Context: an optimization exercise on an open-source flow, tuned for small area. The choices shown serve that exercise and are no tape-out recipe.
Only simulation tests tie the RTL to the original design; equivalence was not proved.
Not every run is shown, and edits may drop behaviour that the tests do not exercise.
Power figures rest on the tool's default switching activity, not on a simulated workload.

==> design/flow/design.v <==
module regfile(
    input clk,  
    input rst_n,  
    input [4:0] rs1_id,  
    input [4:0] rs2_id,  
    output wire [31:0] rs1_data,  
    output wire [31:0] rs2_data,  
    input [4:0] rd_id,  
    input [31:0] rd_data  
    );
    reg [31:0] data[31:1];
    always @(posedge clk or negedge rst_n) begin
        if (!rst_n) begin
            for (int c = 1; c < 32; c++) begin
                data[c] <= 0;
            end
        end else begin
            if (rd_id != 0) begin
                data[rd_id] <= rd_data;
            end
        end
    end
    assign rs1_data = rs1_id == 0 ? 0 : data[rs1_id];
    assign rs2_data = rs2_id == 0 ? 0 : data[rs2_id];
endmodule
==> design/flow/run.sh <==
#!/bin/bash
# synth_recipe.tcl (not shown) runs the flow's synth.tcl, then flattens the netlist and writes it again
# the make line also repeats each setting of config.mk as NAME=value (left out here)
make -C /OpenROAD-flow-scripts/flow DESIGN_CONFIG=/design/flow/config.mk WORK_HOME=/design/flow/orfs CLKGATE_MAP_FILE= SYNTH_SCRIPT=/design/flow/synth_recipe.tcl finish
==> design/flow/config.mk <==
export PLATFORM = sky130hd
export DESIGN_NAME = regfile
export DESIGN_NICKNAME = regfile
export VERILOG_FILES = /design/flow/design.v
export SDC_FILE = /design/flow/constraint.sdc
export NUM_CORES = 8
export LEC_CHECK = 0
export CAP_MARGIN = 20
export CORE_MARGIN = 2
export CORE_UTILIZATION = 40
export SETUP_SLACK_MARGIN = 0.4
export SLEW_MARGIN = 20
==> design/flow/constraint.sdc <==
create_clock -name core_clock -period 6.0 [get_ports {clk}]
set_input_delay 1.2000 -clock core_clock [delete_from_list [all_inputs] [get_ports {clk}]]
set_output_delay 1.2000 -clock core_clock [all_outputs]
set_load 0.01 [all_outputs]
### Placement by cell class, run 1

Fill, decap, tap and diode cells in grey.
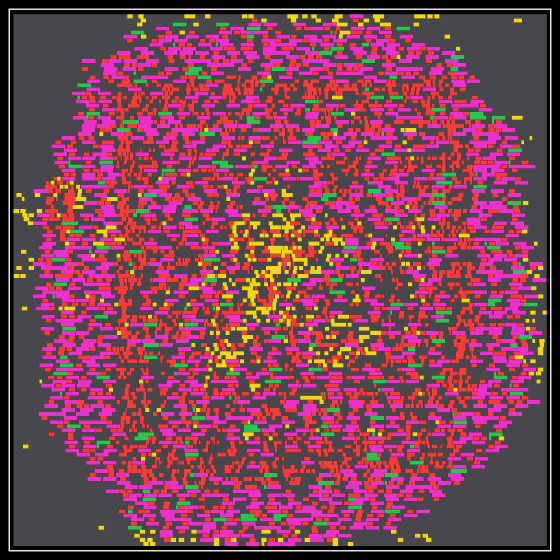
Key: sequential cells = magenta [cells 992, share of their area 43%]; remaining logic cells = red [cells 2,881, share of their area 43%]; clock drivers and dummy loads = green [cells 203, share of their area 6.7%]; remaining buffers and delay cells = yellow [cells 455, share of their area 7.6%]

### Signal wires by layer, run 1

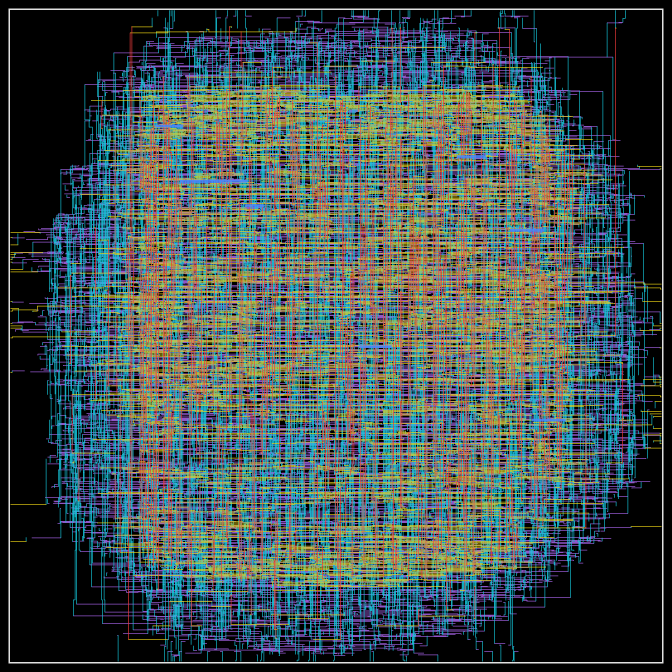
Key: M1 = purple [wire length 105 mm]; M3 = yellow [wire length 45.0 mm]; M5 = blue [wire length 125 um]; M4 = red [wire length 26.7 mm]; M2 = cyan [wire length 111 mm]

==> impl_results.md, run 1 <==
- Status: finished clean
- Root buf cell: clkbuf_16
- Layout Cells excl Fill: 6,216
- FMAX: around 0.17 GHz
- Synth Flop Type: dfrtp_1
- CTS sink count: slightly below 1,000
- Crit path time final: slightly below 6 ns
- Final Core Density: 0.4705
- Worst Setup Path Type: input port to output port
- # DRC: 0
- Die width: 361.9 um
- Routed wire per std cell: approximately 46 um
- Layout fillers: 11,600
- GPL Wtd Cong: about 1.1
- Leak: roughly 25 nW
- Die Height: 361.9 um
- Clock latency (worst-skew pair): 0.77 ns
- First-iteration detailed-routing DRC count: approximately 8,600
- Switching share of power: 0.3143
- Critical Path RT: about 4.8 ns
- P&R area growth vs syn: 16.91%
- NetSw: 0.006645 W
- Logic pwr share: 0.178
- Initial antenna violation count: 21
- Post-synth EDFFs: 0
- R2R Setup Slk: ~5 ns
- Syn nets: 4,342
- Final Hold Fails: 0
- Yosys warns: 2
- Yosys reg bits: between 900 and 1,000
- Overflow after GRT: 0
- H-Tree Depth: 3
- Worst hold path class: input port to asynchronous set/reset pin
- Peak supply drop: 0.0002386 V
- FP Rows: roughly 130
- Arrival @ worst endpoint: 4.57 ns
- Placed cells: approximately 6,000
- Synth cell types: between 70 and 80
- CTS buffer count: between 100 and 150
- Number of global-route vias before repair: around 44,000
- Mean post-synth cell area: about 12 sq um
- Via/cell ratio: ~7.6
- Starting Density: 0.4024
- PD cells: ~350 nW/um^2
- Most frequent cells in the layout: 1,021 x mux2_2, 992 x dfrtp_1, 549 x a22oi_1
- Critical Path Source Type: input port
- Sequential fraction of the synthesis area: 0.4844
- CTS tree: done
- Max FO, Critical Path: 21
- Largest net degree at the start of global routing: about 160
- Global-route wire length before repair: about 380,000 um
- Detail Route Antenna Nets: 0
- Max-slew violation count: 0
- Largest regs: data (992)
- Clock power share: 0.351
- Clock buffer depth: 3
- Setup TNS: 0 ns
- Worst slew margin: 0.1698
- Share of cells above drive strength 1: 0.3728
- Core box area: ~130,000 sq um
- Biggest register: data
- Commonest non-fill, non-tap cell in the layout: mux2_2
- First-pass DRT Iterations: 8
- Mapped cell area: between 50,000 and 60,000 sq um
- Tcrit/Tclk final: 0.9620
- Die area: 131,000 sq um
- RSZ-0062 raised after global routing: yes
- Ports: approximately 110
- Final setup vio count: 0
- Final setup skew: 0 ns
- Cts hold-fix bufs: 0
- Port-buffer cells: approximately 110
- Largest register FFs: just under 1,000
- FF-to-FF End: data[28][27]
- Synth Instances: about 4,300
- Worst r2r src: data[28][27]
- Detail Placement HPWL: between 150,000 and 200,000 um
- R2R cell count: 1
- Slew of the pin with the lowest slew margin: 1.242 ns
- Clk pin slew, worst setup/hold paths: about 0.060 ns
- Nets: ~4,500
- Internal power: ~0.014 W
- CP Capture Type: output port
- Reg power frac: 0.472
- MaxCap Viol Count: 0
- Asr flop ratio synth: 1.000
### Wiring heat map, run 1

The bar under the picture is 100 um long. 36 x 36 tiles, from black (low) to pale yellow (high), scaled to the fullest tile. Values are wire area over tile area, all layers added.
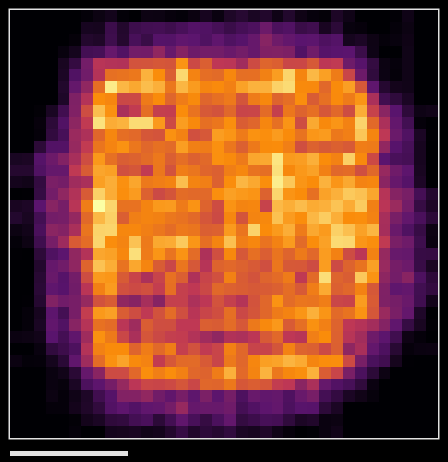
The densest ninth of the die: middle. 15% of the tiles are nearly empty. 48% of the tiles are over half the peak. The mean over all tiles is 0.41. The fullest tile reaches 0.97.
final wirelength: 287,800 um
vias post-DR: 47,190
Total GRT Usage: 0.4290

## run 1: power by group through the flow
stage / Combinational (W) / Clock [W] / Sequential [W]
after floorplan: 0.00234 / 0 / 0.00920
after global placement: 0.00355 / 0 / 0.00995
after detailed placement: 0.00363 / 0 / 0.00996
after CTS: 0.00364 / 0.00741 / 0.00986
after global routing: 0.00390 / 0.00769 / 0.0101
final: 0.00376 / 0.00741 / 0.00997
## run 1: final cells by class
cell class / instances / area [sq um] / share of cell area
timing repair buffer: 455 / 4369 / 0.07292
antenna: 23 / 57.56 / 0.0009606
sequential: 992 / 24820 / 0.4143
clock buffer: 157 / 3193 / 0.05329
inverter: 11 / 41.29 / 0.0006891
tap: 1662 / 2079 / 0.03471
multi-input combinational: 2870 / 24690 / 0.4121
clock inverter: 46 / 658.1 / 0.01098
## run 1: critical path, cell delays in order
cell and delay, ns:
clkbuf_4 0.29, buf_4 0.32, nor2b_2 0.15, buf_4 0.44
a22oi_1 0.32, o21ai_1 0.64, nor4_1 0.11, a31oi_1 0.43
clkdlybuf4s50_1 0.63
## run 1: stage by stage
step / hold WS [ns] / power [W] / area (sq um) / setup slack [ns]
floorplan: 0.4870 / 0.01154 / 51250 / 2.110
global placement: 0.5044 / 0.01350 / 55980 / 0.2665
detailed placement: 0.5118 / 0.01359 / 55980 / 0.2645
CTS: 0.4919 / 0.02091 / 59860 / 0.4011
global route: 0.5126 / 0.02166 / 59860 / 0.3521
finish: 0.4699 / 0.02114 / 59920 / 0.2280
## run 1: cell families (layout without fill, tap and decap cells)
logic type,Yosys count,in the layout,share of synthesized area
flops,992,992,0.4844
mux,1126,1126,0.2451
buf+inv,431,669,0.04243
simple gates,656,656,0.07124
other cells,0,23,0
compound gates,1088,1088,0.1568
## run 1: how the worst max path moves through the flow
| stage | startpoint | end | slack, ns | depth (start not counted) |
|---|---|---|---|---|
| 4_1_cts | rs1_id[3] | rs1_data[26] | 0.40 | 10 |
| 5_1_grt | rs2_id[2] | rs2_data[19] | 0.35 | 12 |
| 2_1_floorplan | rs1_id[0] | rs1_data[22] | 2.11 | 9 |
| 3_3_place_gp | rs1_id[0] | rs1_data[14] | 0.27 | 11 |
| 3_5_place_dp | rs1_id[3] | rs1_data[14] | 0.26 | 11 |
| 6_report | rs2_id[4] | rs2_data[27] | 0.23 | 9 |
## run 1: layer usage
| layer | vias to the layer above | global-route usage | wire length (um) |
|---|---|---|---|
| met3 | 1583 | 0.1945 | 44960 |
| met5 | - | 0.002960 | 125 |
| met2 | 4926 | 0.5684 | 110800 |
| li1 | 16870 | - | - |
| met1 | 23800 | 0.5465 | 105200 |
| met4 | 14 | 0.3084 | 26670 |
## run 1: synthesized netlist by cell type, types with 25 or more instances
master       n  area [sq um]
a21oi_1    136         680.7
a221oi_1    63         551.8
a222oi_1    27         270.3
a22o_1      84         735.7
a22oi_1    549          4121
a31oi_1     52         325.3
a32oi_1     27         236.5
and3_1      36         225.2
buf_1       39         146.4
buf_2      162         810.8
buf_4       55         412.9
clkbuf_1   146         548.0
dfrtp_1    992         24820
mux2_2    1021         11500
mux2i_1    102          1021
nand2_1    165         619.3
nand3_1     35         175.2
nand4_1     75         469.2
nor2_1     115         431.7
nor2b_1     25         156.4
nor3_1      61         305.3
o21ai_0     43         215.2
## run 1: what timing repair did
action,4_1_cts,5_1_grt
endpoints found under the setup margin,6,9
resized for setup,2,6
pin swaps,1,0
setup buffers,2,0
### Track usage over the die, run 1

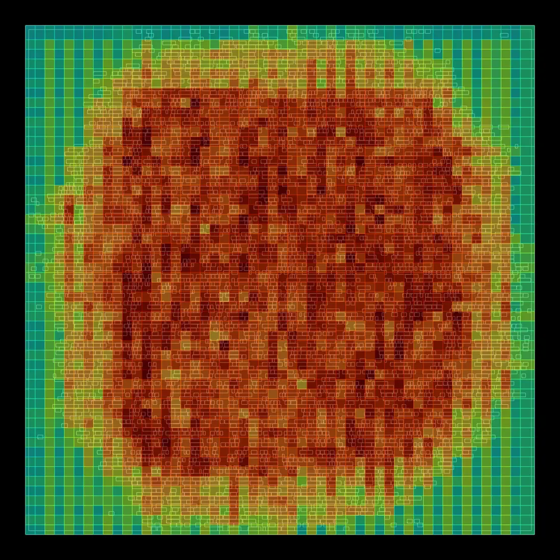

--- run 2 (diff from run 1) ---
==> design/flow/design.v (replaced) <==
module regfile_aoi222(
    input a1, input a2, input b1, input b2, input c1, input c2,
    output y
    );
    assign y = ~((a1 & a2) | (b1 & b2) | (c1 & c2));
endmodule
module regfile_hold(
    input q, input keep, input we, input d,
    output y
    );
    assign y = (q & keep) | (we & d);
endmodule
module regfile_rdmux(
    input [31:1] sel,
    input [31:1] d,
    output y
    );
    wire [9:0] g;
    genvar j;
    generate
        for (j = 0; j < 10; j = j + 1) begin : g_grp
            regfile_aoi222 u(
                .a1(sel[3*j+1]), .a2(d[3*j+1]),
                .b1(sel[3*j+2]), .b2(d[3*j+2]),
                .c1(sel[3*j+3]), .c2(d[3*j+3]),
                .y(g[j]));
        end
    endgenerate
    wire g10 = ~(sel[31] & d[31]);
    assign y = ~(&{g, g10});
endmodule
module regfile(
    input clk,  
    input rst_n,  
    input [4:0] rs1_id,  
    input [4:0] rs2_id,  
    output wire [31:0] rs1_data,  
    output wire [31:0] rs2_data,  
    input [4:0] rd_id,  
    input [31:0] rd_data  
    );
    reg [31:0] data[31:1];
    reg [31:1] valid;
    wire [31:1] we, keep;
    genvar i, b;
    generate
        for (i = 1; i < 32; i = i + 1) begin : g_reg
            assign we[i] = (rd_id == i);
            assign keep[i] = (rd_id != i);
            wire [31:0] nxt;
            for (b = 0; b < 32; b = b + 1) begin : g_bit
                regfile_hold u(.q(data[i][b]), .keep(keep[i]), .we(we[i]),
                               .d(rd_data[b]), .y(nxt[b]));
            end
            always @(posedge clk) begin
                data[i] <= nxt;
            end
            always @(posedge clk or negedge rst_n) begin
                if (!rst_n)
                    valid[i] <= 1'b0;
                else if (we[i])
                    valid[i] <= 1'b1;
            end
        end
    endgenerate
    wire [31:1] sel1, sel2;
    generate
        for (i = 1; i < 32; i = i + 1) begin : g_sel
            assign sel1[i] = (rs1_id == i) & valid[i];
            assign sel2[i] = (rs2_id == i) & valid[i];
        end
    endgenerate
    generate
        for (b = 0; b < 32; b = b + 1) begin : g_rd
            wire [31:1] col;
            for (i = 1; i < 32; i = i + 1) begin : g_col
                assign col[i] = data[i][b];
            end
            regfile_rdmux u1(.sel(sel1), .d(col), .y(rs1_data[b]));
            regfile_rdmux u2(.sel(sel2), .d(col), .y(rs2_data[b]));
        end
    endgenerate
endmodule
--- a/design/flow/config.mk
+++ b/design/flow/config.mk
@@ -10,3 +10,4 @@
 export CORE_UTILIZATION = 40
 export SETUP_SLACK_MARGIN = 0.4
 export SLEW_MARGIN = 20
+export SYNTH_HIERARCHICAL = 1
### Track usage over the die, run 2

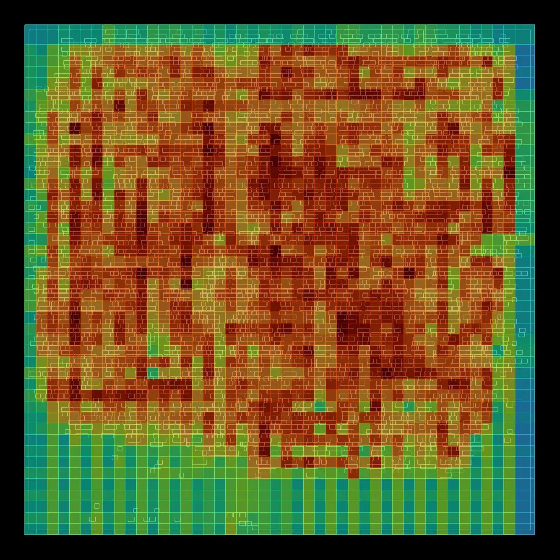
Routed wire per std cell: 40.85 um
Final Core Density: 0.4925
GRT busiest layer: met2
met2 Usage GRT: 0.5406
met3 Resource Use GR: 0.1801

### Wiring heat map, run 2

The bar under the picture is 100 um long. 32 x 32 tiles, from black (low) to pale yellow (high), scaled to the fullest tile. Values are wire area over tile area, all layers added.
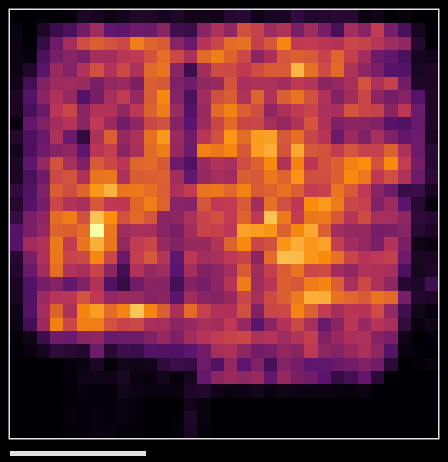
The emptiest ninth of the die: bottom left. The fullest tile reaches 1.1. 31% of the tiles are over half the peak. The mean over all tiles is 0.38. 13% of the tiles are nearly empty.

==> run 2 against run 1 <==
Net effect: still clean on timing, DRC and antenna; synthesized cell count fell by 27%; core utilization rose by 2.2 points; sequential share of layout area rose by 2.0 points; design area fell by 21%; via count fell by 14%; clock power fell by 3.9%; die area fell by 24%; worst setup slack improved by 0.28 ns.
==> impl_results.md, run 2 <==
- Mean post-synth cell area: 12.40 sq um (+3.8%)
- Nets: 3,579 (-20%)
- Critical Path Source Type: input port
- CP Capture Type: output port
- PD cells: 412.2 nW/um^2 (+17%)
- Syn nets: 3,184 (-27%)
- P&R area growth vs syn: 22.18%
- Die Height: 315.7 um (-13%)
- Overflow after GRT: 0 (unchanged)
- FP Rows: 114 (-13%)
- Share of cells above drive strength 1: 0.1158 (-0.2570)
- First-pass DRT Iterations: 14 (+6)
- Sequential fraction of the synthesis area: 0.5310 (+0.04657)
- Detail Route Antenna Nets: 0 (unchanged)
- H-Tree Depth: 3 (unchanged)
- Clock latency (worst-skew pair): 0.68 ns (-0.09 ns)
- First-iteration detailed-routing DRC count: 10,010 (+16%)
- Mapped cell area: 38,860 sq um (-24%)
- Area leader, netlist: dfxtp_1
- Root buf cell: clkbuf_16
- Slew of the pin with the lowest slew margin: 1.234 ns (-0.008802 ns)
- Total power: 0.01958 W (-7.4%)
- # DRC: 0 (unchanged)
- Yosys top cell area share: 0.5110 (+0.02661)
- Via/cell ratio: 8.257 (+8.8%)
- Post-CTS setup buffers: 0 (-2)
- Yosys warns: 9 (+7)
- Clk pin slew, worst setup/hold paths: 0.06 ns (about the same)
- Logic pwr share: 0.149 (-0.029)
- Status: finished clean
- Footprint of the multi-input gates: 18,370 sq um (-26%)
- Final setup skew: 0 ns (unchanged)
- Tcrit/Tclk final: 0.9148 (-0.04724)
- Largest net degree at the start of global routing: 33 (-79%)
- Clock power share: 0.364 (+0.013)
- Min-Delay Endpoint: valid[15]
- R2R cell count: 1 (unchanged)
- NetSw: 0.005397 W (-19%)
- Yosys reg bits: 1,023 (+3.1%)
- Die width: 315.7 um (-13%)
- Cts hold-fix bufs: 0 (unchanged)
- Initial antenna violation count: 17 (-19%)
- Switching share of power: 0.2757 (-0.03859)
- FF-to-FF End: data[31][13]
- Worst r2r src: data[31][13]
- CTS sink count: 1,023 (+3.1%)
- GPL Wtd Cong: 0.9385 (-12%)
- WHS Path Cells: 1
- Largest regs: data (992), valid (31)
- Max FO, Critical Path: 22 (+4.8%)
- Detail Placement HPWL: 112,400 um (-38%)
- RSZ-0062 raised after global routing: no
- Worst Setup Path Type: input port to output port
- Asr flop ratio synth: 0.03030 (-0.9697)
- Vias post-DR: 40,470 (-14%)
- Number of global-route vias before repair: 38,790 (-12%)
- Max-slew violation count: 0 (unchanged)
- Final setup vio count: 0 (unchanged)
- Commonest cells post-synth: 992 x a22o_1, 992 x dfxtp_1, 640 x a222oi_1
- Synth cell types: 31 (-60%)
- Global-route wire length before repair: 279,000 um (-28%)
- Clock buffer depth: 3 (unchanged)
- Internal power: 0.01418 W (-2.2%)
- Final Hold Fails: 0 (unchanged)
- Starting Density: 0.4031 (+0.0006555)
- Crit path time final: 5.489 ns (-0.2834 ns)
- Die area: 99,670 sq um (-24%)
- Most frequent cells in the layout: 992 x a22o_1, 992 x dfxtp_1, 640 x a222oi_1
- Ports: 113 (unchanged)
- Leak: 18.47 nW (-26%)
- Largest register FFs: 992 (unchanged)
- R2R Setup Slk: 5.25 ns (+0.17 ns)
- FMAX: 0.1822 GHz (+5.2%)
- Crit. Startpoint: rs1_id[1]
- Peak supply drop: 0.0002566 V (+7.5%)
- MaxCap Viol Count: 0 (unchanged)
- Seq. cell area: 20,630 sq um (-17%)
- Min-delay src: valid[15]
- Port-buffer cells: 112 (unchanged)
- Arrival @ worst endpoint: 4.29 ns (-0.28 ns)
- Post-synth EDFFs: 0 (unchanged)
- Worst hold path class: register to register
- Critical Path RT: 4.80 ns (about the same)
- Layout fillers: 8,547 (-26%)
- Core box area: 96,420 sq um (-24%)
- Setup TNS: 0 ns (unchanged)
- CTS buffer count: 105 (-4.5%)
- Reg power frac: 0.487 (+0.015)
- Worst slew margin: 0.1757 (+0.005883)
- Synth Instances: 3,135 (-27%)
- Final wirelength: 200,200 um (-30%)
- Synth Flop Type: dfxtp_1
- Synth area leaders: dfxtp_1 51%, a22o_1 22%, a222oi_1 16%
- CTS tree: done
- Total GRT Usage: 0.3831 (-0.04592)
- Biggest register: data
### Signal wires by layer, run 2

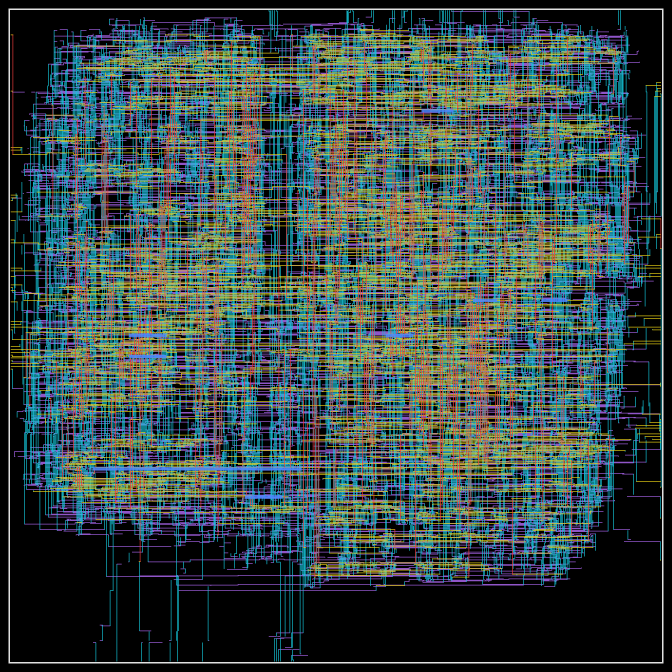
Key: M3 = yellow [wire length 36.3 mm]; M2 = cyan [wire length 80.0 mm]; M1 = purple [wire length 70.8 mm]; M4 = red [wire length 12,900 um]; M5 = blue [wire length 196 um]

[run 2: changes by cell type after synthesis, sizes merged, moves of 113 or more]
cell    delta
a22o     +908
buf      -262
dfrtp    -961
a21oi    -136
clkbuf   -141
a222oi   +613
nor2     -113
a22oi    -553
mux2    -1023
dfxtp    +992
[run 2: power by group through the flow]
stage | clock [W] | combinational (W) | sequential [W]
after floorplan | 0 | 0.00182 | 0.00922
after global placement | 0 | 0.00273 | 0.00946
after detailed placement | 0 | 0.00283 | 0.00958
after CTS | 0.00711 | 0.00284 | 0.00945
after global routing | 0.00741 | 0.00304 | 0.00967
final | 0.00712 | 0.00293 | 0.00953
[run 2: worst max-delay path, stage by stage]
cell,delay [ns]
dlymetal6s2s_1,0.31
nor3b_1,0.19
and3_1,0.22
buf_4,0.27
a222oi_1,0.44
nand4_1,0.54
a2111o_1,0.57
clkdlybuf4s50_1,0.53
[run 2: worst max path at each step]
stage / endpoint / slack, ns
floorplan: rs2_data[0] / 2.06
global route: rs1_data[15] / 0.43
CTS: rs1_data[15] / 0.38
detailed placement: rs1_data[15] / 0.26
finish: rs1_data[15] / 0.51
global placement: rs2_data[23] / 0.29
[run 2: per-layer routing]
layer / track usage / vias up / share of wire
met4: 0.1936 / 16 / 0.064
li1: - / 15490 / -
met3: 0.1801 / 1019 / 0.18
met1: 0.4862 / 19760 / 0.35
met5: 0.007576 / - / 0.00097
met2: 0.5406 / 4177 / 0.40
[run 2: stage by stage]
step	hold slack [ns]	cell area, sq um	setup slack (ns)	cells
after floorplan	0.4332	38860	2.057	3135
final	0.4751	47480	0.5114	4901
after global routing	0.4881	47470	0.4277	4895
after CTS	0.4772	47430	0.3826	4894
after global placement	0.4490	43550	0.2935	4693
after detailed placement	0.4651	43680	0.2642	4698
[run 2: cells by family (layout without fill, tap and decap cells)]
family,after synthesis,count (layout),share of synthesized area
AOI/OAI and AO/OA,1727,1727,0.4129
DFF,1023,1023,0.5310
and+or+nand+nor,368,368,0.05344
buffers and inverters,17,501,0.002672
other,0,6,0
[run 2: timing repair]
item                       CTS  global route
setup endpoints to repair   23            34
gates resized for setup      7            16
pin swaps                   10            11
[run 2: cell type report]
cell class,instances,area share
flip-flops and latches,1023,0.4346
multi-input cells,2095,0.3868
repair buffers,305,0.06598
clock buffers,150,0.06398
well taps,1276,0.03362
clock inverters,46,0.01478
diodes,6,0.0003162
[run 2: per-module statistics from Yosys (local to each module, per instance)]
module,flops+latches,copies in the design
regfile,1023,1
regfile_rdmux,0,64
regfile_aoi222,0,640
regfile_hold,0,992
--- run 3 (diff from run 2) ---
--- a/design/flow/design.v
+++ b/design/flow/design.v
@@ -4,15 +4,28 @@
     );
     assign y = ~((a1 & a2) | (b1 & b2) | (c1 & c2));
 endmodule
-module regfile_hold(
-    input q, input keep, input we, input d,
+module regfile_ao2111(
+    input a1, input a2, input b1, input c1, input d1,
     output y
     );
-    assign y = (q & keep) | (we & d);
+    assign y = (a1 & a2) | b1 | c1 | d1;
+endmodule
+module regfile_xor(
+    input a, input b,
+    output y
+    );
+    assign y = a ^ b;
+endmodule
+module regfile_hold(
+    input q, input we, input dn, input keep,
+    output y
+    );
+    assign y = ~((q | we) & (dn | keep));
 endmodule
 module regfile_rdmux(
     input [31:1] sel,
     input [31:1] d,
+    input flip,
     output y
     );
     wire [9:0] g;
@@ -26,8 +39,12 @@
                 .y(g[j]));
         end
     endgenerate
-    wire g10 = ~(sel[31] & d[31]);
-    assign y = ~(&{g, g10});
+    wire h0 = ~(&g[3:0]);
+    wire h1 = ~(&g[7:4]);
+    wire h2 = ~(&g[9:8]);
+    wire m;
+    regfile_ao2111 u_or(.a1(sel[31]), .a2(d[31]), .b1(h0), .c1(h1), .d1(h2), .y(m));
+    regfile_xor u_x(.a(m), .b(flip), .y(y));
 endmodule
 module regfile(
     input clk,  
@@ -41,6 +58,14 @@
     );
     reg [31:0] data[31:1];
     reg [31:1] valid;
+    reg phase;
+    always @(posedge clk or negedge rst_n) begin
+        if (!rst_n)
+            phase <= 1'b0;
+        else
+            phase <= ~phase;
+    end
+    wire [31:0] dn = rd_data ^ {32{phase}};
     wire [31:1] we, keep;
     genvar i, b;
     generate
@@ -49,8 +74,8 @@
             assign keep[i] = (rd_id != i);
             wire [31:0] nxt;
             for (b = 0; b < 32; b = b + 1) begin : g_bit
-                regfile_hold u(.q(data[i][b]), .keep(keep[i]), .we(we[i]),
-                               .d(rd_data[b]), .y(nxt[b]));
+                regfile_hold u(.q(data[i][b]), .we(we[i]), .dn(dn[b]),
+                               .keep(keep[i]), .y(nxt[b]));
             end
             always @(posedge clk) begin
                 data[i] <= nxt;
@@ -70,14 +95,16 @@
             assign sel2[i] = (rs2_id == i) & valid[i];
         end
     endgenerate
+    wire flip1 = phase & (|sel1);
+    wire flip2 = phase & (|sel2);
     generate
         for (b = 0; b < 32; b = b + 1) begin : g_rd
             wire [31:1] col;
             for (i = 1; i < 32; i = i + 1) begin : g_col
                 assign col[i] = data[i][b];
             end
-            regfile_rdmux u1(.sel(sel1), .d(col), .y(rs1_data[b]));
-            regfile_rdmux u2(.sel(sel2), .d(col), .y(rs2_data[b]));
+            regfile_rdmux u1(.sel(sel1), .d(col), .flip(flip1), .y(rs1_data[b]));
+            regfile_rdmux u2(.sel(sel2), .d(col), .flip(flip2), .y(rs2_data[b]));
         end
     endgenerate
 endmodule
==> design/flow/flow/run.sh (new file) <==
#!/bin/bash
# The standard layout (standard.sh) with extra ORFS variables:
# - CTS without dummy loads, clkbuf_8 leaf buffers in clusters of up to 16 sinks
# - the smallest buffer cell for the port buffers
export CTS_ARGS="-sink_clustering_enable -repair_clock_nets -dont_use_dummy_load -buf_list sky130_fd_sc_hd__clkbuf_8 -sink_clustering_size 16 -sink_clustering_max_diameter 60"
export BUFFER_PORTS_ARGS="-buffer_cell sky130_fd_sc_hd__buf_1"
bash standard.sh > standard.log 2>&1
==> design/flow/standard.sh (new file) <==
#!/bin/bash
# synth_recipe.tcl (not shown) runs the flow's synth.tcl, then flattens the netlist and writes it again
# the make line also repeats each setting of config.mk as NAME=value (left out here)
make -C /OpenROAD-flow-scripts/flow DESIGN_CONFIG=/design/flow/config.mk WORK_HOME=/design/flow/orfs CLKGATE_MAP_FILE= SYNTH_SCRIPT=/design/flow/synth_recipe.tcl "${@:-finish}"
==> design/flow/config.mk (replaced) <==
export PLATFORM = sky130hd
export DESIGN_NAME = regfile
export DESIGN_NICKNAME = regfile
export VERILOG_FILES = /design/flow/design.v
export SDC_FILE = /design/flow/constraint.sdc
export NUM_CORES = 8
export LEC_CHECK = 0
export CAP_MARGIN = 10
export CORE_MARGIN = 2
export CORE_UTILIZATION = 45
export SETUP_SLACK_MARGIN = 0
export SLEW_MARGIN = 10
export SYNTH_HIERARCHICAL = 1
removed: design/flow/run.sh
==> run 3 against run 2 <==
Net effect: die area decreased by 14%; routed wire length decreased by 10%; via count decreased by 2.1%; hold slack got worse by 0.0028 ns; combinational power increased by 4%; worst setup slack got worse by 0.24 ns; clock power decreased by about 50%; first-iteration DRC count decreased by 8.2%; maximum frequency decreased by 4.2%; clock skew increased by 0.080 ns; total power decreased by 15%; register-to-register slack got worse by 1.5 ns; largest power group unchanged.
==> impl_results.md, run 3 <==
- Status: finished clean
- Largest regs: data (992), valid (31), phase (1)
- Yosys top cell area share: 0.5296 (+0.01857)
- Port-buffer cells: 112 (unchanged)
- Largest register FFs: 992 (unchanged)
- CTS sink count: 1,024 (+0.098%)
- Die area: 85,660 sq um (-14%)
- Placed cells: 4,620 (-1.7%)
- Final Hold Fails: 0 (unchanged)
- Overflow after GRT: 0 (unchanged)
- Share of cells above drive strength 1: 0.09491 (-0.02087)
- Yosys warns: 9 (unchanged)
- Global-route wire length before repair: 257,300 um (-7.8%)
- Synth cell types: 52 (+68%)
- Die Height: 292.7 um (-7.3%)
- Root buf cell: clkbuf_8
- Max FO, Critical Path: 19 (-14%)
- CP Capture Type: output port
- Met1 usage: 0.4995 (+0.01336)
- Mapped cell area: 37,500 sq um (-3.5%)
- Final setup skew: 0.08039 ns (+0.08039 ns)
- Max-slew violation count: 0 (unchanged)
- Synth Flop Type: dfxtp_1
- Final wirelength: 180,100 um (-10%)
- R2R Setup Slk: 3.71 ns (-1.54 ns)
- Critical Path RT: 4.80 ns (about the same)
- Initial antenna violation count: 9 (-8)
- Vias post-DR: 39,630 (-2.1%)
- Clock buffer depth: 3 (unchanged)
- Peak supply drop: 0.0002551 V (-0.59%)
- Yosys reg bits: 1,024 (+0.098%)
- # resized after CTS: 0 (-7)
- Worst slack at placement: 0.5251 ns (+0.2609 ns)
- Final setup vio count: 0 (unchanged)
- GRT busiest layer: met2
- Cell Area, Placed: 41,110 sq um (-5.9%)
- Arrival @ worst endpoint: 4.53 ns (+0.24 ns)
- Worst Setup Path Type: input port to output port
- Number of global-route vias before repair: 38,470 (-0.82%)
- FMAX: 0.1746 GHz (-4.2%)
- Hold Worst Slack: 0.4723 ns (-0.002840 ns)
- Tcrit/Tclk final: 0.9546 (+0.03979)
- Post-synth EDFFs: 0 (unchanged)
- MaxCap Viol Count: 0 (unchanged)
- Total GRT Usage: 0.3997 (+0.01663)
- P&R area growth vs syn: 12.78%
- Nets: 3,686 (+3.0%)
- Crit path time final: 5.727 ns (+0.2387 ns)
- Layout Cells excl Fill: 4,709 (-3.9%)
- Biggest register: data
- Slew of the pin with the lowest slew margin: 1.157 ns (-0.07661 ns)
- Internal power: 0.01123 W (-21%)
- CTS buffer count: 85 (-19%)
- Met2 Usage GRT: 0.5997 (+0.05906)
- Routed wire per std cell: 38.25 um (-6.4%)
- Synth Instances: 3,282 (+4.7%)
- Sequential fraction of the synthesis area: 0.5509 (+0.01996)
- Clk pin slew, worst setup/hold paths: 0.06 ns (about the same)
- Syn nets: 3,331 (+4.6%)
- First-iteration detailed-routing DRC count: 9,191 (-8.2%)
- GPL Wtd Cong: 0.9805 (+4.5%)
- Die width: 292.7 um (-7.3%)
- Setup TNS: 0 ns (unchanged)
- CTS tree: done
- Starting Density: 0.4560 (+0.05293)
- Mean post-synth cell area: 11.43 sq um (-7.8%)
- Ports: 113 (unchanged)
- Detail Placement HPWL: 104,700 um (-6.8%)
- Met3 Resource Use GR: 0.1449 (-0.03519)
- Worst setup margin: 0.2727 ns (-0.2387 ns)
- RSZ-0062 raised after global routing: no
- Clock power share: 0.212 (-0.152)
- Switching share of power: 0.3247 (+0.04904)
- Leak: 15.53 nW (-16%)
- Reg power frac: 0.605 (+0.118)
- Synth area leaders: dfxtp_1 53%, a222oi_1 17%, o22ai_1 17%
- Asr flop ratio synth: 0.03125 (+0.0009470)
- First-pass DRT Iterations: 13 (-1)
run 3: Yosys stat by module, one instance, submodules excluded:
module / flip-flops and latches / cell area, sq um / cells
regfile_ao2111: 0 / 11.26 / 1
regfile_xor: 0 / 8.758 / 1
regfile: 1024 / 22570 / 1330
regfile_aoi222: 0 / 10.01 / 1
regfile_rdmux: 0 / 16.27 / 3
regfile_hold: 0 / 6.256 / 1
run 3: cell type report:
class                      instances  area, sq um
fill                            7286        39950
inverter                          33        123.9
clock buffer                      85         1170
timing repair buffer             288         2031
tap                             1070         1339
multi-input combinational       2205        16960
antenna                            4        10.01
sequential                      1024        20660
run 3: layer usage:
metal	wire, um	up-vias
li1	-	15760
met1	63620	19280
met2	76410	3649
met3	28210	939
met4	11810	10
met5	65	-
run 3: cell families after synthesis:
group / share of synthesized area
simple gates: 0.05812
flops: 0.5509
mux: 0.001735
buf+inv: 0.006573
xor+xnor: 0.02242
compound gates: 0.3602
run 3: per-stage QoR:
stage | util | total power (W)
final | 0.5143 | 0.01663
after CTS | 0.5141 | 0.01644
after floorplan | - | 0.01167
after detailed placement | 0.4999 | 0.01305
after global routing | 0.5142 | 0.01724
after global placement | 0.4999 | 0.01278
run 3: path summary, 6_finish.rpt:
| kind | from | end | cells after the start |
|---|---|---|---|
| hold reg to reg | data[2][21] | data[2][21] | 1 |
| hold / removal | data[2][21] | data[2][21] | 1 |
| min in group asynchronous | rst_n | valid[2] | 1 |
| setup / recovery | rs1_id[1] | rs1_data[27] | 9 |
| max in group asynchronous | rst_n | phase | 1 |
| setup reg to reg | phase | data[12][3] | 4 |
run 3: power groups by stage:
| stage | Clock (W) | Sequential (W) | Combinational (W) |
|---|---|---|---|
| 3_3_place_gp | 0 | 0.00996 | 0.00282 |
| 3_5_place_dp | 0 | 0.0101 | 0.00293 |
| 2_1_floorplan | 0 | 0.00975 | 0.00192 |
| 5_1_grt | 0.00379 | 0.0103 | 0.00320 |
| 4_1_cts | 0.00353 | 0.00997 | 0.00293 |
| 6_report | 0.00353 | 0.0101 | 0.00304 |
run 3: worst max-delay path, stage by stage:
cell,delay (ns)
buf_1,0.36
nor2b_1,0.73
and3_2,0.68
buf_4,0.43
a222oi_1,0.16
nand4_1,0.26
a2111o_1,0.21
xor2_1,0.28
buf_1,0.20
### Wiring heat map, run 3

The bar under the picture is 100 um long. 29 x 29 tiles, from black (low) to pale yellow (high), scaled to the fullest tile. Values are wire area over tile area, all layers added.
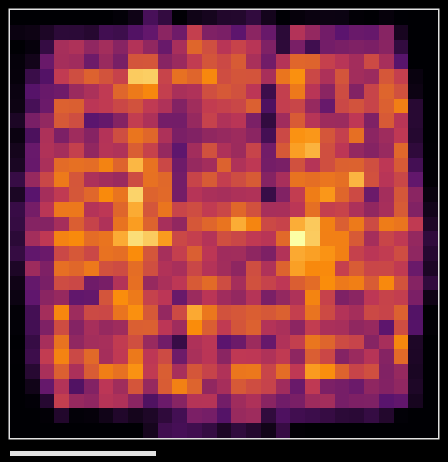
The fullest tile reaches 0.93. 40% of the tiles are over half the peak. The mean over all tiles is 0.38. 9.2% of the tiles are nearly empty.

### Placement by cell class, run 3

Fill, decap, tap and diode cells in grey.
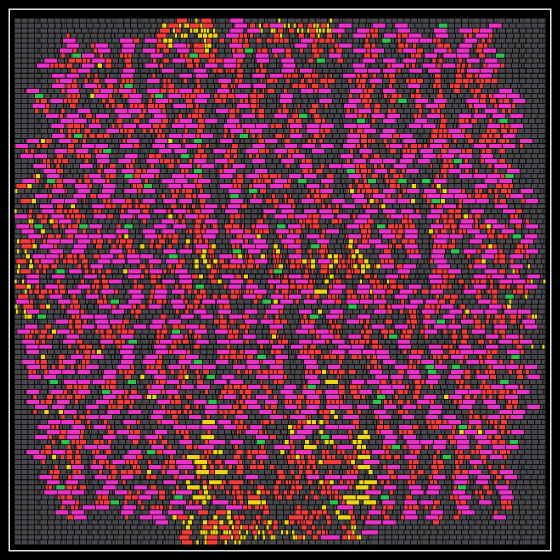
Key: clock-net drivers = green [cells 85, share of their area 2.9%]; sequential cells = magenta [cells 1,024, share of their area 50%]; remaining buffers and delay cells = yellow [cells 288, share of their area 5.0%]; remaining logic cells = red [cells 2,238, share of their area 42%]
fin area: 42,290 sq um
Final Core Density: 0.5143
Seq area share: 0.4886
FP Rows: 105
core box area: 82,240 sq um

### Met1 routing, run 3

The bar under the picture is 100 um long. Supply wires on this layer in grey.
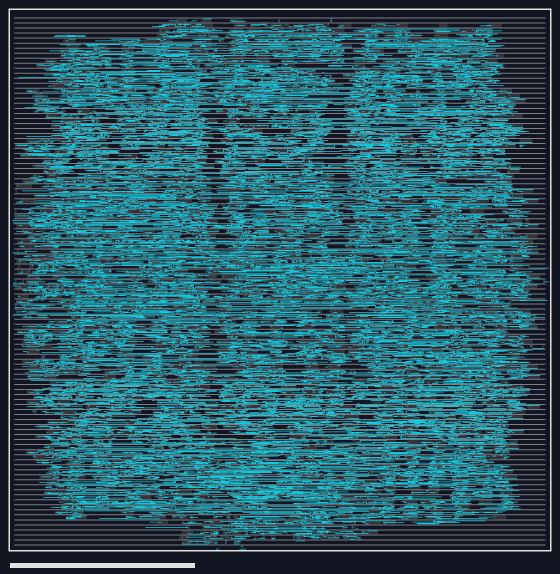
The wires run mostly horizontal. The layer holds 35% of the routed length. 3,576 nets have wire on it. The longest straight run is 91.1 um. The layer carries 63.6 mm of wire.

--- run 4 (diff from run 3) ---
--- a/design/flow/config.mk
+++ b/design/flow/config.mk
@@ -5,9 +5,9 @@
 export SDC_FILE = /design/flow/constraint.sdc
 export NUM_CORES = 8
 export LEC_CHECK = 0
-export CAP_MARGIN = 10
+export CAP_MARGIN = 25
 export CORE_MARGIN = 2
 export CORE_UTILIZATION = 45
 export SETUP_SLACK_MARGIN = 0
-export SLEW_MARGIN = 10
+export SLEW_MARGIN = 15
 export SYNTH_HIERARCHICAL = 1
==> run 4 against run 3 <==
Net effect: register-to-register slack barely moved; sequential power barely moved; core utilization did not move; synthesized cell count did not move; sequential cell count did not move; design area did not move; non-clock buffer count did not move; die area did not move; global-route usage did not move; worst setup slack did not move; clock power barely moved; via count did not move; critical path type unchanged; highest routed layer unchanged.
==> impl_results.md, run 4 <==
- R2R Setup Slk: 3.71 ns (about the same)
- Worst slew margin: 0.2287
- Layout Cells excl Fill: 4,709 (unchanged)
- Synth area leaders: dfxtp_1 53%, a222oi_1 17%, o22ai_1 17%
- Final setup vio count: 0 (unchanged)
- Ports: 113 (unchanged)
- Crit path time final: 5.727 ns (unchanged)
- Global-route wire length before repair: 257,300 um (unchanged)
- Number of global-route vias before repair: 38,470 (unchanged)
- Post-synth EDFFs: 0 (unchanged)
- FP Rows: 105 (unchanged)
- Sequential fraction of the synthesis area: 0.5509 (unchanged)
- Status: finished clean
- PD cells: roughly 390 nW/um^2
- Max FO, Critical Path: 19 (unchanged)
- Mapped cell area: 37,500 sq um (unchanged)
- Critical Path Source Type: input port
- Layout fillers: 7,286 (unchanged)
- CTS sink count: 1,024 (unchanged)
- Overflow after GRT: 0 (unchanged)
- Asr flop ratio synth: 0.03125 (unchanged)
- Initial antenna violation count: 9 (unchanged)
- Post-CTS setup buffers: 0
- CTS tree: done
- Area leader, netlist: dfxtp_1
- RSZ-0062 raised after global routing: no
- Starting Density: 0.4560 (unchanged)
- Synth cell types: 52 (unchanged)
- Mean post-synth cell area: 11.43 sq um (unchanged)
- Worst Setup Path Type: input port to output port
- Synth Flop Type: dfxtp_1
- CP cell instances: buf_1, nor2b_1, and3_2, buf_4, a222oi_1, nand4_1, a2111o_1, xor2_1, buf_1
- H-Tree Depth: 3
- Hold Worst Slack: 0.4723 ns (unchanged)
- Footprint of the multi-input gates: 16,960 sq um (unchanged)
- Nets: 3,686 (unchanged)
- Yosys reg bits: 1,024 (unchanged)
- Yosys top cell area share: 0.5296 (unchanged)
- Slowest cell on crit path: nor2b_1
- Setup TNS: 0 ns (unchanged)
- Yosys warns: 9 (unchanged)
- GRT busiest layer: met2
- Port-buffer cells: 112 (unchanged)
- Clock latency (worst-skew pair): 0.75 ns
- CP Buf/Inv Count: 3 (unchanged)
- Commonest cells post-synth: 992 x dfxtp_1, 992 x o22ai_1, 640 x a222oi_1
- First-pass DRT Iterations: 13 (unchanged)
- Synth Instances: 3,282 (unchanged)
- P&R area growth vs syn: 12.78% (unchanged)
- Clk pin slew, worst setup/hold paths: 0.06 ns (about the same)
- Largest net degree at the start of global routing: 35
- Core box area: 82,240 sq um (unchanged)
- Leak: 15.53 nW (unchanged)
- Max-slew violation count: 0 (unchanged)
- Arrival @ worst endpoint: 4.53 ns (about the same)
- Crit-path most repeated cell: buf_1
- CP top delay family: simple AND/OR/NAND/NOR gates
- Share of cells above drive strength 1: 0.09491 (unchanged)
- Syn nets: 3,331 (unchanged)
- Worst hold path class: register to register
- Root buf cell: clkbuf_8
- Peak supply drop: 0.0002551 V (unchanged)
- # DRC: 0
- Via/cell ratio: roughly 8.4
- Biggest register: data
- CP Capture Type: output port
- Tcrit/Tclk final: 0.9546 (unchanged)
- Final Hold Fails: 0 (unchanged)
- Clock buffer depth: 3 (unchanged)
- CTS buffer count: 85 (unchanged)
- Slew of the pin with the lowest slew margin: 1.157 ns (unchanged)
- # resized after CTS: 0 (unchanged)
- Fin area: 42,290 sq um (unchanged)
- Die area: 85,660 sq um (unchanged)
- Die Height: 292.7 um (unchanged)
- Critical Path RT: 4.80 ns (about the same)
- Seq. cell area: 20,660 sq um (unchanged)
- FMAX: 0.1746 GHz (unchanged)
- Cts hold-fix bufs: 0
- CP peak stage delay: 0.73 ns (about the same)
- Most frequent cells in the layout: 992 x o22ai_1, 992 x dfxtp_1, 640 x a222oi_1
- GPL Wtd Cong: 0.9805 (unchanged)
- Placed cells: 4,620 (unchanged)
- Die width: 292.7 um (unchanged)
- Final setup skew: 0.08039 ns (unchanged)
- Detail Route Antenna Nets: 0
- MaxCap Viol Count: 0 (unchanged)
- Largest register FFs: 992 (unchanged)
- Largest regs: data (992), valid (31), phase (1)
- Cell Area, Placed: 41,110 sq um (unchanged)
- Detail Placement HPWL: 104,700 um (unchanged)
- First-iteration detailed-routing DRC count: 9,191 (unchanged)
[run 4: cell counts after synthesis]
Identical to the previous run, type by type.
[run 4: worst reg2reg max path, stage by stage (launching register included)]
cell and delay [ns]:
dfrtp_4 0.67, buf_4 0.66, xor2_2 0.25, buf_4 0.45
o22ai_1 0.14
[run 4: per-stage QoR]
| stage | utilization | total power (W) | setup WS, ns |
|---|---|---|---|
| after floorplan | - | 0.01167 | 0.4784 |
| after global placement | 0.4999 | 0.01278 | 0.5589 |
| after detailed placement | 0.4999 | 0.01305 | 0.5251 |
| after CTS | 0.5141 | 0.01644 | 0.5235 |
| after global routing | 0.5142 | 0.01724 | 0.3241 |
| final | 0.5143 | 0.01663 | 0.2727 |
[run 4: cell type report]
class	count	share of cell area
Tap cell	1070	0.03165
Timing Repair Buffer	288	0.04801
Sequential cell	1024	0.4886
Clock buffer	85	0.02766
Inverter	33	0.002929
Antenna cell	4	0.0002367
Multi-Input combinational cell	2205	0.4009
[run 4: worst paths after layout]
| kind | startpoint | to | cells past startpoint |
|---|---|---|---|
| hold / removal | data[2][21] | data[2][21] | 1 |
| hold reg to reg | data[2][21] | data[2][21] | 1 |
| setup reg to reg | phase | data[12][3] | 4 |
| max in group asynchronous | rst_n | phase | 1 |
| setup / recovery | rs1_id[1] | rs1_data[27] | 9 |
| min in group asynchronous | rst_n | valid[2] | 1 |
[run 4: per-module statistics from Yosys (local to each module, per instance)]
| module | cell area [sq um] | flip-flops and latches | cells | times used |
|---|---|---|---|---|
| regfile_hold | 6.256 | 0 | 1 | 992 |
| regfile_rdmux | 16.27 | 0 | 3 | 64 |
| regfile_aoi222 | 10.01 | 0 | 1 | 640 |
| regfile_xor | 8.758 | 0 | 1 | 64 |
| regfile | 22570 | 1024 | 1330 | 1 |
| regfile_ao2111 | 11.26 | 0 | 1 | 64 |
[run 4: routing by layer]
metal	vias up	wire, um
li1	15760	-
met1	19280	63620
met2	3649	76410
met3	939	28210
met4	10	11810
met5	-	65
[run 4: cell families (layout without fill, tap and decap cells)]
group	count (synthesis)	in the layout	synth area share
xor gates and xnor gates	96	96	0.02242
and+or+nand+nor	385	385	0.05812
other	0	4	0
buffers and inverters	53	406	0.006573
AOI/OAI and AO/OA	1719	1719	0.3602
DFF	1024	1024	0.5509
muxes	5	5	0.001735
[run 4: power breakdown]
part           internal (W)  switching [W]  total, W
clock network       0.00127        0.00226   0.00353
logic               0.00134        0.00171   0.00304
registers           0.00862        0.00143    0.0101
total                0.0112        0.00540    0.0166
### Signal wires by layer, run 4

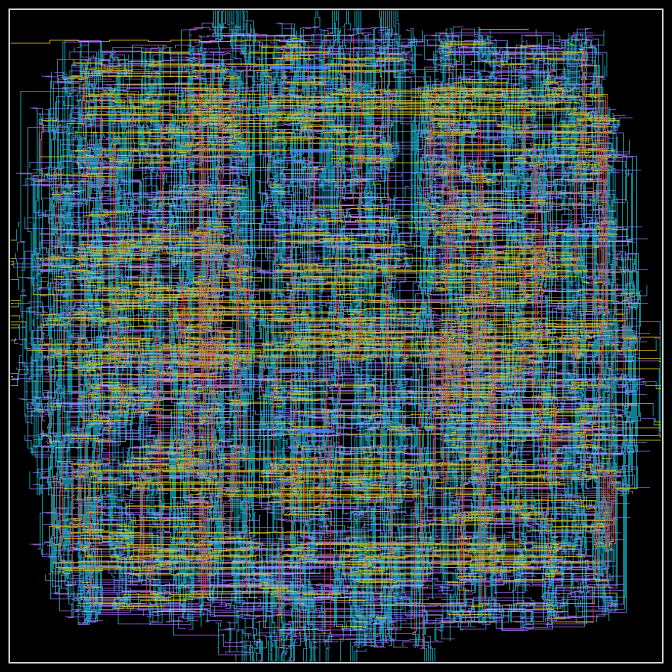
Key: M2 = cyan [wire length 76.4 mm]; M5 = blue [wire length 65.3 um]; M3 = yellow [wire length 28.2 mm]; M1 = purple [wire length 63.6 mm]; M4 = red [wire length 11,800 um]
Routed wire per std cell: 38.25 um
final wirelength: 180,100 um
Total GRT Usage: 0.3997
vias post-DR: 39,630

### Track usage over the die, run 4

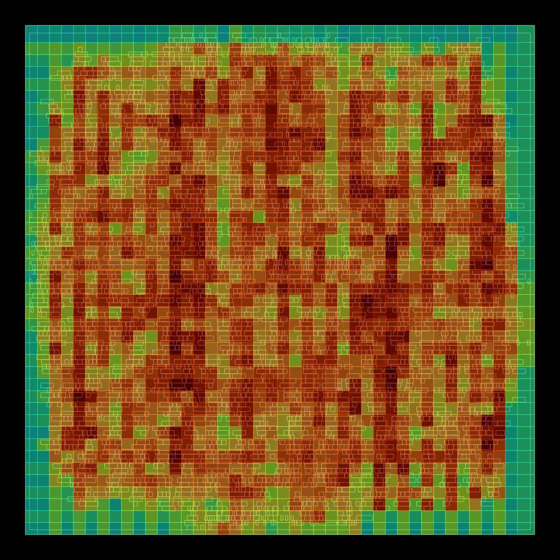
met3 Resource Use GR: 0.1449
met1 usage: 0.4995
met2 Usage GRT: 0.5997

--- run 5 (changed files replaced; the others as in run 4) ---
==> design/flow/design.v <==
module regfile_aoi222(
    input a1, input a2, input b1, input b2, input c1, input c2,
    output y
    );
    assign y = ~((a1 & a2) | (b1 & b2) | (c1 & c2));
endmodule
module regfile_ao2111(
    input a1, input a2, input b1, input c1, input d1,
    output y
    );
    assign y = (a1 & a2) | b1 | c1 | d1;
endmodule
module regfile_xor(
    input a, input b,
    output y
    );
    assign y = a ^ b;
endmodule
module regfile_inv(
    input a,
    output y
    );
    assign y = ~a;
endmodule
module regfile_nand2(
    input a, input b,
    output y
    );
    assign y = ~(a & b);
endmodule
module regfile_nand3(
    input a, input b, input c,
    output y
    );
    assign y = ~(a & b & c);
endmodule
module regfile_hold(
    input q, input we, input dn, input keep,
    output y
    );
    assign y = ~((q | we) & (dn | keep));
endmodule
module regfile_rdmux(
    input [31:1] sel,
    input [31:1] d,
    input flip,
    output y
    );
    wire [9:0] g;
    genvar j;
    generate
        for (j = 0; j < 10; j = j + 1) begin : g_grp
            regfile_aoi222 u(
                .a1(sel[3*j+1]), .a2(d[3*j+1]),
                .b1(sel[3*j+2]), .b2(d[3*j+2]),
                .c1(sel[3*j+3]), .c2(d[3*j+3]),
                .y(g[j]));
        end
    endgenerate
    wire h0 = ~(&g[3:0]);
    wire h1 = ~(&g[7:4]);
    wire h2 = ~(&g[9:8]);
    wire m;
    regfile_ao2111 u_or(.a1(sel[31]), .a2(d[31]), .b1(h0), .c1(h1), .d1(h2), .y(m));
    regfile_xor u_x(.a(m), .b(flip), .y(y));
endmodule
module regfile(
    input clk,  
    input rst_n,  
    input [4:0] rs1_id,  
    input [4:0] rs2_id,  
    output wire [31:0] rs1_data,  
    output wire [31:0] rs2_data,  
    input [4:0] rd_id,  
    input [31:0] rd_data  
    );
    reg [31:0] data[31:1];
    reg [31:1] valid;
    reg phase;
    always @(posedge clk or negedge rst_n) begin
        if (!rst_n)
            phase <= 1'b0;
        else
            phase <= ~phase;
    end
    genvar i, b;
    wire phase_n;
    regfile_inv u_pn(.a(phase), .y(phase_n));
    wire [31:0] dn;
    generate
        for (b = 0; b < 32; b = b + 1) begin : g_dn
            wire x = rd_data[b] ^ phase_n;
            regfile_inv u(.a(x), .y(dn[b]));
        end
    endgenerate
    wire [3:0] wr_hi = 4'b1 << rd_id[4:3];
    wire [7:0] wr_lo = 8'b1 << rd_id[2:0];
    wire [3:0] r1_hi = 4'b1 << rs1_id[4:3];
    wire [7:0] r1_lo = 8'b1 << rs1_id[2:0];
    wire [3:0] r2_hi = 4'b1 << rs2_id[4:3];
    wire [7:0] r2_lo = 8'b1 << rs2_id[2:0];
    wire [31:1] we, keep;
    generate
        for (i = 1; i < 32; i = i + 1) begin : g_reg
            wire a, an;
            regfile_nand2 u_a(.a(wr_hi[i / 8]), .b(wr_lo[i % 8]), .y(a));
            regfile_inv u_w(.a(a), .y(we[i]));
            regfile_inv u_an(.a(a), .y(an));
            regfile_inv u_k(.a(an), .y(keep[i]));
            wire [31:0] nxt;
            for (b = 0; b < 32; b = b + 1) begin : g_bit
                regfile_hold u(.q(data[i][b]), .we(we[i]), .dn(dn[b]),
                               .keep(keep[i]), .y(nxt[b]));
            end
            always @(posedge clk) begin
                data[i] <= nxt;
            end
            always @(posedge clk or negedge rst_n) begin
                if (!rst_n)
                    valid[i] <= 1'b0;
                else if (we[i])
                    valid[i] <= 1'b1;
            end
        end
    endgenerate
    wire [31:1] sel1, sel2;
    generate
        for (i = 1; i < 32; i = i + 1) begin : g_sel
            wire n1, n2;
            regfile_nand3 u_n1(.a(r1_hi[i / 8]), .b(r1_lo[i % 8]), .c(valid[i]), .y(n1));
            regfile_nand3 u_n2(.a(r2_hi[i / 8]), .b(r2_lo[i % 8]), .c(valid[i]), .y(n2));
            regfile_inv u_s1(.a(n1), .y(sel1[i]));
            regfile_inv u_s2(.a(n2), .y(sel2[i]));
        end
    endgenerate
    wire flip1, flip2;
    wire nflip1 = ~(phase & (|sel1));
    wire nflip2 = ~(phase & (|sel2));
    regfile_inv u_f1(.a(nflip1), .y(flip1));
    regfile_inv u_f2(.a(nflip2), .y(flip2));
    generate
        for (b = 0; b < 32; b = b + 1) begin : g_rd
            wire [31:1] col;
            for (i = 1; i < 32; i = i + 1) begin : g_col
                assign col[i] = data[i][b];
            end
            regfile_rdmux u1(.sel(sel1), .d(col), .flip(flip1), .y(rs1_data[b]));
            regfile_rdmux u2(.sel(sel2), .d(col), .flip(flip2), .y(rs2_data[b]));
        end
    endgenerate
endmodule
==> design/flow/flow/run.sh <==
#!/bin/bash
# The standard layout (standard.sh) with extra ORFS variables:
# - CTS without dummy loads, clkbuf_8 leaf buffers in clusters of up to 18 sinks
# - the smallest buffer cell for the port buffers
# - the inverters that drive the long lines sized for their load before
#   repair_design (flow/presize.tcl), so that they are not buffered
export CTS_ARGS="-sink_clustering_enable -repair_clock_nets -dont_use_dummy_load -buf_list sky130_fd_sc_hd__clkbuf_8 -sink_clustering_size 18 -sink_clustering_max_diameter 55"
export BUFFER_PORTS_ARGS="-buffer_cell sky130_fd_sc_hd__buf_1"
export PRE_RESIZE_TCL=$PWD/flow/presize.tcl
bash standard.sh "$@" > standard.log 2>&1
==> design/flow/flow/presize.tcl <==
# Size the inverters that drive the long lines (PRE_RESIZE_TCL): pick the
# smallest inverter whose max capacitance covers the placed load with a
# margin, so that repair_design does not buffer these lines.
uplevel #0 {
  estimate_parasitics -placement
  set presize_scene [sta::cmd_scene]
  set presize_cells {
    {sky130_fd_sc_hd__inv_2 0.331}
    {sky130_fd_sc_hd__inv_4 0.563}
    {sky130_fd_sc_hd__inv_6 0.783}
    {sky130_fd_sc_hd__inv_8 1.035}
    {sky130_fd_sc_hd__inv_12 1.417}
  }
  set presize_n 0
  foreach inst [get_cells *] {
    set m [get_property $inst ref_name]
    if {$m ne "sky130_fd_sc_hd__inv_1" && $m ne "sky130_fd_sc_hd__inv_2"} continue
    set pin [get_pins -of_objects $inst -filter "direction==output"]
    set net [get_nets -of_objects $pin]
    set c [expr {[sta::Net_capacitance $net $presize_scene max] * 1e12}]
    foreach cand $presize_cells {
      lassign $cand cell cmax
      if {$c <= 0.75 * $cmax} {
        if {$cell ne $m} { replace_cell $inst $cell; incr presize_n }
        break
      }
    }
  }
  puts "presize: resized $presize_n inverters"
}
==> design/flow/config.mk <==
export PLATFORM = sky130hd
export DESIGN_NAME = regfile
export DESIGN_NICKNAME = regfile
export VERILOG_FILES = /design/flow/design.v
export SDC_FILE = /design/flow/constraint.sdc
export NUM_CORES = 8
export LEC_CHECK = 0
export CAP_MARGIN = 10
export CORE_MARGIN = 2
export CORE_UTILIZATION = 50
export GPL_TIMING_DRIVEN = 0
export PLACE_DENSITY = 0.85
export SETUP_SLACK_MARGIN = 0
export SLEW_MARGIN = 10
export SYNTH_HIERARCHICAL = 1
### Wiring heat map, run 5

The bar under the picture is 100 um long. 28 x 28 tiles, from black (low) to pale yellow (high), scaled to the fullest tile. Values are wire area over tile area, all layers added.
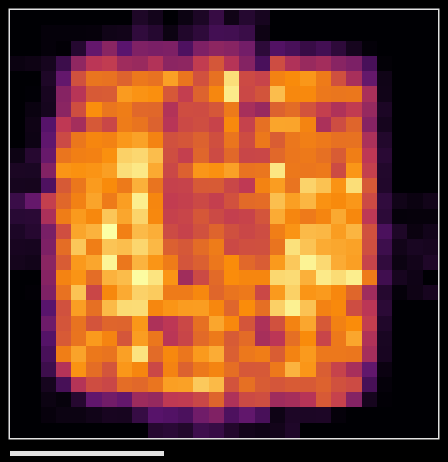
The densest ninth of the die: middle. 54% of the tiles are over half the peak. 20% of the tiles are nearly empty. The fullest tile reaches 0.94. The emptiest ninth of the die: top right.
Total GRT Usage: 0.3905
vias post-DR: 39,890
Routed wire per std cell: 35.45 um
final wirelength: 161,100 um

### Placement by cell class, run 5

Fill, decap, tap and diode cells in grey.
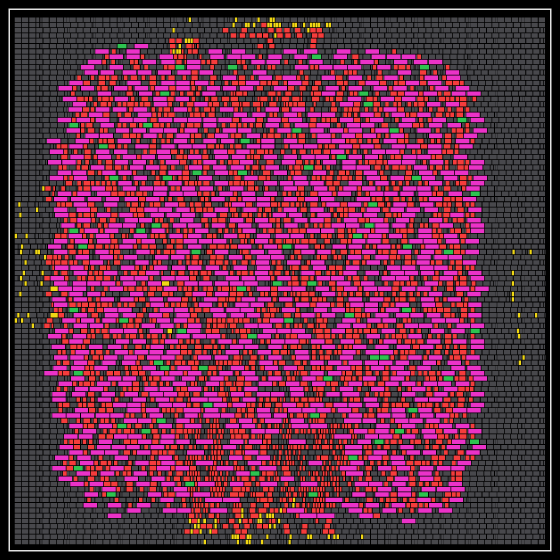
Key: remaining logic cells = red [cells 2,359, share of their area 43%]; sequential cells = magenta [cells 1,024, share of their area 53%]; remaining buffers and delay cells = yellow [cells 116, share of their area 1.2%]; clock-net drivers = green [cells 69, share of their area 2.4%]
FP Rows: 100
Final Core Density: 0.5411
core box area: 74,450 sq um
fin area: 40,280 sq um
Seq area share: 0.5128

### Track usage over the die, run 5

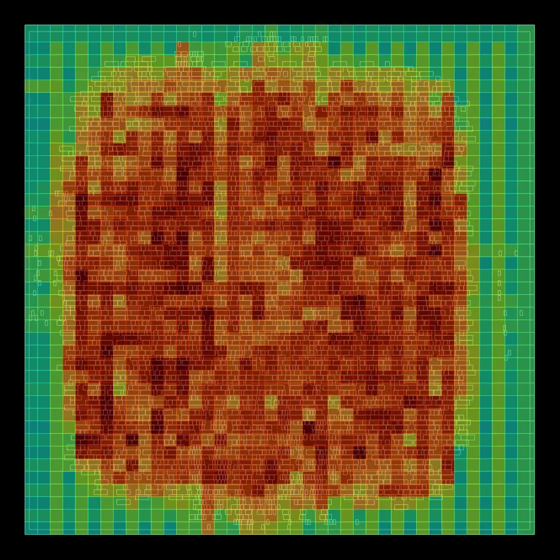
met2 Usage GRT: 0.5512
met1 usage: 0.4638

==> run 5 against run 4 <==
Net effect: now fails the layout checks on setup timing; maximum frequency shrank 5.2%; clock power shrank 9.6%; routed wire length shrank 11%; sequential cell count is the same; critical path depth grew 1; combinational power shrank 3%; via count grew 0.65%; sequential share of layout area grew 2.4 points; total power shrank 2.9%; sequential power is essentially flat; largest cell class unchanged.
==> impl_results.md, run 5 <==
- Global-route wire length before repair: 231,100 um (-10%)
- Status: complete, but fails checks
- CP cell instances: buf_1, nor3b_2, nand3_1, inv_2, nor3_1, nand4_1, o21ai_1, inv_4, xor2_1, buf_1
- Max FO, Critical Path: 33 (+14)
- Worst slew margin: 0.2247 (-0.004021)
- Cts hold-fix bufs: 0 (unchanged)
- Critical Path Source Type: input port
- Asr flop ratio synth: 0.03125 (unchanged)
- P&R area growth vs syn: 7.017%
- Worst slack at placement: -0.1644 ns (-0.6895 ns)
- Largest net degree at the start of global routing: 34 (-2.9%)
- Arrival @ worst endpoint: 4.84 ns (+0.31 ns)
- Detail Placement HPWL: 86,580 um (-17%)
- Synth area leaders: dfxtp_1 53%, a222oi_1 17%, o22ai_1 16%
- Biggest register: data
- CTS sink count: 1,024 (unchanged)
- Die Height: 278.4 um (-4.9%)
- Reg power frac: 0.620 (+0.015)
- Commonest cells post-synth: 992 x dfxtp_1, 992 x o22ai_1, 640 x a222oi_1
- Failing Checks: setup timing
- MaxCap Viol Count: 0 (unchanged)
- Slew of the pin with the lowest slew margin: 1.163 ns (+0.006031 ns)
- NetSw: 0.005223 W (-3.3%)
- Footprint of the multi-input gates: 16,260 sq um (-4.1%)
- Ports: 113 (unchanged)
- First-pass DRT Iterations: 15 (+2)
- CP peak stage delay: 0.73 ns (about the same)
- Mapped cell area: 37,640 sq um (+0.38%)
- CTS buffer count: 69 (-19%)
- Final Hold Fails: 0 (unchanged)
- Mean post-synth cell area: 11.11 sq um (-2.7%)
- Synth Instances: 3,387 (+3.2%)
- Total power: 0.01614 W (-2.9%)
- Clock power share: 0.197 (-0.015)
- Overflow after GRT: 0 (unchanged)
- Logic pwr share: 0.183 (about the same)
- # DRC: 0 (unchanged)
- Sequential fraction of the synthesis area: 0.5488 (-0.002087)
- Starting Density: 0.5056 (+0.04966)
- Yosys warns: 9 (unchanged)
- Number of global-route vias before repair: 37,320 (-3.0%)
- Final setup vio count: 2 (+2)
- Yosys reg bits: 1,024 (unchanged)
- Critical Path RT: 4.80 ns (about the same)
- Layout fillers: 6,367 (-13%)
- CTS tree: done
- Port-buffer cells: 112 (unchanged)
- Die area: 77,500 sq um (-9.5%)
- RSZ-0062 raised after global routing: no
- Clock buffer depth: 3 (unchanged)
- Worst hold path class: register to register
- FMAX: 0.1655 GHz (-5.2%)
- R2R Setup Slk: 3.70 ns (about the same)
- Internal power: 0.01092 W (-2.8%)
- Clk pin slew, worst setup/hold paths: 0.09 ns (+0.03 ns)
- Worst setup margin: -0.04396 ns (-0.3166 ns)
- Most frequent cells in the layout: 992 x o22ai_1, 992 x dfxtp_1, 640 x a222oi_1
- Yosys top cell area share: 0.5276 (-0.002007)
- Die width: 278.4 um (-4.9%)
- Post-CTS setup buffers: 0 (unchanged)
- Final setup skew: 0.04678 ns (-0.03361 ns)
- CP Capture Type: output port
- Largest regs: data (992), valid (31), phase (1)
- Largest register FFs: 992 (unchanged)
- WHS Path Cells: 1 (unchanged)
- First-iteration detailed-routing DRC count: 10,640 (+16%)
- Area leader, netlist: dfxtp_1
- Crit path time final: 6.044 ns (+0.3166 ns)
- Clock latency (worst-skew pair): 0.75 ns (about the same)
- Peak supply drop: 0.0001629 V (-36%)
- R2R cell count: 6 (+2)
- Syn nets: 3,436 (+3.2%)
- Max-slew violation count: 0 (unchanged)
- PD cells: 400.7 nW/um^2 (+1.9%)
- Seq. cell area: 20,660 sq um (about the same)
==> run 5: cell types whose count changed in the layout (fill, tap and decap cells not counted), moves of 7 or more <==
cell,before,now
inv_2,2,183
xor2_1,64,96
nor4_1,5,12
and3_1,52,3
buf_4,153,1
and3_2,7,0
buf_12,23,0
clkbuf_8,85,69
xor2_2,32,0
nand2b_1,22,0
or2_2,11,31
inv_1,30,0
nand3_2,9,0
nand3_1,0,62
==> run 5: Yosys stat by module, one instance, submodules excluded, excerpt <==
module / times used / cells inside / area (sq um) / flops+latches
regfile_inv: 190 / 1 / 3.754 / 0
regfile_xor: 64 / 1 / 8.758 / 0
regfile_ao2111: 64 / 1 / 11.26 / 0
regfile_aoi222: 640 / 1 / 10.01 / 0
regfile_hold: 992 / 1 / 6.256 / 0
regfile_nand2: 31 / 1 / 3.754 / 0
regfile: 1 / 1152 / 21570 / 1024
==> run 5: repair_timing <==
item                                    CTS  global route
gates resized for setup                   2            12
endpoints found under the setup margin   22            22
endpoints found under the hold margin     0             0
==> run 5: layer usage <==
metal,part of all wire,GRT usage
met1,0.32,0.4638
met4,0.090,0.2693
met2,0.40,0.5512
met5,0.00050,0.0006254
met3,0.19,0.1914
==> run 5: layout make-up <==
type / instances / area share
clock buffer: 69 / 0.02357
antenna: 6 / 0.0003727
tap: 969 / 0.03010
buffer: 4 / 0.001025
sequential: 1024 / 0.5128
inverter: 191 / 0.01811
multi-input combinational: 2168 / 0.4035
timing repair buffer: 112 / 0.01047
==> run 5: critical path: cells and delay by family <==
family,cells,cell delay (ns)
buffers and inverters,4,1.72
xor gates and xnor gates,1,0.57
AOI/OAI and AO/OA,1,0.13
and+or+nand+nor,4,1.20
==> run 5: cell families (layout without fill, tap and decap cells) <==
logic type | Yosys count | after routing | synth area share
simple gates | 374 | 374 | 0.05424
other cells | 0 | 6 | 0
buf+inv | 195 | 376 | 0.02014
flops | 1024 | 1024 | 0.5488
xor+xnor | 96 | 96 | 0.02234
compound gates | 1698 | 1698 | 0.3545
==> run 5: power groups by stage <==
stage          Sequential (W)  Combinational, W  Clock (W)
5_1_grt                0.0102           0.00306    0.00339
2_1_floorplan         0.00974           0.00188          0
3_5_place_dp           0.0101           0.00277          0
6_report               0.0100           0.00295    0.00319
4_1_cts               0.00993           0.00276    0.00311
3_3_place_gp          0.00994           0.00264          0
==> run 5: final timing paths <==
check                        startpoint           end
hold reg to reg            data[17][25]  data[17][25]
setup / recovery              rs1_id[1]  rs1_data[19]
min in group asynchronous         rst_n     valid[10]
max in group asynchronous         rst_n     valid[14]
hold / removal             data[17][25]  data[17][25]
setup reg to reg                  phase   data[15][9]
==> run 5: stage by stage <==
step	setup TNS [ns]	hold WS (ns)	std cells	instance area, sq um	utilization
after floorplan	0	0.4300	3387	37640	-
after global placement	-62.94	0.4494	4468	39280	0.5276
after detailed placement	-2.331	0.4592	4468	39280	0.5276
after CTS	0	0.4723	4537	40230	0.5404
after global routing	0	0.4860	4539	40270	0.5410
final	-0.05218	0.4745	4543	40280	0.5411
### Met1 routing, run 5

The bar under the picture is 100 um long. Supply wires on this layer in grey.
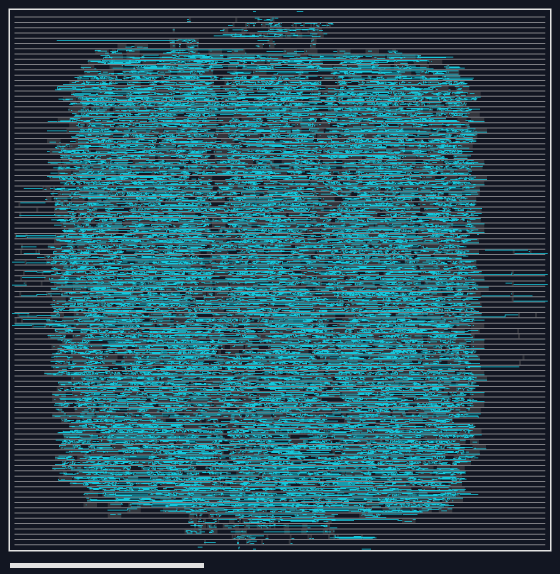

## Run 6: files that changed since run 5, shown whole
==> design/flow/design.v <==
module regfile_aoi222(
    input a1, input a2, input b1, input b2, input c1, input c2,
    output y
    );
    assign y = ~((a1 & a2) | (b1 & b2) | (c1 & c2));
endmodule
module regfile_ao2111(
    input a1, input a2, input b1, input c1, input d1,
    output y
    );
    assign y = (a1 & a2) | b1 | c1 | d1;
endmodule
module regfile_xor(
    input a, input b,
    output y
    );
    assign y = a ^ b;
endmodule
module regfile_inv(
    input a,
    output y
    );
    assign y = ~a;
endmodule
module regfile_nand2(
    input a, input b,
    output y
    );
    assign y = ~(a & b);
endmodule
module regfile_nand3(
    input a, input b, input c,
    output y
    );
    assign y = ~(a & b & c);
endmodule
module regfile_predec(
    input [4:0] id,
    output [3:0] hi,
    output [7:0] lo
    );
    wire [4:0] idn;
    genvar k;
    generate
        for (k = 0; k < 5; k = k + 1) begin : g_n
            regfile_inv u(.a(id[k]), .y(idn[k]));
        end
        for (k = 0; k < 4; k = k + 1) begin : g_hi
            wire n;
            regfile_nand2 u_n(.a(k[0] ? id[3] : idn[3]), .b(k[1] ? id[4] : idn[4]), .y(n));
            regfile_inv u_i(.a(n), .y(hi[k]));
        end
        for (k = 0; k < 8; k = k + 1) begin : g_lo
            wire n;
            regfile_nand3 u_n(.a(k[0] ? id[0] : idn[0]), .b(k[1] ? id[1] : idn[1]),
                              .c(k[2] ? id[2] : idn[2]), .y(n));
            regfile_inv u_i(.a(n), .y(lo[k]));
        end
    endgenerate
endmodule
module regfile_hold(
    input q, input we, input dn, input keep,
    output y
    );
    assign y = ~((q | we) & (dn | keep));
endmodule
module regfile_rdmux(
    input [31:1] sel,
    input [31:1] d,
    input flip,
    output y
    );
    wire [9:0] g;
    genvar j;
    generate
        for (j = 0; j < 10; j = j + 1) begin : g_grp
            regfile_aoi222 u(
                .a1(sel[3*j+1]), .a2(d[3*j+1]),
                .b1(sel[3*j+2]), .b2(d[3*j+2]),
                .c1(sel[3*j+3]), .c2(d[3*j+3]),
                .y(g[j]));
        end
    endgenerate
    wire h0 = ~(&g[3:0]);
    wire h1 = ~(&g[7:4]);
    wire h2 = ~(&g[9:8]);
    wire m;
    regfile_ao2111 u_or(.a1(sel[31]), .a2(d[31]), .b1(h0), .c1(h1), .d1(h2), .y(m));
    regfile_xor u_x(.a(m), .b(flip), .y(y));
endmodule
module regfile(
    input clk,  
    input rst_n,  
    input [4:0] rs1_id,  
    input [4:0] rs2_id,  
    output wire [31:0] rs1_data,  
    output wire [31:0] rs2_data,  
    input [4:0] rd_id,  
    input [31:0] rd_data  
    );
    reg [31:0] data[31:1];
    reg [31:1] valid;
    reg phase;
    always @(posedge clk or negedge rst_n) begin
        if (!rst_n)
            phase <= 1'b0;
        else
            phase <= ~phase;
    end
    genvar i, b;
    wire phase_n;
    regfile_inv u_pn(.a(phase), .y(phase_n));
    wire [31:0] dn;
    generate
        for (b = 0; b < 32; b = b + 1) begin : g_dn
            wire x;
            regfile_xor u_x(.a(rd_data[b]), .b(phase_n), .y(x));
            regfile_inv u(.a(x), .y(dn[b]));
        end
    endgenerate
    wire [3:0] wr_hi = 4'b1 << rd_id[4:3];
    wire [7:0] wr_lo = 8'b1 << rd_id[2:0];
    wire [3:0] r1_hi, r2_hi;
    wire [7:0] r1_lo, r2_lo;
    regfile_predec u_pd1(.id(rs1_id), .hi(r1_hi), .lo(r1_lo));
    regfile_predec u_pd2(.id(rs2_id), .hi(r2_hi), .lo(r2_lo));
    wire [31:1] we, keep;
    generate
        for (i = 1; i < 32; i = i + 1) begin : g_reg
            regfile_nand2 u_k(.a(wr_hi[i / 8]), .b(wr_lo[i % 8]), .y(keep[i]));
            regfile_inv u_w(.a(keep[i]), .y(we[i]));
            wire [31:0] nxt;
            for (b = 0; b < 32; b = b + 1) begin : g_bit
                regfile_hold u(.q(data[i][b]), .we(we[i]), .dn(dn[b]),
                               .keep(keep[i]), .y(nxt[b]));
            end
            always @(posedge clk) begin
                data[i] <= nxt;
            end
            always @(posedge clk or negedge rst_n) begin
                if (!rst_n)
                    valid[i] <= 1'b0;
                else if (we[i])
                    valid[i] <= 1'b1;
            end
        end
    endgenerate
    wire [31:1] sel1, sel2;
    wire [31:1] nsel1, nsel2;
    generate
        for (i = 1; i < 32; i = i + 1) begin : g_sel
            regfile_nand3 u_n1(.a(r1_hi[i / 8]), .b(r1_lo[i % 8]), .c(valid[i]), .y(nsel1[i]));
            regfile_nand3 u_n2(.a(r2_hi[i / 8]), .b(r2_lo[i % 8]), .c(valid[i]), .y(nsel2[i]));
            regfile_inv u_s1(.a(nsel1[i]), .y(sel1[i]));
            regfile_inv u_s2(.a(nsel2[i]), .y(sel2[i]));
        end
    endgenerate
    wire flip1, flip2;
    wire nflip1 = ~(phase & ~(&nsel1));
    wire nflip2 = ~(phase & ~(&nsel2));
    regfile_inv u_f1(.a(nflip1), .y(flip1));
    regfile_inv u_f2(.a(nflip2), .y(flip2));
    generate
        for (b = 0; b < 32; b = b + 1) begin : g_rd
            wire [31:1] col;
            for (i = 1; i < 32; i = i + 1) begin : g_col
                assign col[i] = data[i][b];
            end
            regfile_rdmux u1(.sel(sel1), .d(col), .flip(flip1), .y(rs1_data[b]));
            regfile_rdmux u2(.sel(sel2), .d(col), .flip(flip2), .y(rs2_data[b]));
        end
    endgenerate
endmodule
==> design/flow/flow/presize.tcl <==
# Size the inverters and nand2s that drive the long lines (PRE_RESIZE_TCL):
# pick the smallest cell of the same kind whose max capacitance covers the
# placed load with a margin, so that repair_design does not buffer them.
uplevel #0 {
  estimate_parasitics -placement
  set presize_scene [sta::cmd_scene]
  set presize_cells(inv) {
    {sky130_fd_sc_hd__inv_2 0.331}
    {sky130_fd_sc_hd__inv_4 0.563}
    {sky130_fd_sc_hd__inv_6 0.783}
    {sky130_fd_sc_hd__inv_8 1.035}
    {sky130_fd_sc_hd__inv_12 1.417}
  }
  set presize_cells(nand2) {
    {sky130_fd_sc_hd__nand2_1 0.167}
    {sky130_fd_sc_hd__nand2_2 0.296}
    {sky130_fd_sc_hd__nand2_4 0.530}
    {sky130_fd_sc_hd__nand2_8 0.934}
  }
  set presize_n 0
  foreach inst [get_cells *] {
    set m [get_property $inst ref_name]
    if {$m eq "sky130_fd_sc_hd__inv_1" || $m eq "sky130_fd_sc_hd__inv_2"} {
      set kind inv
    } elseif {$m eq "sky130_fd_sc_hd__nand2_1"} {
      set kind nand2
    } else {
      continue
    }
    set pin [get_pins -of_objects $inst -filter "direction==output"]
    set net [get_nets -of_objects $pin]
    set c [expr {[sta::Net_capacitance $net $presize_scene max] * 1e12}]
    foreach cand $presize_cells($kind) {
      lassign $cand cell cmax
      if {$c <= 0.75 * $cmax} {
        if {$cell ne $m} { replace_cell $inst $cell; incr presize_n }
        break
      }
    }
  }
  puts "presize: resized $presize_n drivers"
}
==> design/flow/config.mk <==
export PLATFORM = sky130hd
export DESIGN_NAME = regfile
export DESIGN_NICKNAME = regfile
export VERILOG_FILES = /design/flow/design.v
export SDC_FILE = /design/flow/constraint.sdc
export NUM_CORES = 8
export LEC_CHECK = 0
export CAP_MARGIN = 10
export CORE_MARGIN = 2
export CORE_UTILIZATION = 50
export GPL_TIMING_DRIVEN = 0
export PLACE_DENSITY = 0.85
export SETUP_SLACK_MARGIN = 0.25
export SLEW_MARGIN = 10
export SYNTH_HIERARCHICAL = 1
### Met1 routing, run 6

The bar under the picture is 100 um long. Supply wires on this layer in grey.
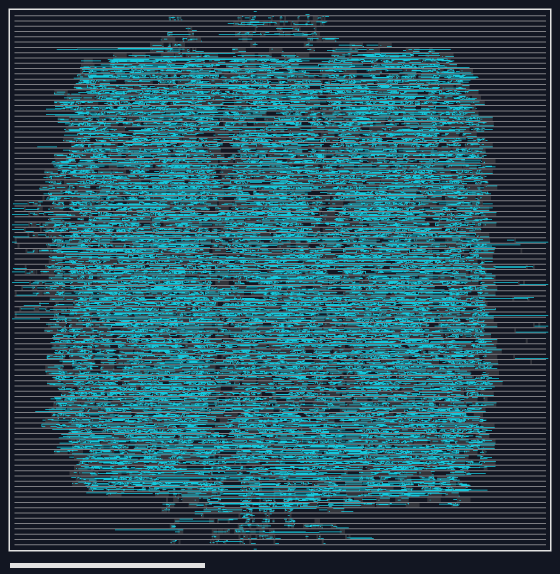
The layer carries 51.6 mm of wire. The longest straight run is 56.1 um. The layer holds 32% of the routed length. 3,471 nets have wire on it.
vias post-DR: 39,890
final wirelength: 160,600 um
met1 usage: 0.4668

### Track usage over the die, run 6

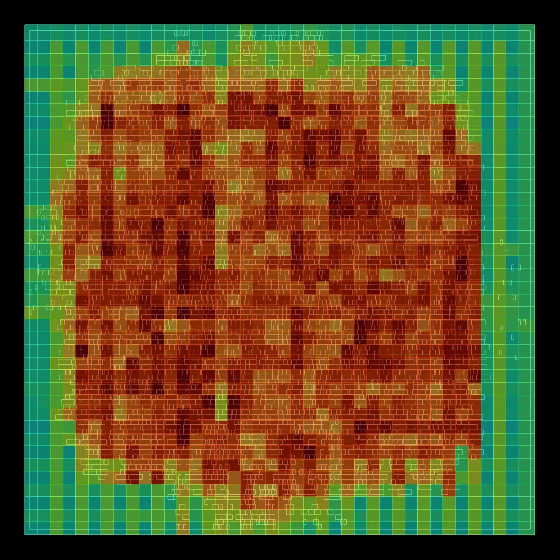
met3 Resource Use GR: 0.1942
Final Core Density: 0.5401

==> run 6 against run 5 <==
Net effect: core utilization fell by 0.10 points; maximum frequency rose by 7.7%; die area down 0.55%; sequential cell count unchanged; total power is 0.46% higher; the run now finishes clean; via count hardly changed; design area down 0.36%; hold slack got worse by 0.0024 ns.
==> impl_results.md, run 6 <==
- Status: finished clean
- Clock latency (worst-skew pair): 0.76 ns (about the same)
- Sequential fraction of the synthesis area: 0.5519 (+0.003045)
- CP cell instances: buf_1, inv_2, nand3_1, inv_2, nand3_1, inv_2, a222oi_1, nand4_1, a2111o_1, xor2_1, buf_1
- Met2 wire length: 63,550 um (-0.25%)
- # resized after CTS: 0 (-2)
- Yosys reg bits: 1,024 (unchanged)
- Die width: 277.6 um (-0.27%)
- Met3 Wirelength: 31,500 um (+1.1%)
- Detail Placement HPWL: 86,700 um (+0.14%)
- FMAX: 0.1782 GHz (+7.7%)
- Largest register FFs: 992 (unchanged)
- Worst hold path class: register to register
- Core box area: 74,320 sq um (-0.17%)
- Most frequent cells in the layout: 992 x o22ai_1, 992 x dfxtp_1, 640 x a222oi_1
- MaxCap Viol Count: 0 (unchanged)
- Synth Instances: 3,354 (-0.97%)
- Crit path time final: 5.611 ns (-0.4330 ns)
- Fin area: 40,140 sq um (-0.36%)
- Final Hold Fails: 0 (unchanged)
- Number of global-route vias before repair: 37,300 (-0.043%)
- CP top delay family: compound AO/OA/AOI/OAI gates
- Mean post-synth cell area: 11.16 sq um (+0.43%)
- Biggest register: data
- Syn nets: 3,403 (-0.96%)
- P&R area growth vs syn: 7.222%
- CP peak stage delay: 0.54 ns (-0.19 ns)
- Cts hold-fix bufs: 0 (unchanged)
- Placed cells: 4,435 (-0.74%)
- Mapped cell area: 37,440 sq um (-0.55%)
- Clock power share: 0.199 (+0.002)
- Layout fillers: 6,510 (+2.2%)
- CTS buffer count: 71 (+2.9%)
- First-iteration detailed-routing DRC count: 11,370 (+6.9%)
- First-pass DRT Iterations: 13 (-2)
- Ports: 113 (unchanged)
- RSZ-0062 raised after global routing: no
- CTS tree: done
- Critical Path Source Type: input port
- CP Buf/Inv Count: 5 (+1)
- CP Capture Type: output port
- Layout Cells excl Fill: 4,512 (-0.68%)
- # DRC: 0 (unchanged)
- Routed wire per std cell: 35.59 um (+0.39%)
- Die area: 77,080 sq um (-0.55%)
- Clk pin slew, worst setup/hold paths: 0.04 ns (-0.05 ns)
- Logic pwr share: 0.183 (about the same)
- Largest net degree at the start of global routing: 34 (unchanged)
- Critical Path RT: 4.80 ns (about the same)
- Synth area leaders: dfxtp_1 53%, a222oi_1 17%, o22ai_1 17%
- Total GRT Usage: 0.3904 (about the same)
- Top Metal Used: met5
- Port-buffer cells: 112 (unchanged)
- Worst slew margin: 0.1868 (-0.03786)
- Largest regs: data (992), valid (31), phase (1)
- Max FO, Critical Path: 32 (-3.0%)
- Final setup vio count: 0 (-2)
- Global-route wire length before repair: 231,400 um (+0.12%)
- Final setup skew: 0.09447 ns (+0.04769 ns)
- Commonest cells post-synth: 992 x dfxtp_1, 992 x o22ai_1, 640 x a222oi_1
### Signal wires by layer, run 6

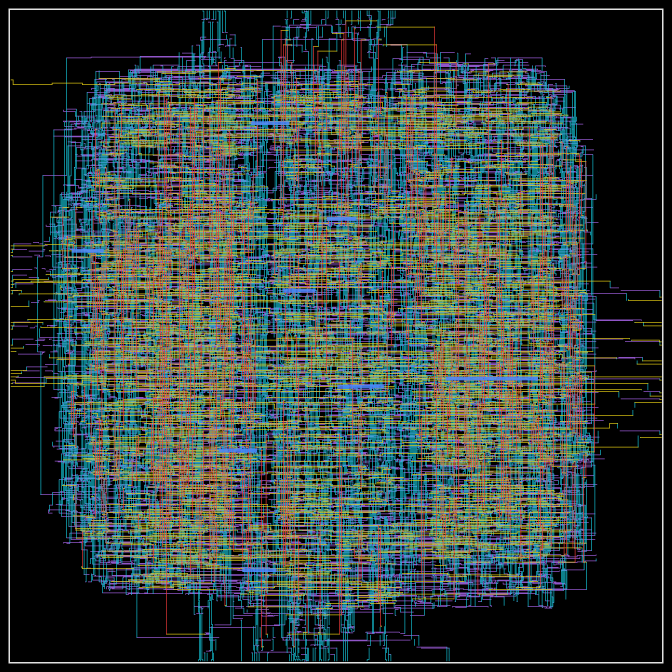
Key: M5 = blue [wire length 133 um]; M3 = yellow [wire length 31.5 mm]; M4 = red [wire length 13,800 um]; M2 = cyan [wire length 63.6 mm]; M1 = purple [wire length 51.6 mm]

## run 6: cell types whose count changed after synthesis, sizes merged, moves of 4 or more
| cell | change |
|---|---|
| inv | -28 |
| nand3 | +18 |
| nor4 | -14 |
| nand4 | +10 |
| nand2 | +7 |
| nor3b | -6 |
| and3b | -5 |
| buf | -4 |
| nor2b | -4 |
| nor3 | -4 |
| or4 | +4 |
## run 6: worst paths after layout
| check | from | end | cells after the start | slack, ns |
|---|---|---|---|---|
| worst max-delay path | rs1_id[1] | rs1_data[26] | 11 | 0.39 |
| worst min-delay path | data[9][7] | data[9][7] | 1 | 0.47 |
| worst max register to register | phase | data[13][31] | 4 | 3.57 |
| worst min register to register | data[9][7] | data[9][7] | 1 | 0.47 |
| max in group asynchronous | rst_n | valid[10] | 1 | 4.89 |
| min in group asynchronous | rst_n | valid[18] | 1 | 0.56 |
## run 6: logic make-up after synthesis
| group | after synthesis | share of synthesized area |
|---|---|---|
| AOI/OAI and AO/OA | 1698 | 0.3564 |
| DFF | 1024 | 0.5519 |
| and+or+nand+nor | 373 | 0.05291 |
| buffers and inverters | 163 | 0.01634 |
| xor gates and xnor gates | 96 | 0.02246 |
## run 6: worst reg2reg max path: stages, from the launching register on
cell     delay [ns]
dfrtp_1        0.43
inv_2          0.69
xor2_1         0.56
inv_2          0.45
o22ai_1        0.26
## run 6: per-stage QoR
step	worst slack (ns)	util	hold WS, ns
4_1_cts	0.7343	0.5399	0.4702
3_3_place_gp	0.2497	0.5257	0.4489
5_1_grt	0.3855	0.5399	0.4858
2_1_floorplan	1.671	-	0.4300
3_5_place_dp	0.7406	0.5267	0.4586
6_report	0.3890	0.5401	0.4722
## run 6: power by group through the flow
| stage | registers [W] | clock network [W] | logic [W] |
|---|---|---|---|
| 4_1_cts | 0.00994 | 0.00316 | 0.00277 |
| 3_5_place_dp | 0.0101 | 0 | 0.00278 |
| 5_1_grt | 0.0102 | 0.00343 | 0.00307 |
| 6_report | 0.0100 | 0.00323 | 0.00297 |
| 2_1_floorplan | 0.00974 | 0 | 0.00188 |
| 3_3_place_gp | 0.00995 | 0 | 0.00265 |
## run 6: per-layer routing
metal  GRT usage  up-vias
met1      0.4668    18570
met3      0.1942     1352
met4      0.2462       16
li1            -    15530
met2      0.5560     4423
met5           0        -
## run 6: final cells by class
type | instances | area, sq um | share of cell area
flip-flops and latches | 1024 | 20660 | 0.5147
multi-input cells | 2167 | 16240 | 0.4046
well taps | 969 | 1212 | 0.03020
clock buffers | 71 | 977.2 | 0.02434
inverters | 163 | 611.8 | 0.01524
repair buffers | 112 | 421.7 | 0.01050
diodes | 6 | 15.01 | 0.0003741
## run 6: Yosys stat by module (local to each module, per instance), a selection
module          cell area, sq um  copies in the design  cells
regfile                    21080                     1   1091
regfile_rdmux              16.27                    64      3
regfile_ao2111             11.26                    64      1
regfile_aoi222             10.01                   640      1
regfile_xor                8.758                    96      1
regfile_hold               6.256                   992      1
regfile_nand3              5.005                    78      1
regfile_inv                3.754                   162      1
regfile_nand2              3.754                    39      1
### Wiring heat map, run 6

The bar under the picture is 100 um long. 28 x 28 tiles, from black (low) to pale yellow (high), scaled to the fullest tile. Values are wire area over tile area, all layers added.
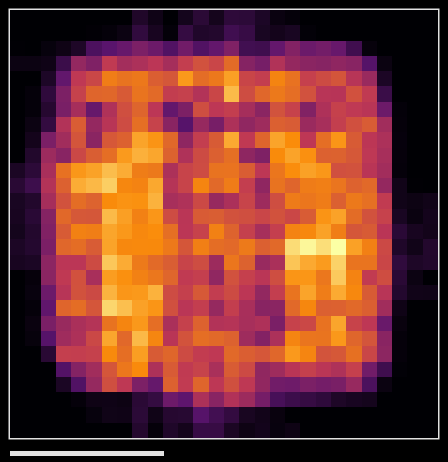

--- run 7 (diff from run 6) ---
==> design/flow/flow/run.sh (replaced) <==
#!/bin/bash
# The standard layout (standard.sh) with extra ORFS variables:
# - CTS without dummy loads, clkbuf_8 leaf buffers in clusters of up to 17 sinks,
#   clkbuf_4 at the root
# - the smallest buffer cell for the port buffers
# - the inverters that drive the long lines sized for their load before
#   repair_design (flow/presize.tcl), so that they are not buffered
export CTS_ARGS="-sink_clustering_enable -repair_clock_nets -dont_use_dummy_load -buf_list sky130_fd_sc_hd__clkbuf_8 -root_buf sky130_fd_sc_hd__clkbuf_4 -sink_clustering_size 17 -sink_clustering_max_diameter 60"
export BUFFER_PORTS_ARGS="-buffer_cell sky130_fd_sc_hd__buf_1"
export PRE_RESIZE_TCL=$PWD/flow/presize.tcl
bash standard.sh "$@" > standard.log 2>&1
### Wiring heat map, run 7

The bar under the picture is 100 um long. 28 x 28 tiles, from black (low) to pale yellow (high), scaled to the fullest tile. Values are wire area over tile area, all layers added.
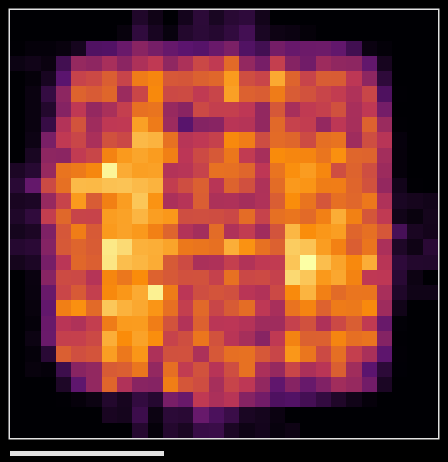
The densest ninth of the die: middle. The fullest tile reaches 1.0. 45% of the tiles are over half the peak.
final wirelength: 159,800 um
vias post-DR: 39,760
Total GRT Usage: 0.3878

### Signal wires by layer, run 7

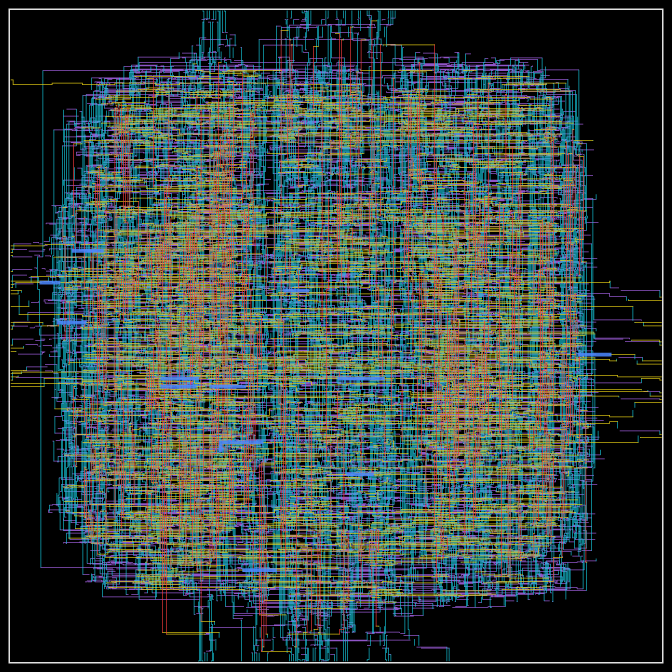
Key: M3 = yellow [wire length 30.9 mm]; M1 = purple [wire length 51.9 mm]; M4 = red [wire length 13,700 um]; M5 = blue [wire length 157 um]; M2 = cyan [wire length 63.3 mm]

==> run 7 against run 6 <==
Net effect: still clean; combinational power barely moved; worst setup slack got worse by 0.056 ns; global-route usage fell by 0.26 points; sequential cell count did not move; final cell count barely moved; register-to-register slack got worse by 0.02 ns; synthesized area did not move; design area fell by 0.13%; critical path depth did not move; non-clock buffer count did not move; maximum frequency fell by 0.99%; critical path type unchanged; largest power group unchanged.
==> impl_results.md, run 7 <==
- Status: finished clean
- Initial antenna violation count: 17
- Mean post-synth cell area: 11.16 sq um (unchanged)
- First-pass DRT Iterations: 15 (+2)
- P&R area growth vs syn: 7.079%
- Root buf cell: clkbuf_4
- Worst Setup Path Type: input port to output port
- Global-route wire length before repair: 230,200 um (-0.49%)
- Most frequent cells in the layout: 992 x o22ai_1, 992 x dfxtp_1, 640 x a222oi_1
- Detail Placement HPWL: 86,700 um (unchanged)
- Share of cells above drive strength 1: 0.08397
- Cts hold-fix bufs: 0 (unchanged)
- Largest register FFs: 992 (unchanged)
- Die width: 277.6 um (unchanged)
- Synth Instances: 3,354 (unchanged)
- Final setup skew: 0.03770 ns (-0.05677 ns)
- Biggest register: data
- Syn nets: 3,403 (unchanged)
- First-iteration detailed-routing DRC count: 10,980 (-3.4%)
- Footprint of the multi-input gates: 16,240 sq um (unchanged)
- CP Capture Type: output port
- Core box area: 74,320 sq um (unchanged)
- Die area: 77,080 sq um (unchanged)
- Final Hold Fails: 0 (unchanged)
- Clock latency (worst-skew pair): 0.95 ns (+0.19 ns)
- Synth cell types: 20
- Number of global-route vias before repair: 37,280 (-0.046%)
- Arrival @ worst endpoint: between 4 and 5 ns
- Crit-path most repeated cell: inv_2
- Yosys reg bits: 1,024 (unchanged)
- Final setup vio count: 0 (unchanged)
- Largest regs: data (992), valid (31), phase (1)
- Clk pin slew, worst setup/hold paths: 0.11 ns (+0.07 ns)
- Sequential fraction of the synthesis area: 0.5519 (unchanged)
- Clock buffer depth: 3
- Routed wire per std cell: 35.41 um (-0.50%)
- Max FO, Critical Path: 32 (unchanged)
- CTS tree: done
- Critical Path Source Type: input port
- Final Core Density: 0.5394 (-0.0007240)
- Seq. cell area: 20,660 sq um (unchanged)
- FP Rows: 100
- Hold Worst Slack: 0.3262 ns (-0.1460 ns)
- FMAX: 0.1765 GHz (-0.99%)
- Critical Path RT: 4.80 ns (about the same)
- CP Buf/Inv Count: 5 (unchanged)
- Post-synth EDFFs: 0
- Largest net degree at the start of global routing: 34 (unchanged)
- Ports: 113 (unchanged)
- CTS buffer count: 71 (unchanged)
- CP cell instances: buf_1, inv_2, nand3_1, inv_2, nand3_1, inv_2, a222oi_1, nand4_1, a2111o_1, xor2_1, buf_1
- CP top delay family: compound AO/OA/AOI/OAI gates
- CP peak stage delay: 0.65 ns (+0.11 ns)
- RSZ-0062 raised after global routing: no
- Crit path time final: 5.667 ns (+0.05589 ns)
- # resized after CTS: 0 (unchanged)
- Commonest cells post-synth: 992 x dfxtp_1, 992 x o22ai_1, 640 x a222oi_1
- Layout fillers: 6,529 (+0.29%)
- Asr flop ratio synth: 0.03125
- Mapped cell area: 37,440 sq um (unchanged)
- MaxCap Viol Count: 0 (unchanged)
- Port-buffer cells: 112 (unchanged)
- Synth Flop Type: dfxtp_1
- Synth area leaders: dfxtp_1 53%, a222oi_1 17%, o22ai_1 17%
- # DRC: 0 (unchanged)
- Worst r2r src: phase
- Worst hold path class: input port to asynchronous set/reset pin
- Worst slew margin: 0.1961 (+0.009273)
- Starting Density: 0.5037
- Crit. Startpoint: rs1_id[1]
### Track usage over the die, run 7

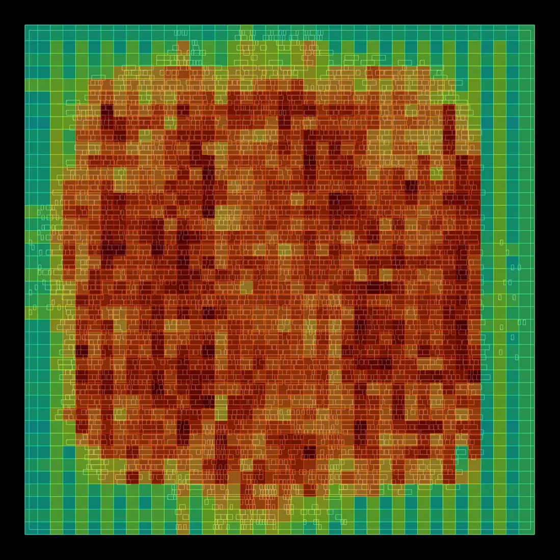
met3 Resource Use GR: 0.1858
met2 Usage GRT: 0.5547

-- run 7: changes by cell type in the layout (fill, tap and decap cells not counted), sizes merged --
| cell | delta |
|---|---|
| diode | +1 |
-- run 7: path summary, 6_finish.rpt --
check	end	slack (ns)	depth (start not counted)
worst min register to register	data[2][7]	0.47	1
worst max-delay path	rs1_data[10]	0.33	11
worst max register to register	data[30][31]	3.55	4
max in group asynchronous	valid[29]	5.13	1
worst min-delay path	valid[5]	0.33	1
min in group core_clock	data[2][7]	0.47	1
-- run 7: modules after synthesis, one instance, submodules excluded, excerpt --
module          flops+latches  area [sq um]  cells inside  copies in the design
regfile_hold                0         6.256             1                   992
regfile_rdmux               0         16.27             3                    64
regfile_aoi222              0         10.01             1                   640
regfile_nand2               0         3.754             1                    39
regfile_ao2111              0         11.26             1                    64
regfile_xor                 0         8.758             1                    96
regfile_inv                 0         3.754             1                   162
regfile_nand3               0         5.005             1                    78
regfile                  1024         21080          1091                     1
-- run 7: stage by stage --
stage / instance area (sq um) / instances / setup slack (ns)
2_1_floorplan: 37440 / 3354 / 1.671
3_3_place_gp: 39070 / 4435 / 0.2497
3_5_place_dp: 39150 / 4435 / 0.7406
4_1_cts: 40070 / 4506 / 0.7337
5_1_grt: 40080 / 4510 / 0.3709
6_report: 40090 / 4513 / 0.3331
-- run 7: cell type report --
class,instances,share of cell area
Tap cell,969,0.03025
Sequential cell,1024,0.5154
Multi-Input combinational cell,2167,0.4052
Timing Repair Buffer,112,0.01052
Clock buffer,71,0.02297
Inverter,163,0.01526
Antenna cell,7,0.0004370
-- run 7: cell families (layout without fill, tap and decap cells) --
family | count (synthesis) | count (layout) | synth area share
AO/OA/AOI/OAI | 1698 | 1698 | 0.3564
flip-flops | 1024 | 1024 | 0.5519
AND/OR/NAND/NOR | 373 | 373 | 0.05291
XOR/XNOR | 96 | 96 | 0.02246
buffers and inverters | 163 | 346 | 0.01634
other | 0 | 7 | 0
-- run 7: report_power, final --
part,switching [W],internal [W]
Combinational,0.00171,0.00125
Sequential,0.00138,0.00863
Clock,0.00213,0.000989
Total,0.00522,0.0109
-- run 7: metal layers --
layer	up-vias	track usage	share of wire
li1	15540	-	-
met1	18540	0.4682	0.32
met2	4354	0.5547	0.40
met3	1307	0.1858	0.19
met4	24	0.2391	0.085
met5	-	0.002502	0.00098
### Placement by cell class, run 7

Fill, decap, tap and diode cells in grey.
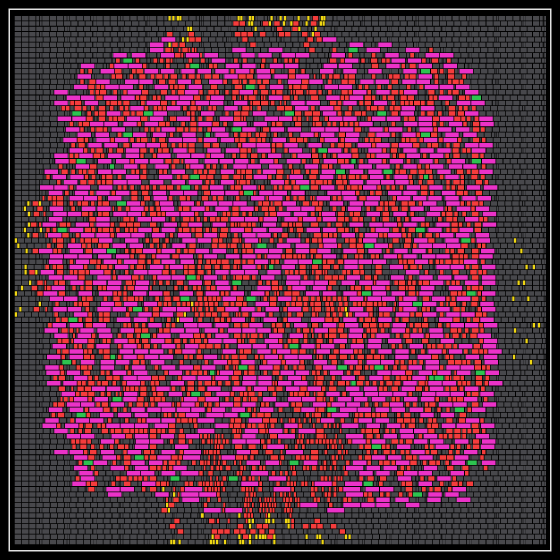

--- run 8 (diff from run 7) ---
--- a/design/flow/config.mk
+++ b/design/flow/config.mk
@@ -7,9 +7,9 @@
 export LEC_CHECK = 0
 export CAP_MARGIN = 10
 export CORE_MARGIN = 2
-export CORE_UTILIZATION = 50
+export CORE_UTILIZATION = 55
 export GPL_TIMING_DRIVEN = 0
-export PLACE_DENSITY = 0.85
+export PLACE_DENSITY = 0.9
 export SETUP_SLACK_MARGIN = 0.25
 export SLEW_MARGIN = 10
 export SYNTH_HIERARCHICAL = 1
### Placement by cell class, run 8

Fill, decap, tap and diode cells in grey.
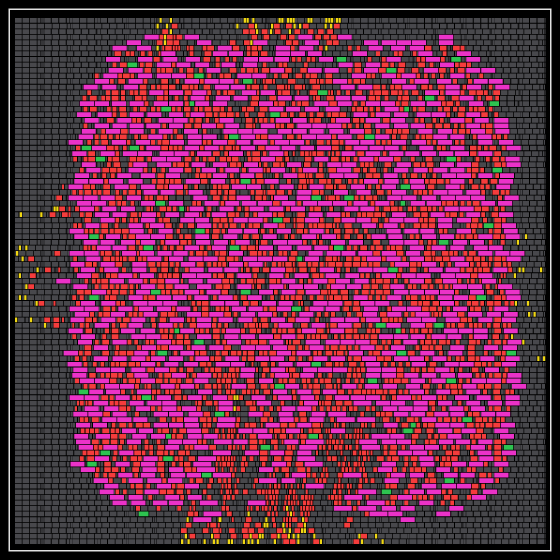
Key: clock-net drivers = green [cells 71, share of their area 2.4%]; sequential cells = magenta [cells 1,024, share of their area 53%]; remaining logic cells = red [cells 2,330, share of their area 43%]; remaining buffers and delay cells = yellow [cells 112, share of their area 1.1%]
core box area: 67,280 sq um
fin area: 39,960 sq um
Seq area share: 0.5170

### Wiring heat map, run 8

The bar under the picture is 100 um long. 26 x 26 tiles, from black (low) to pale yellow (high), scaled to the fullest tile. Values are wire area over tile area, all layers added.
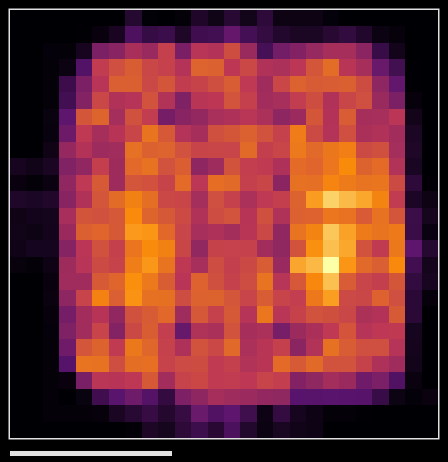
The mean over all tiles is 0.45. 18% of the tiles are nearly empty. 41% of the tiles are over half the peak. The fullest tile reaches 1.2.
vias post-DR: 40,200
Routed wire per std cell: 35.75 um
Total GRT Usage: 0.4242

### Met1 routing, run 8

The bar under the picture is 100 um long. Supply wires on this layer in grey.
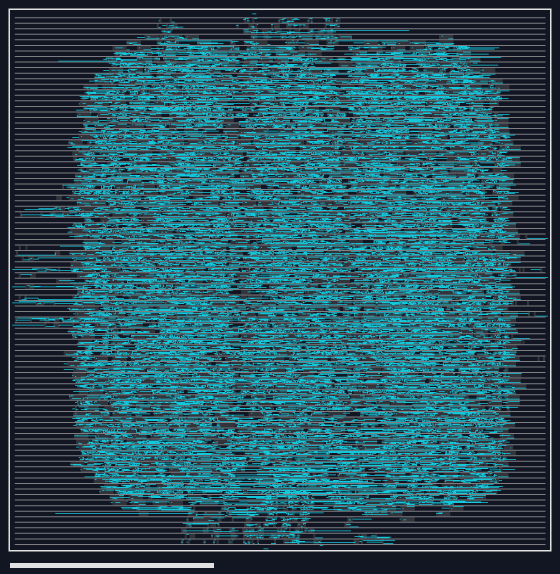
3,462 nets have wire on it. The wires run mostly horizontal. The longest straight run is 66.7 um. The layer holds 31% of the routed length.
final wirelength: 157,900 um
met1 usage: 0.4964

==> run 8 against run 7 <==
Net effect: core utilization grew 5.5 points; routed wire length down 1.2%; still clean on timing, DRC and antenna; final cell count decreased by 2.1%; synthesized area is the same; critical path depth did not move; hold slack improved by 0.029 ns; sequential share of layout area increased by 0.16 points; critical endpoint is now rs2_data[25]; maximum frequency is 2.6% higher; count of clock-buffer cells in the layout unchanged; sequential power barely moved.
==> impl_results.md, run 8 <==
- First-pass DRT Iterations: 21 (+6)
- Detail Placement HPWL: 85,820 um (-1.0%)
- Initial antenna violation count: 11 (-6)
- # DRC: 0 (unchanged)
- Critical Path RT: 4.80 ns (about the same)
- Crit path time final: 5.524 ns (-0.1433 ns)
- Final setup vio count: 0 (unchanged)
- Port-buffer cells: 112 (unchanged)
- CTS tree: done
- Final setup skew: 0.05825 ns (+0.02056 ns)
- Syn nets: 3,403 (unchanged)
- Die width: 264.9 um (-4.6%)
- MaxCap Viol Count: 0 (unchanged)
- Clock latency (worst-skew pair): 0.95 ns (about the same)
- H-Tree Depth: 3
- Synth Instances: 3,354 (unchanged)
- CP Capture Type: output port
- Worst r2r src: phase
- P&R area growth vs syn: 6.751%
- First-iteration detailed-routing DRC count: 12,470 (+14%)
- Final Hold Fails: 0 (unchanged)
- Layout fillers: 5,518 (-15%)
- Setup TNS: 0 ns
- FMAX: 0.1810 GHz (+2.6%)
- Root buf cell: clkbuf_4
- CP cell instances: buf_1, inv_2, nand3_1, inv_2, nand3_1, inv_2, a222oi_1, nand4_1, a2111o_1, xor2_1, buf_1
- Max FO, Critical Path: 32 (unchanged)
- Biggest register: data
- Final Core Density: 0.5940 (+0.05465)
- Cell Area, Placed: 39,030 sq um (-0.31%)
- Critical Path Source Type: input port
- RSZ-0062 raised after global routing: no
- Yosys top cell area share: 0.5305
- Synth Flop Type: dfxtp_1
- Post-synth EDFFs: 0 (unchanged)
- CP top delay family: compound AO/OA/AOI/OAI gates
- Leak: roughly 15 nW
- Number of global-route vias before repair: 38,200 (+2.4%)
- Arrival @ worst endpoint: 4.32 ns (-0.15 ns)
- Worst slack at placement: 0.8367 ns (+0.09615 ns)
- Starting Density: 0.5564 (+0.05274)
- Commonest cells post-synth: 992 x dfxtp_1, 992 x o22ai_1, 640 x a222oi_1
- CP peak stage delay: 0.54 ns (-0.11 ns)
- Largest regs: data (992), valid (31), phase (1)
- Largest register FFs: 992 (unchanged)
- Most frequent cells in the layout: 992 x o22ai_1, 992 x dfxtp_1, 640 x a222oi_1
- Largest net degree at the start of global routing: 34 (unchanged)
- R2R cell count: 4 (unchanged)
- Slowest cell on crit path: a222oi_1
- Max-slew violation count: 0
- Global-route wire length before repair: 228,000 um (-0.96%)
- Worst hold path class: input port to asynchronous set/reset pin
- Status: finished clean
- Sequential fraction of the synthesis area: 0.5519 (unchanged)
- Synth area leaders: dfxtp_1 53%, a222oi_1 17%, o22ai_1 17%
- Asr flop ratio synth: 0.03125 (unchanged)
- Seq. cell area: 20,660 sq um (unchanged)
- FF-to-FF End: data[12][20]
- Footprint of the multi-input gates: 16,240 sq um (unchanged)
- R2R Setup Slk: 3.59 ns (+0.04 ns)
- FP Rows: 95 (-5.0%)
- Yosys reg bits: 1,024 (unchanged)
- Synth cell types: 20 (unchanged)
- Clock buffer depth: 3 (unchanged)
- Cts hold-fix bufs: 0 (unchanged)
- Slew of the pin with the lowest slew margin: 1.233 ns
- Worst setup margin: 0.4765 ns (+0.1433 ns)
- Worst slew margin: 0.1748 (-0.02123)
- Mean post-synth cell area: 11.16 sq um (unchanged)
- Via/cell ratio: around 9.1
- Tcrit/Tclk final: 0.9206
- Clk pin slew, worst setup/hold paths: 0.10 ns (about the same)
- Ports: 113 (unchanged)
- CP Buf/Inv Count: 5 (unchanged)
- Worst Setup Path Type: input port to output port
- Area leader, netlist: dfxtp_1
- CTS buffer count: 71 (unchanged)
- Die area: 70,170 sq um (-9.0%)
- Crit-path most repeated cell: inv_2
- Share of cells above drive strength 1: 0.08397 (unchanged)
- Mapped cell area: 37,440 sq um (unchanged)
- # resized after CTS: 0 (unchanged)
==> run 8: cell counts after synthesis <==
No cell type changed its count.
==> run 8: layout make-up <==
class	instances	share of cell area
multi-input combinational	2167	0.4064
sequential	1024	0.5170
clock buffer	71	0.02304
tap	873	0.02733
timing repair buffer	112	0.01055
antenna	6	0.0003757
inverter	163	0.01531
==> run 8: worst max path at each step <==
stage                         endpoint       from  cells after the start
after floorplan            rs1_data[0]  rs1_id[4]                      9
after global placement    rs2_data[25]  rs2_id[1]                     11
after detailed placement   rs1_data[3]  rs1_id[1]                     11
after CTS                  rs1_data[3]  rs1_id[1]                     11
after global routing      rs1_data[25]  rs1_id[0]                     11
final                     rs2_data[25]  rs2_id[2]                     11
==> run 8: per-module statistics from Yosys (local to each module, per instance), excerpt <==
module          area (sq um)  cells  flops+latches  copies in the design
regfile                21080   1091           1024                     1
regfile_aoi222         10.01      1              0                   640
regfile_ao2111         11.26      1              0                    64
regfile_rdmux          16.27      3              0                    64
regfile_nand2          3.754      1              0                    39
regfile_nand3          5.005      1              0                    78
regfile_inv            3.754      1              0                   162
regfile_hold           6.256      1              0                   992
regfile_xor            8.758      1              0                    96
==> run 8: cells by family (layout without fill, tap and decap cells) <==
kind of cell              Yosys count  in the layout  share of synthesized area
xor gates and xnor gates           96             96                    0.02246
other                               0              6                          0
buffers and inverters             163            346                    0.01634
DFF                              1024           1024                     0.5519
and+or+nand+nor                   373            373                    0.05291
AOI/OAI and AO/OA                1698           1698                     0.3564
==> run 8: routing by layer <==
metal / share of wire / GRT usage / vias to the layer above
met1: 0.31 / 0.4964 / 18450
met5: 0.0015 / 0.008316 / -
met2: 0.39 / 0.5984 / 4662
met3: 0.20 / 0.2142 / 1529
li1: - / - / 15540
met4: 0.099 / 0.3025 / 14
==> run 8: through the flow <==
step,hold WS [ns],total power [W],cells
2_1_floorplan,0.4300,0.01163,3354
3_3_place_gp,0.4487,0.01255,4339
3_5_place_dp,0.4589,0.01283,4339
4_1_cts,0.3411,0.01573,4410
5_1_grt,0.4201,0.01654,4416
6_report,0.3549,0.01609,4416
==> run 8: worst reg2reg max path, cell delays in order, from the launching register on <==
cell	delay, ns
dfrtp_1	0.43
inv_2	0.67
xor2_1	0.40
inv_2	0.57
o22ai_1	0.18
==> run 8: where the power goes <==
part           total (W)  switching [W]  internal [W]
sequential        0.0100        0.00141       0.00863
combinational    0.00294        0.00168       0.00125
clock            0.00312        0.00213      0.000988
total             0.0161        0.00523        0.0109

==> separate check: timing with driven ports <==
The results above use ideal ports. As a check the final layouts listed here were re-extracted and re-timed, cells and wires unchanged.
Step 1: set_driving_cell puts a clkbuf_16 on clk and a buf_2 on each other input, an assumption about the parent block.
Step 2 adds t to the input delays and takes it off the output delays; t is the mean of the earliest and latest rising clock arrival at the registers after step 1. Input paths then give back, and output paths get back, about the clock's delay inside the block.
a / b / c = ideal ports / drivers / drivers and shift; a / b = the first two.
run | t (ns) | slack for setup (ns) | worst setup path at the end
run 1 | 0.841 | 0.228 / 0.180 / 0.180 | input to output
run 2 | 0.764 | 0.511 / 0.397 / 0.397 | input to output
run 3 | 0.780 | 0.273 / 0.243 / 0.243 | input to output
run 4 | 0.780 | 0.273 / 0.243 / 0.243 | input to output
run 5 | 0.798 | -0.044 / -0.076 / -0.076 | input to output
run 6 | 0.765 | 0.389 / 0.358 / 0.358 | input to output
run 7 | 0.983 | 0.333 / 0.302 / 0.302 | input to output
run 8 | 0.962 | 0.476 / 0.443 / 0.443 | input to output
The setup slack of run 2, which loses most, moves by -0.114 ns with the drivers and by -0.114 ns with both steps.
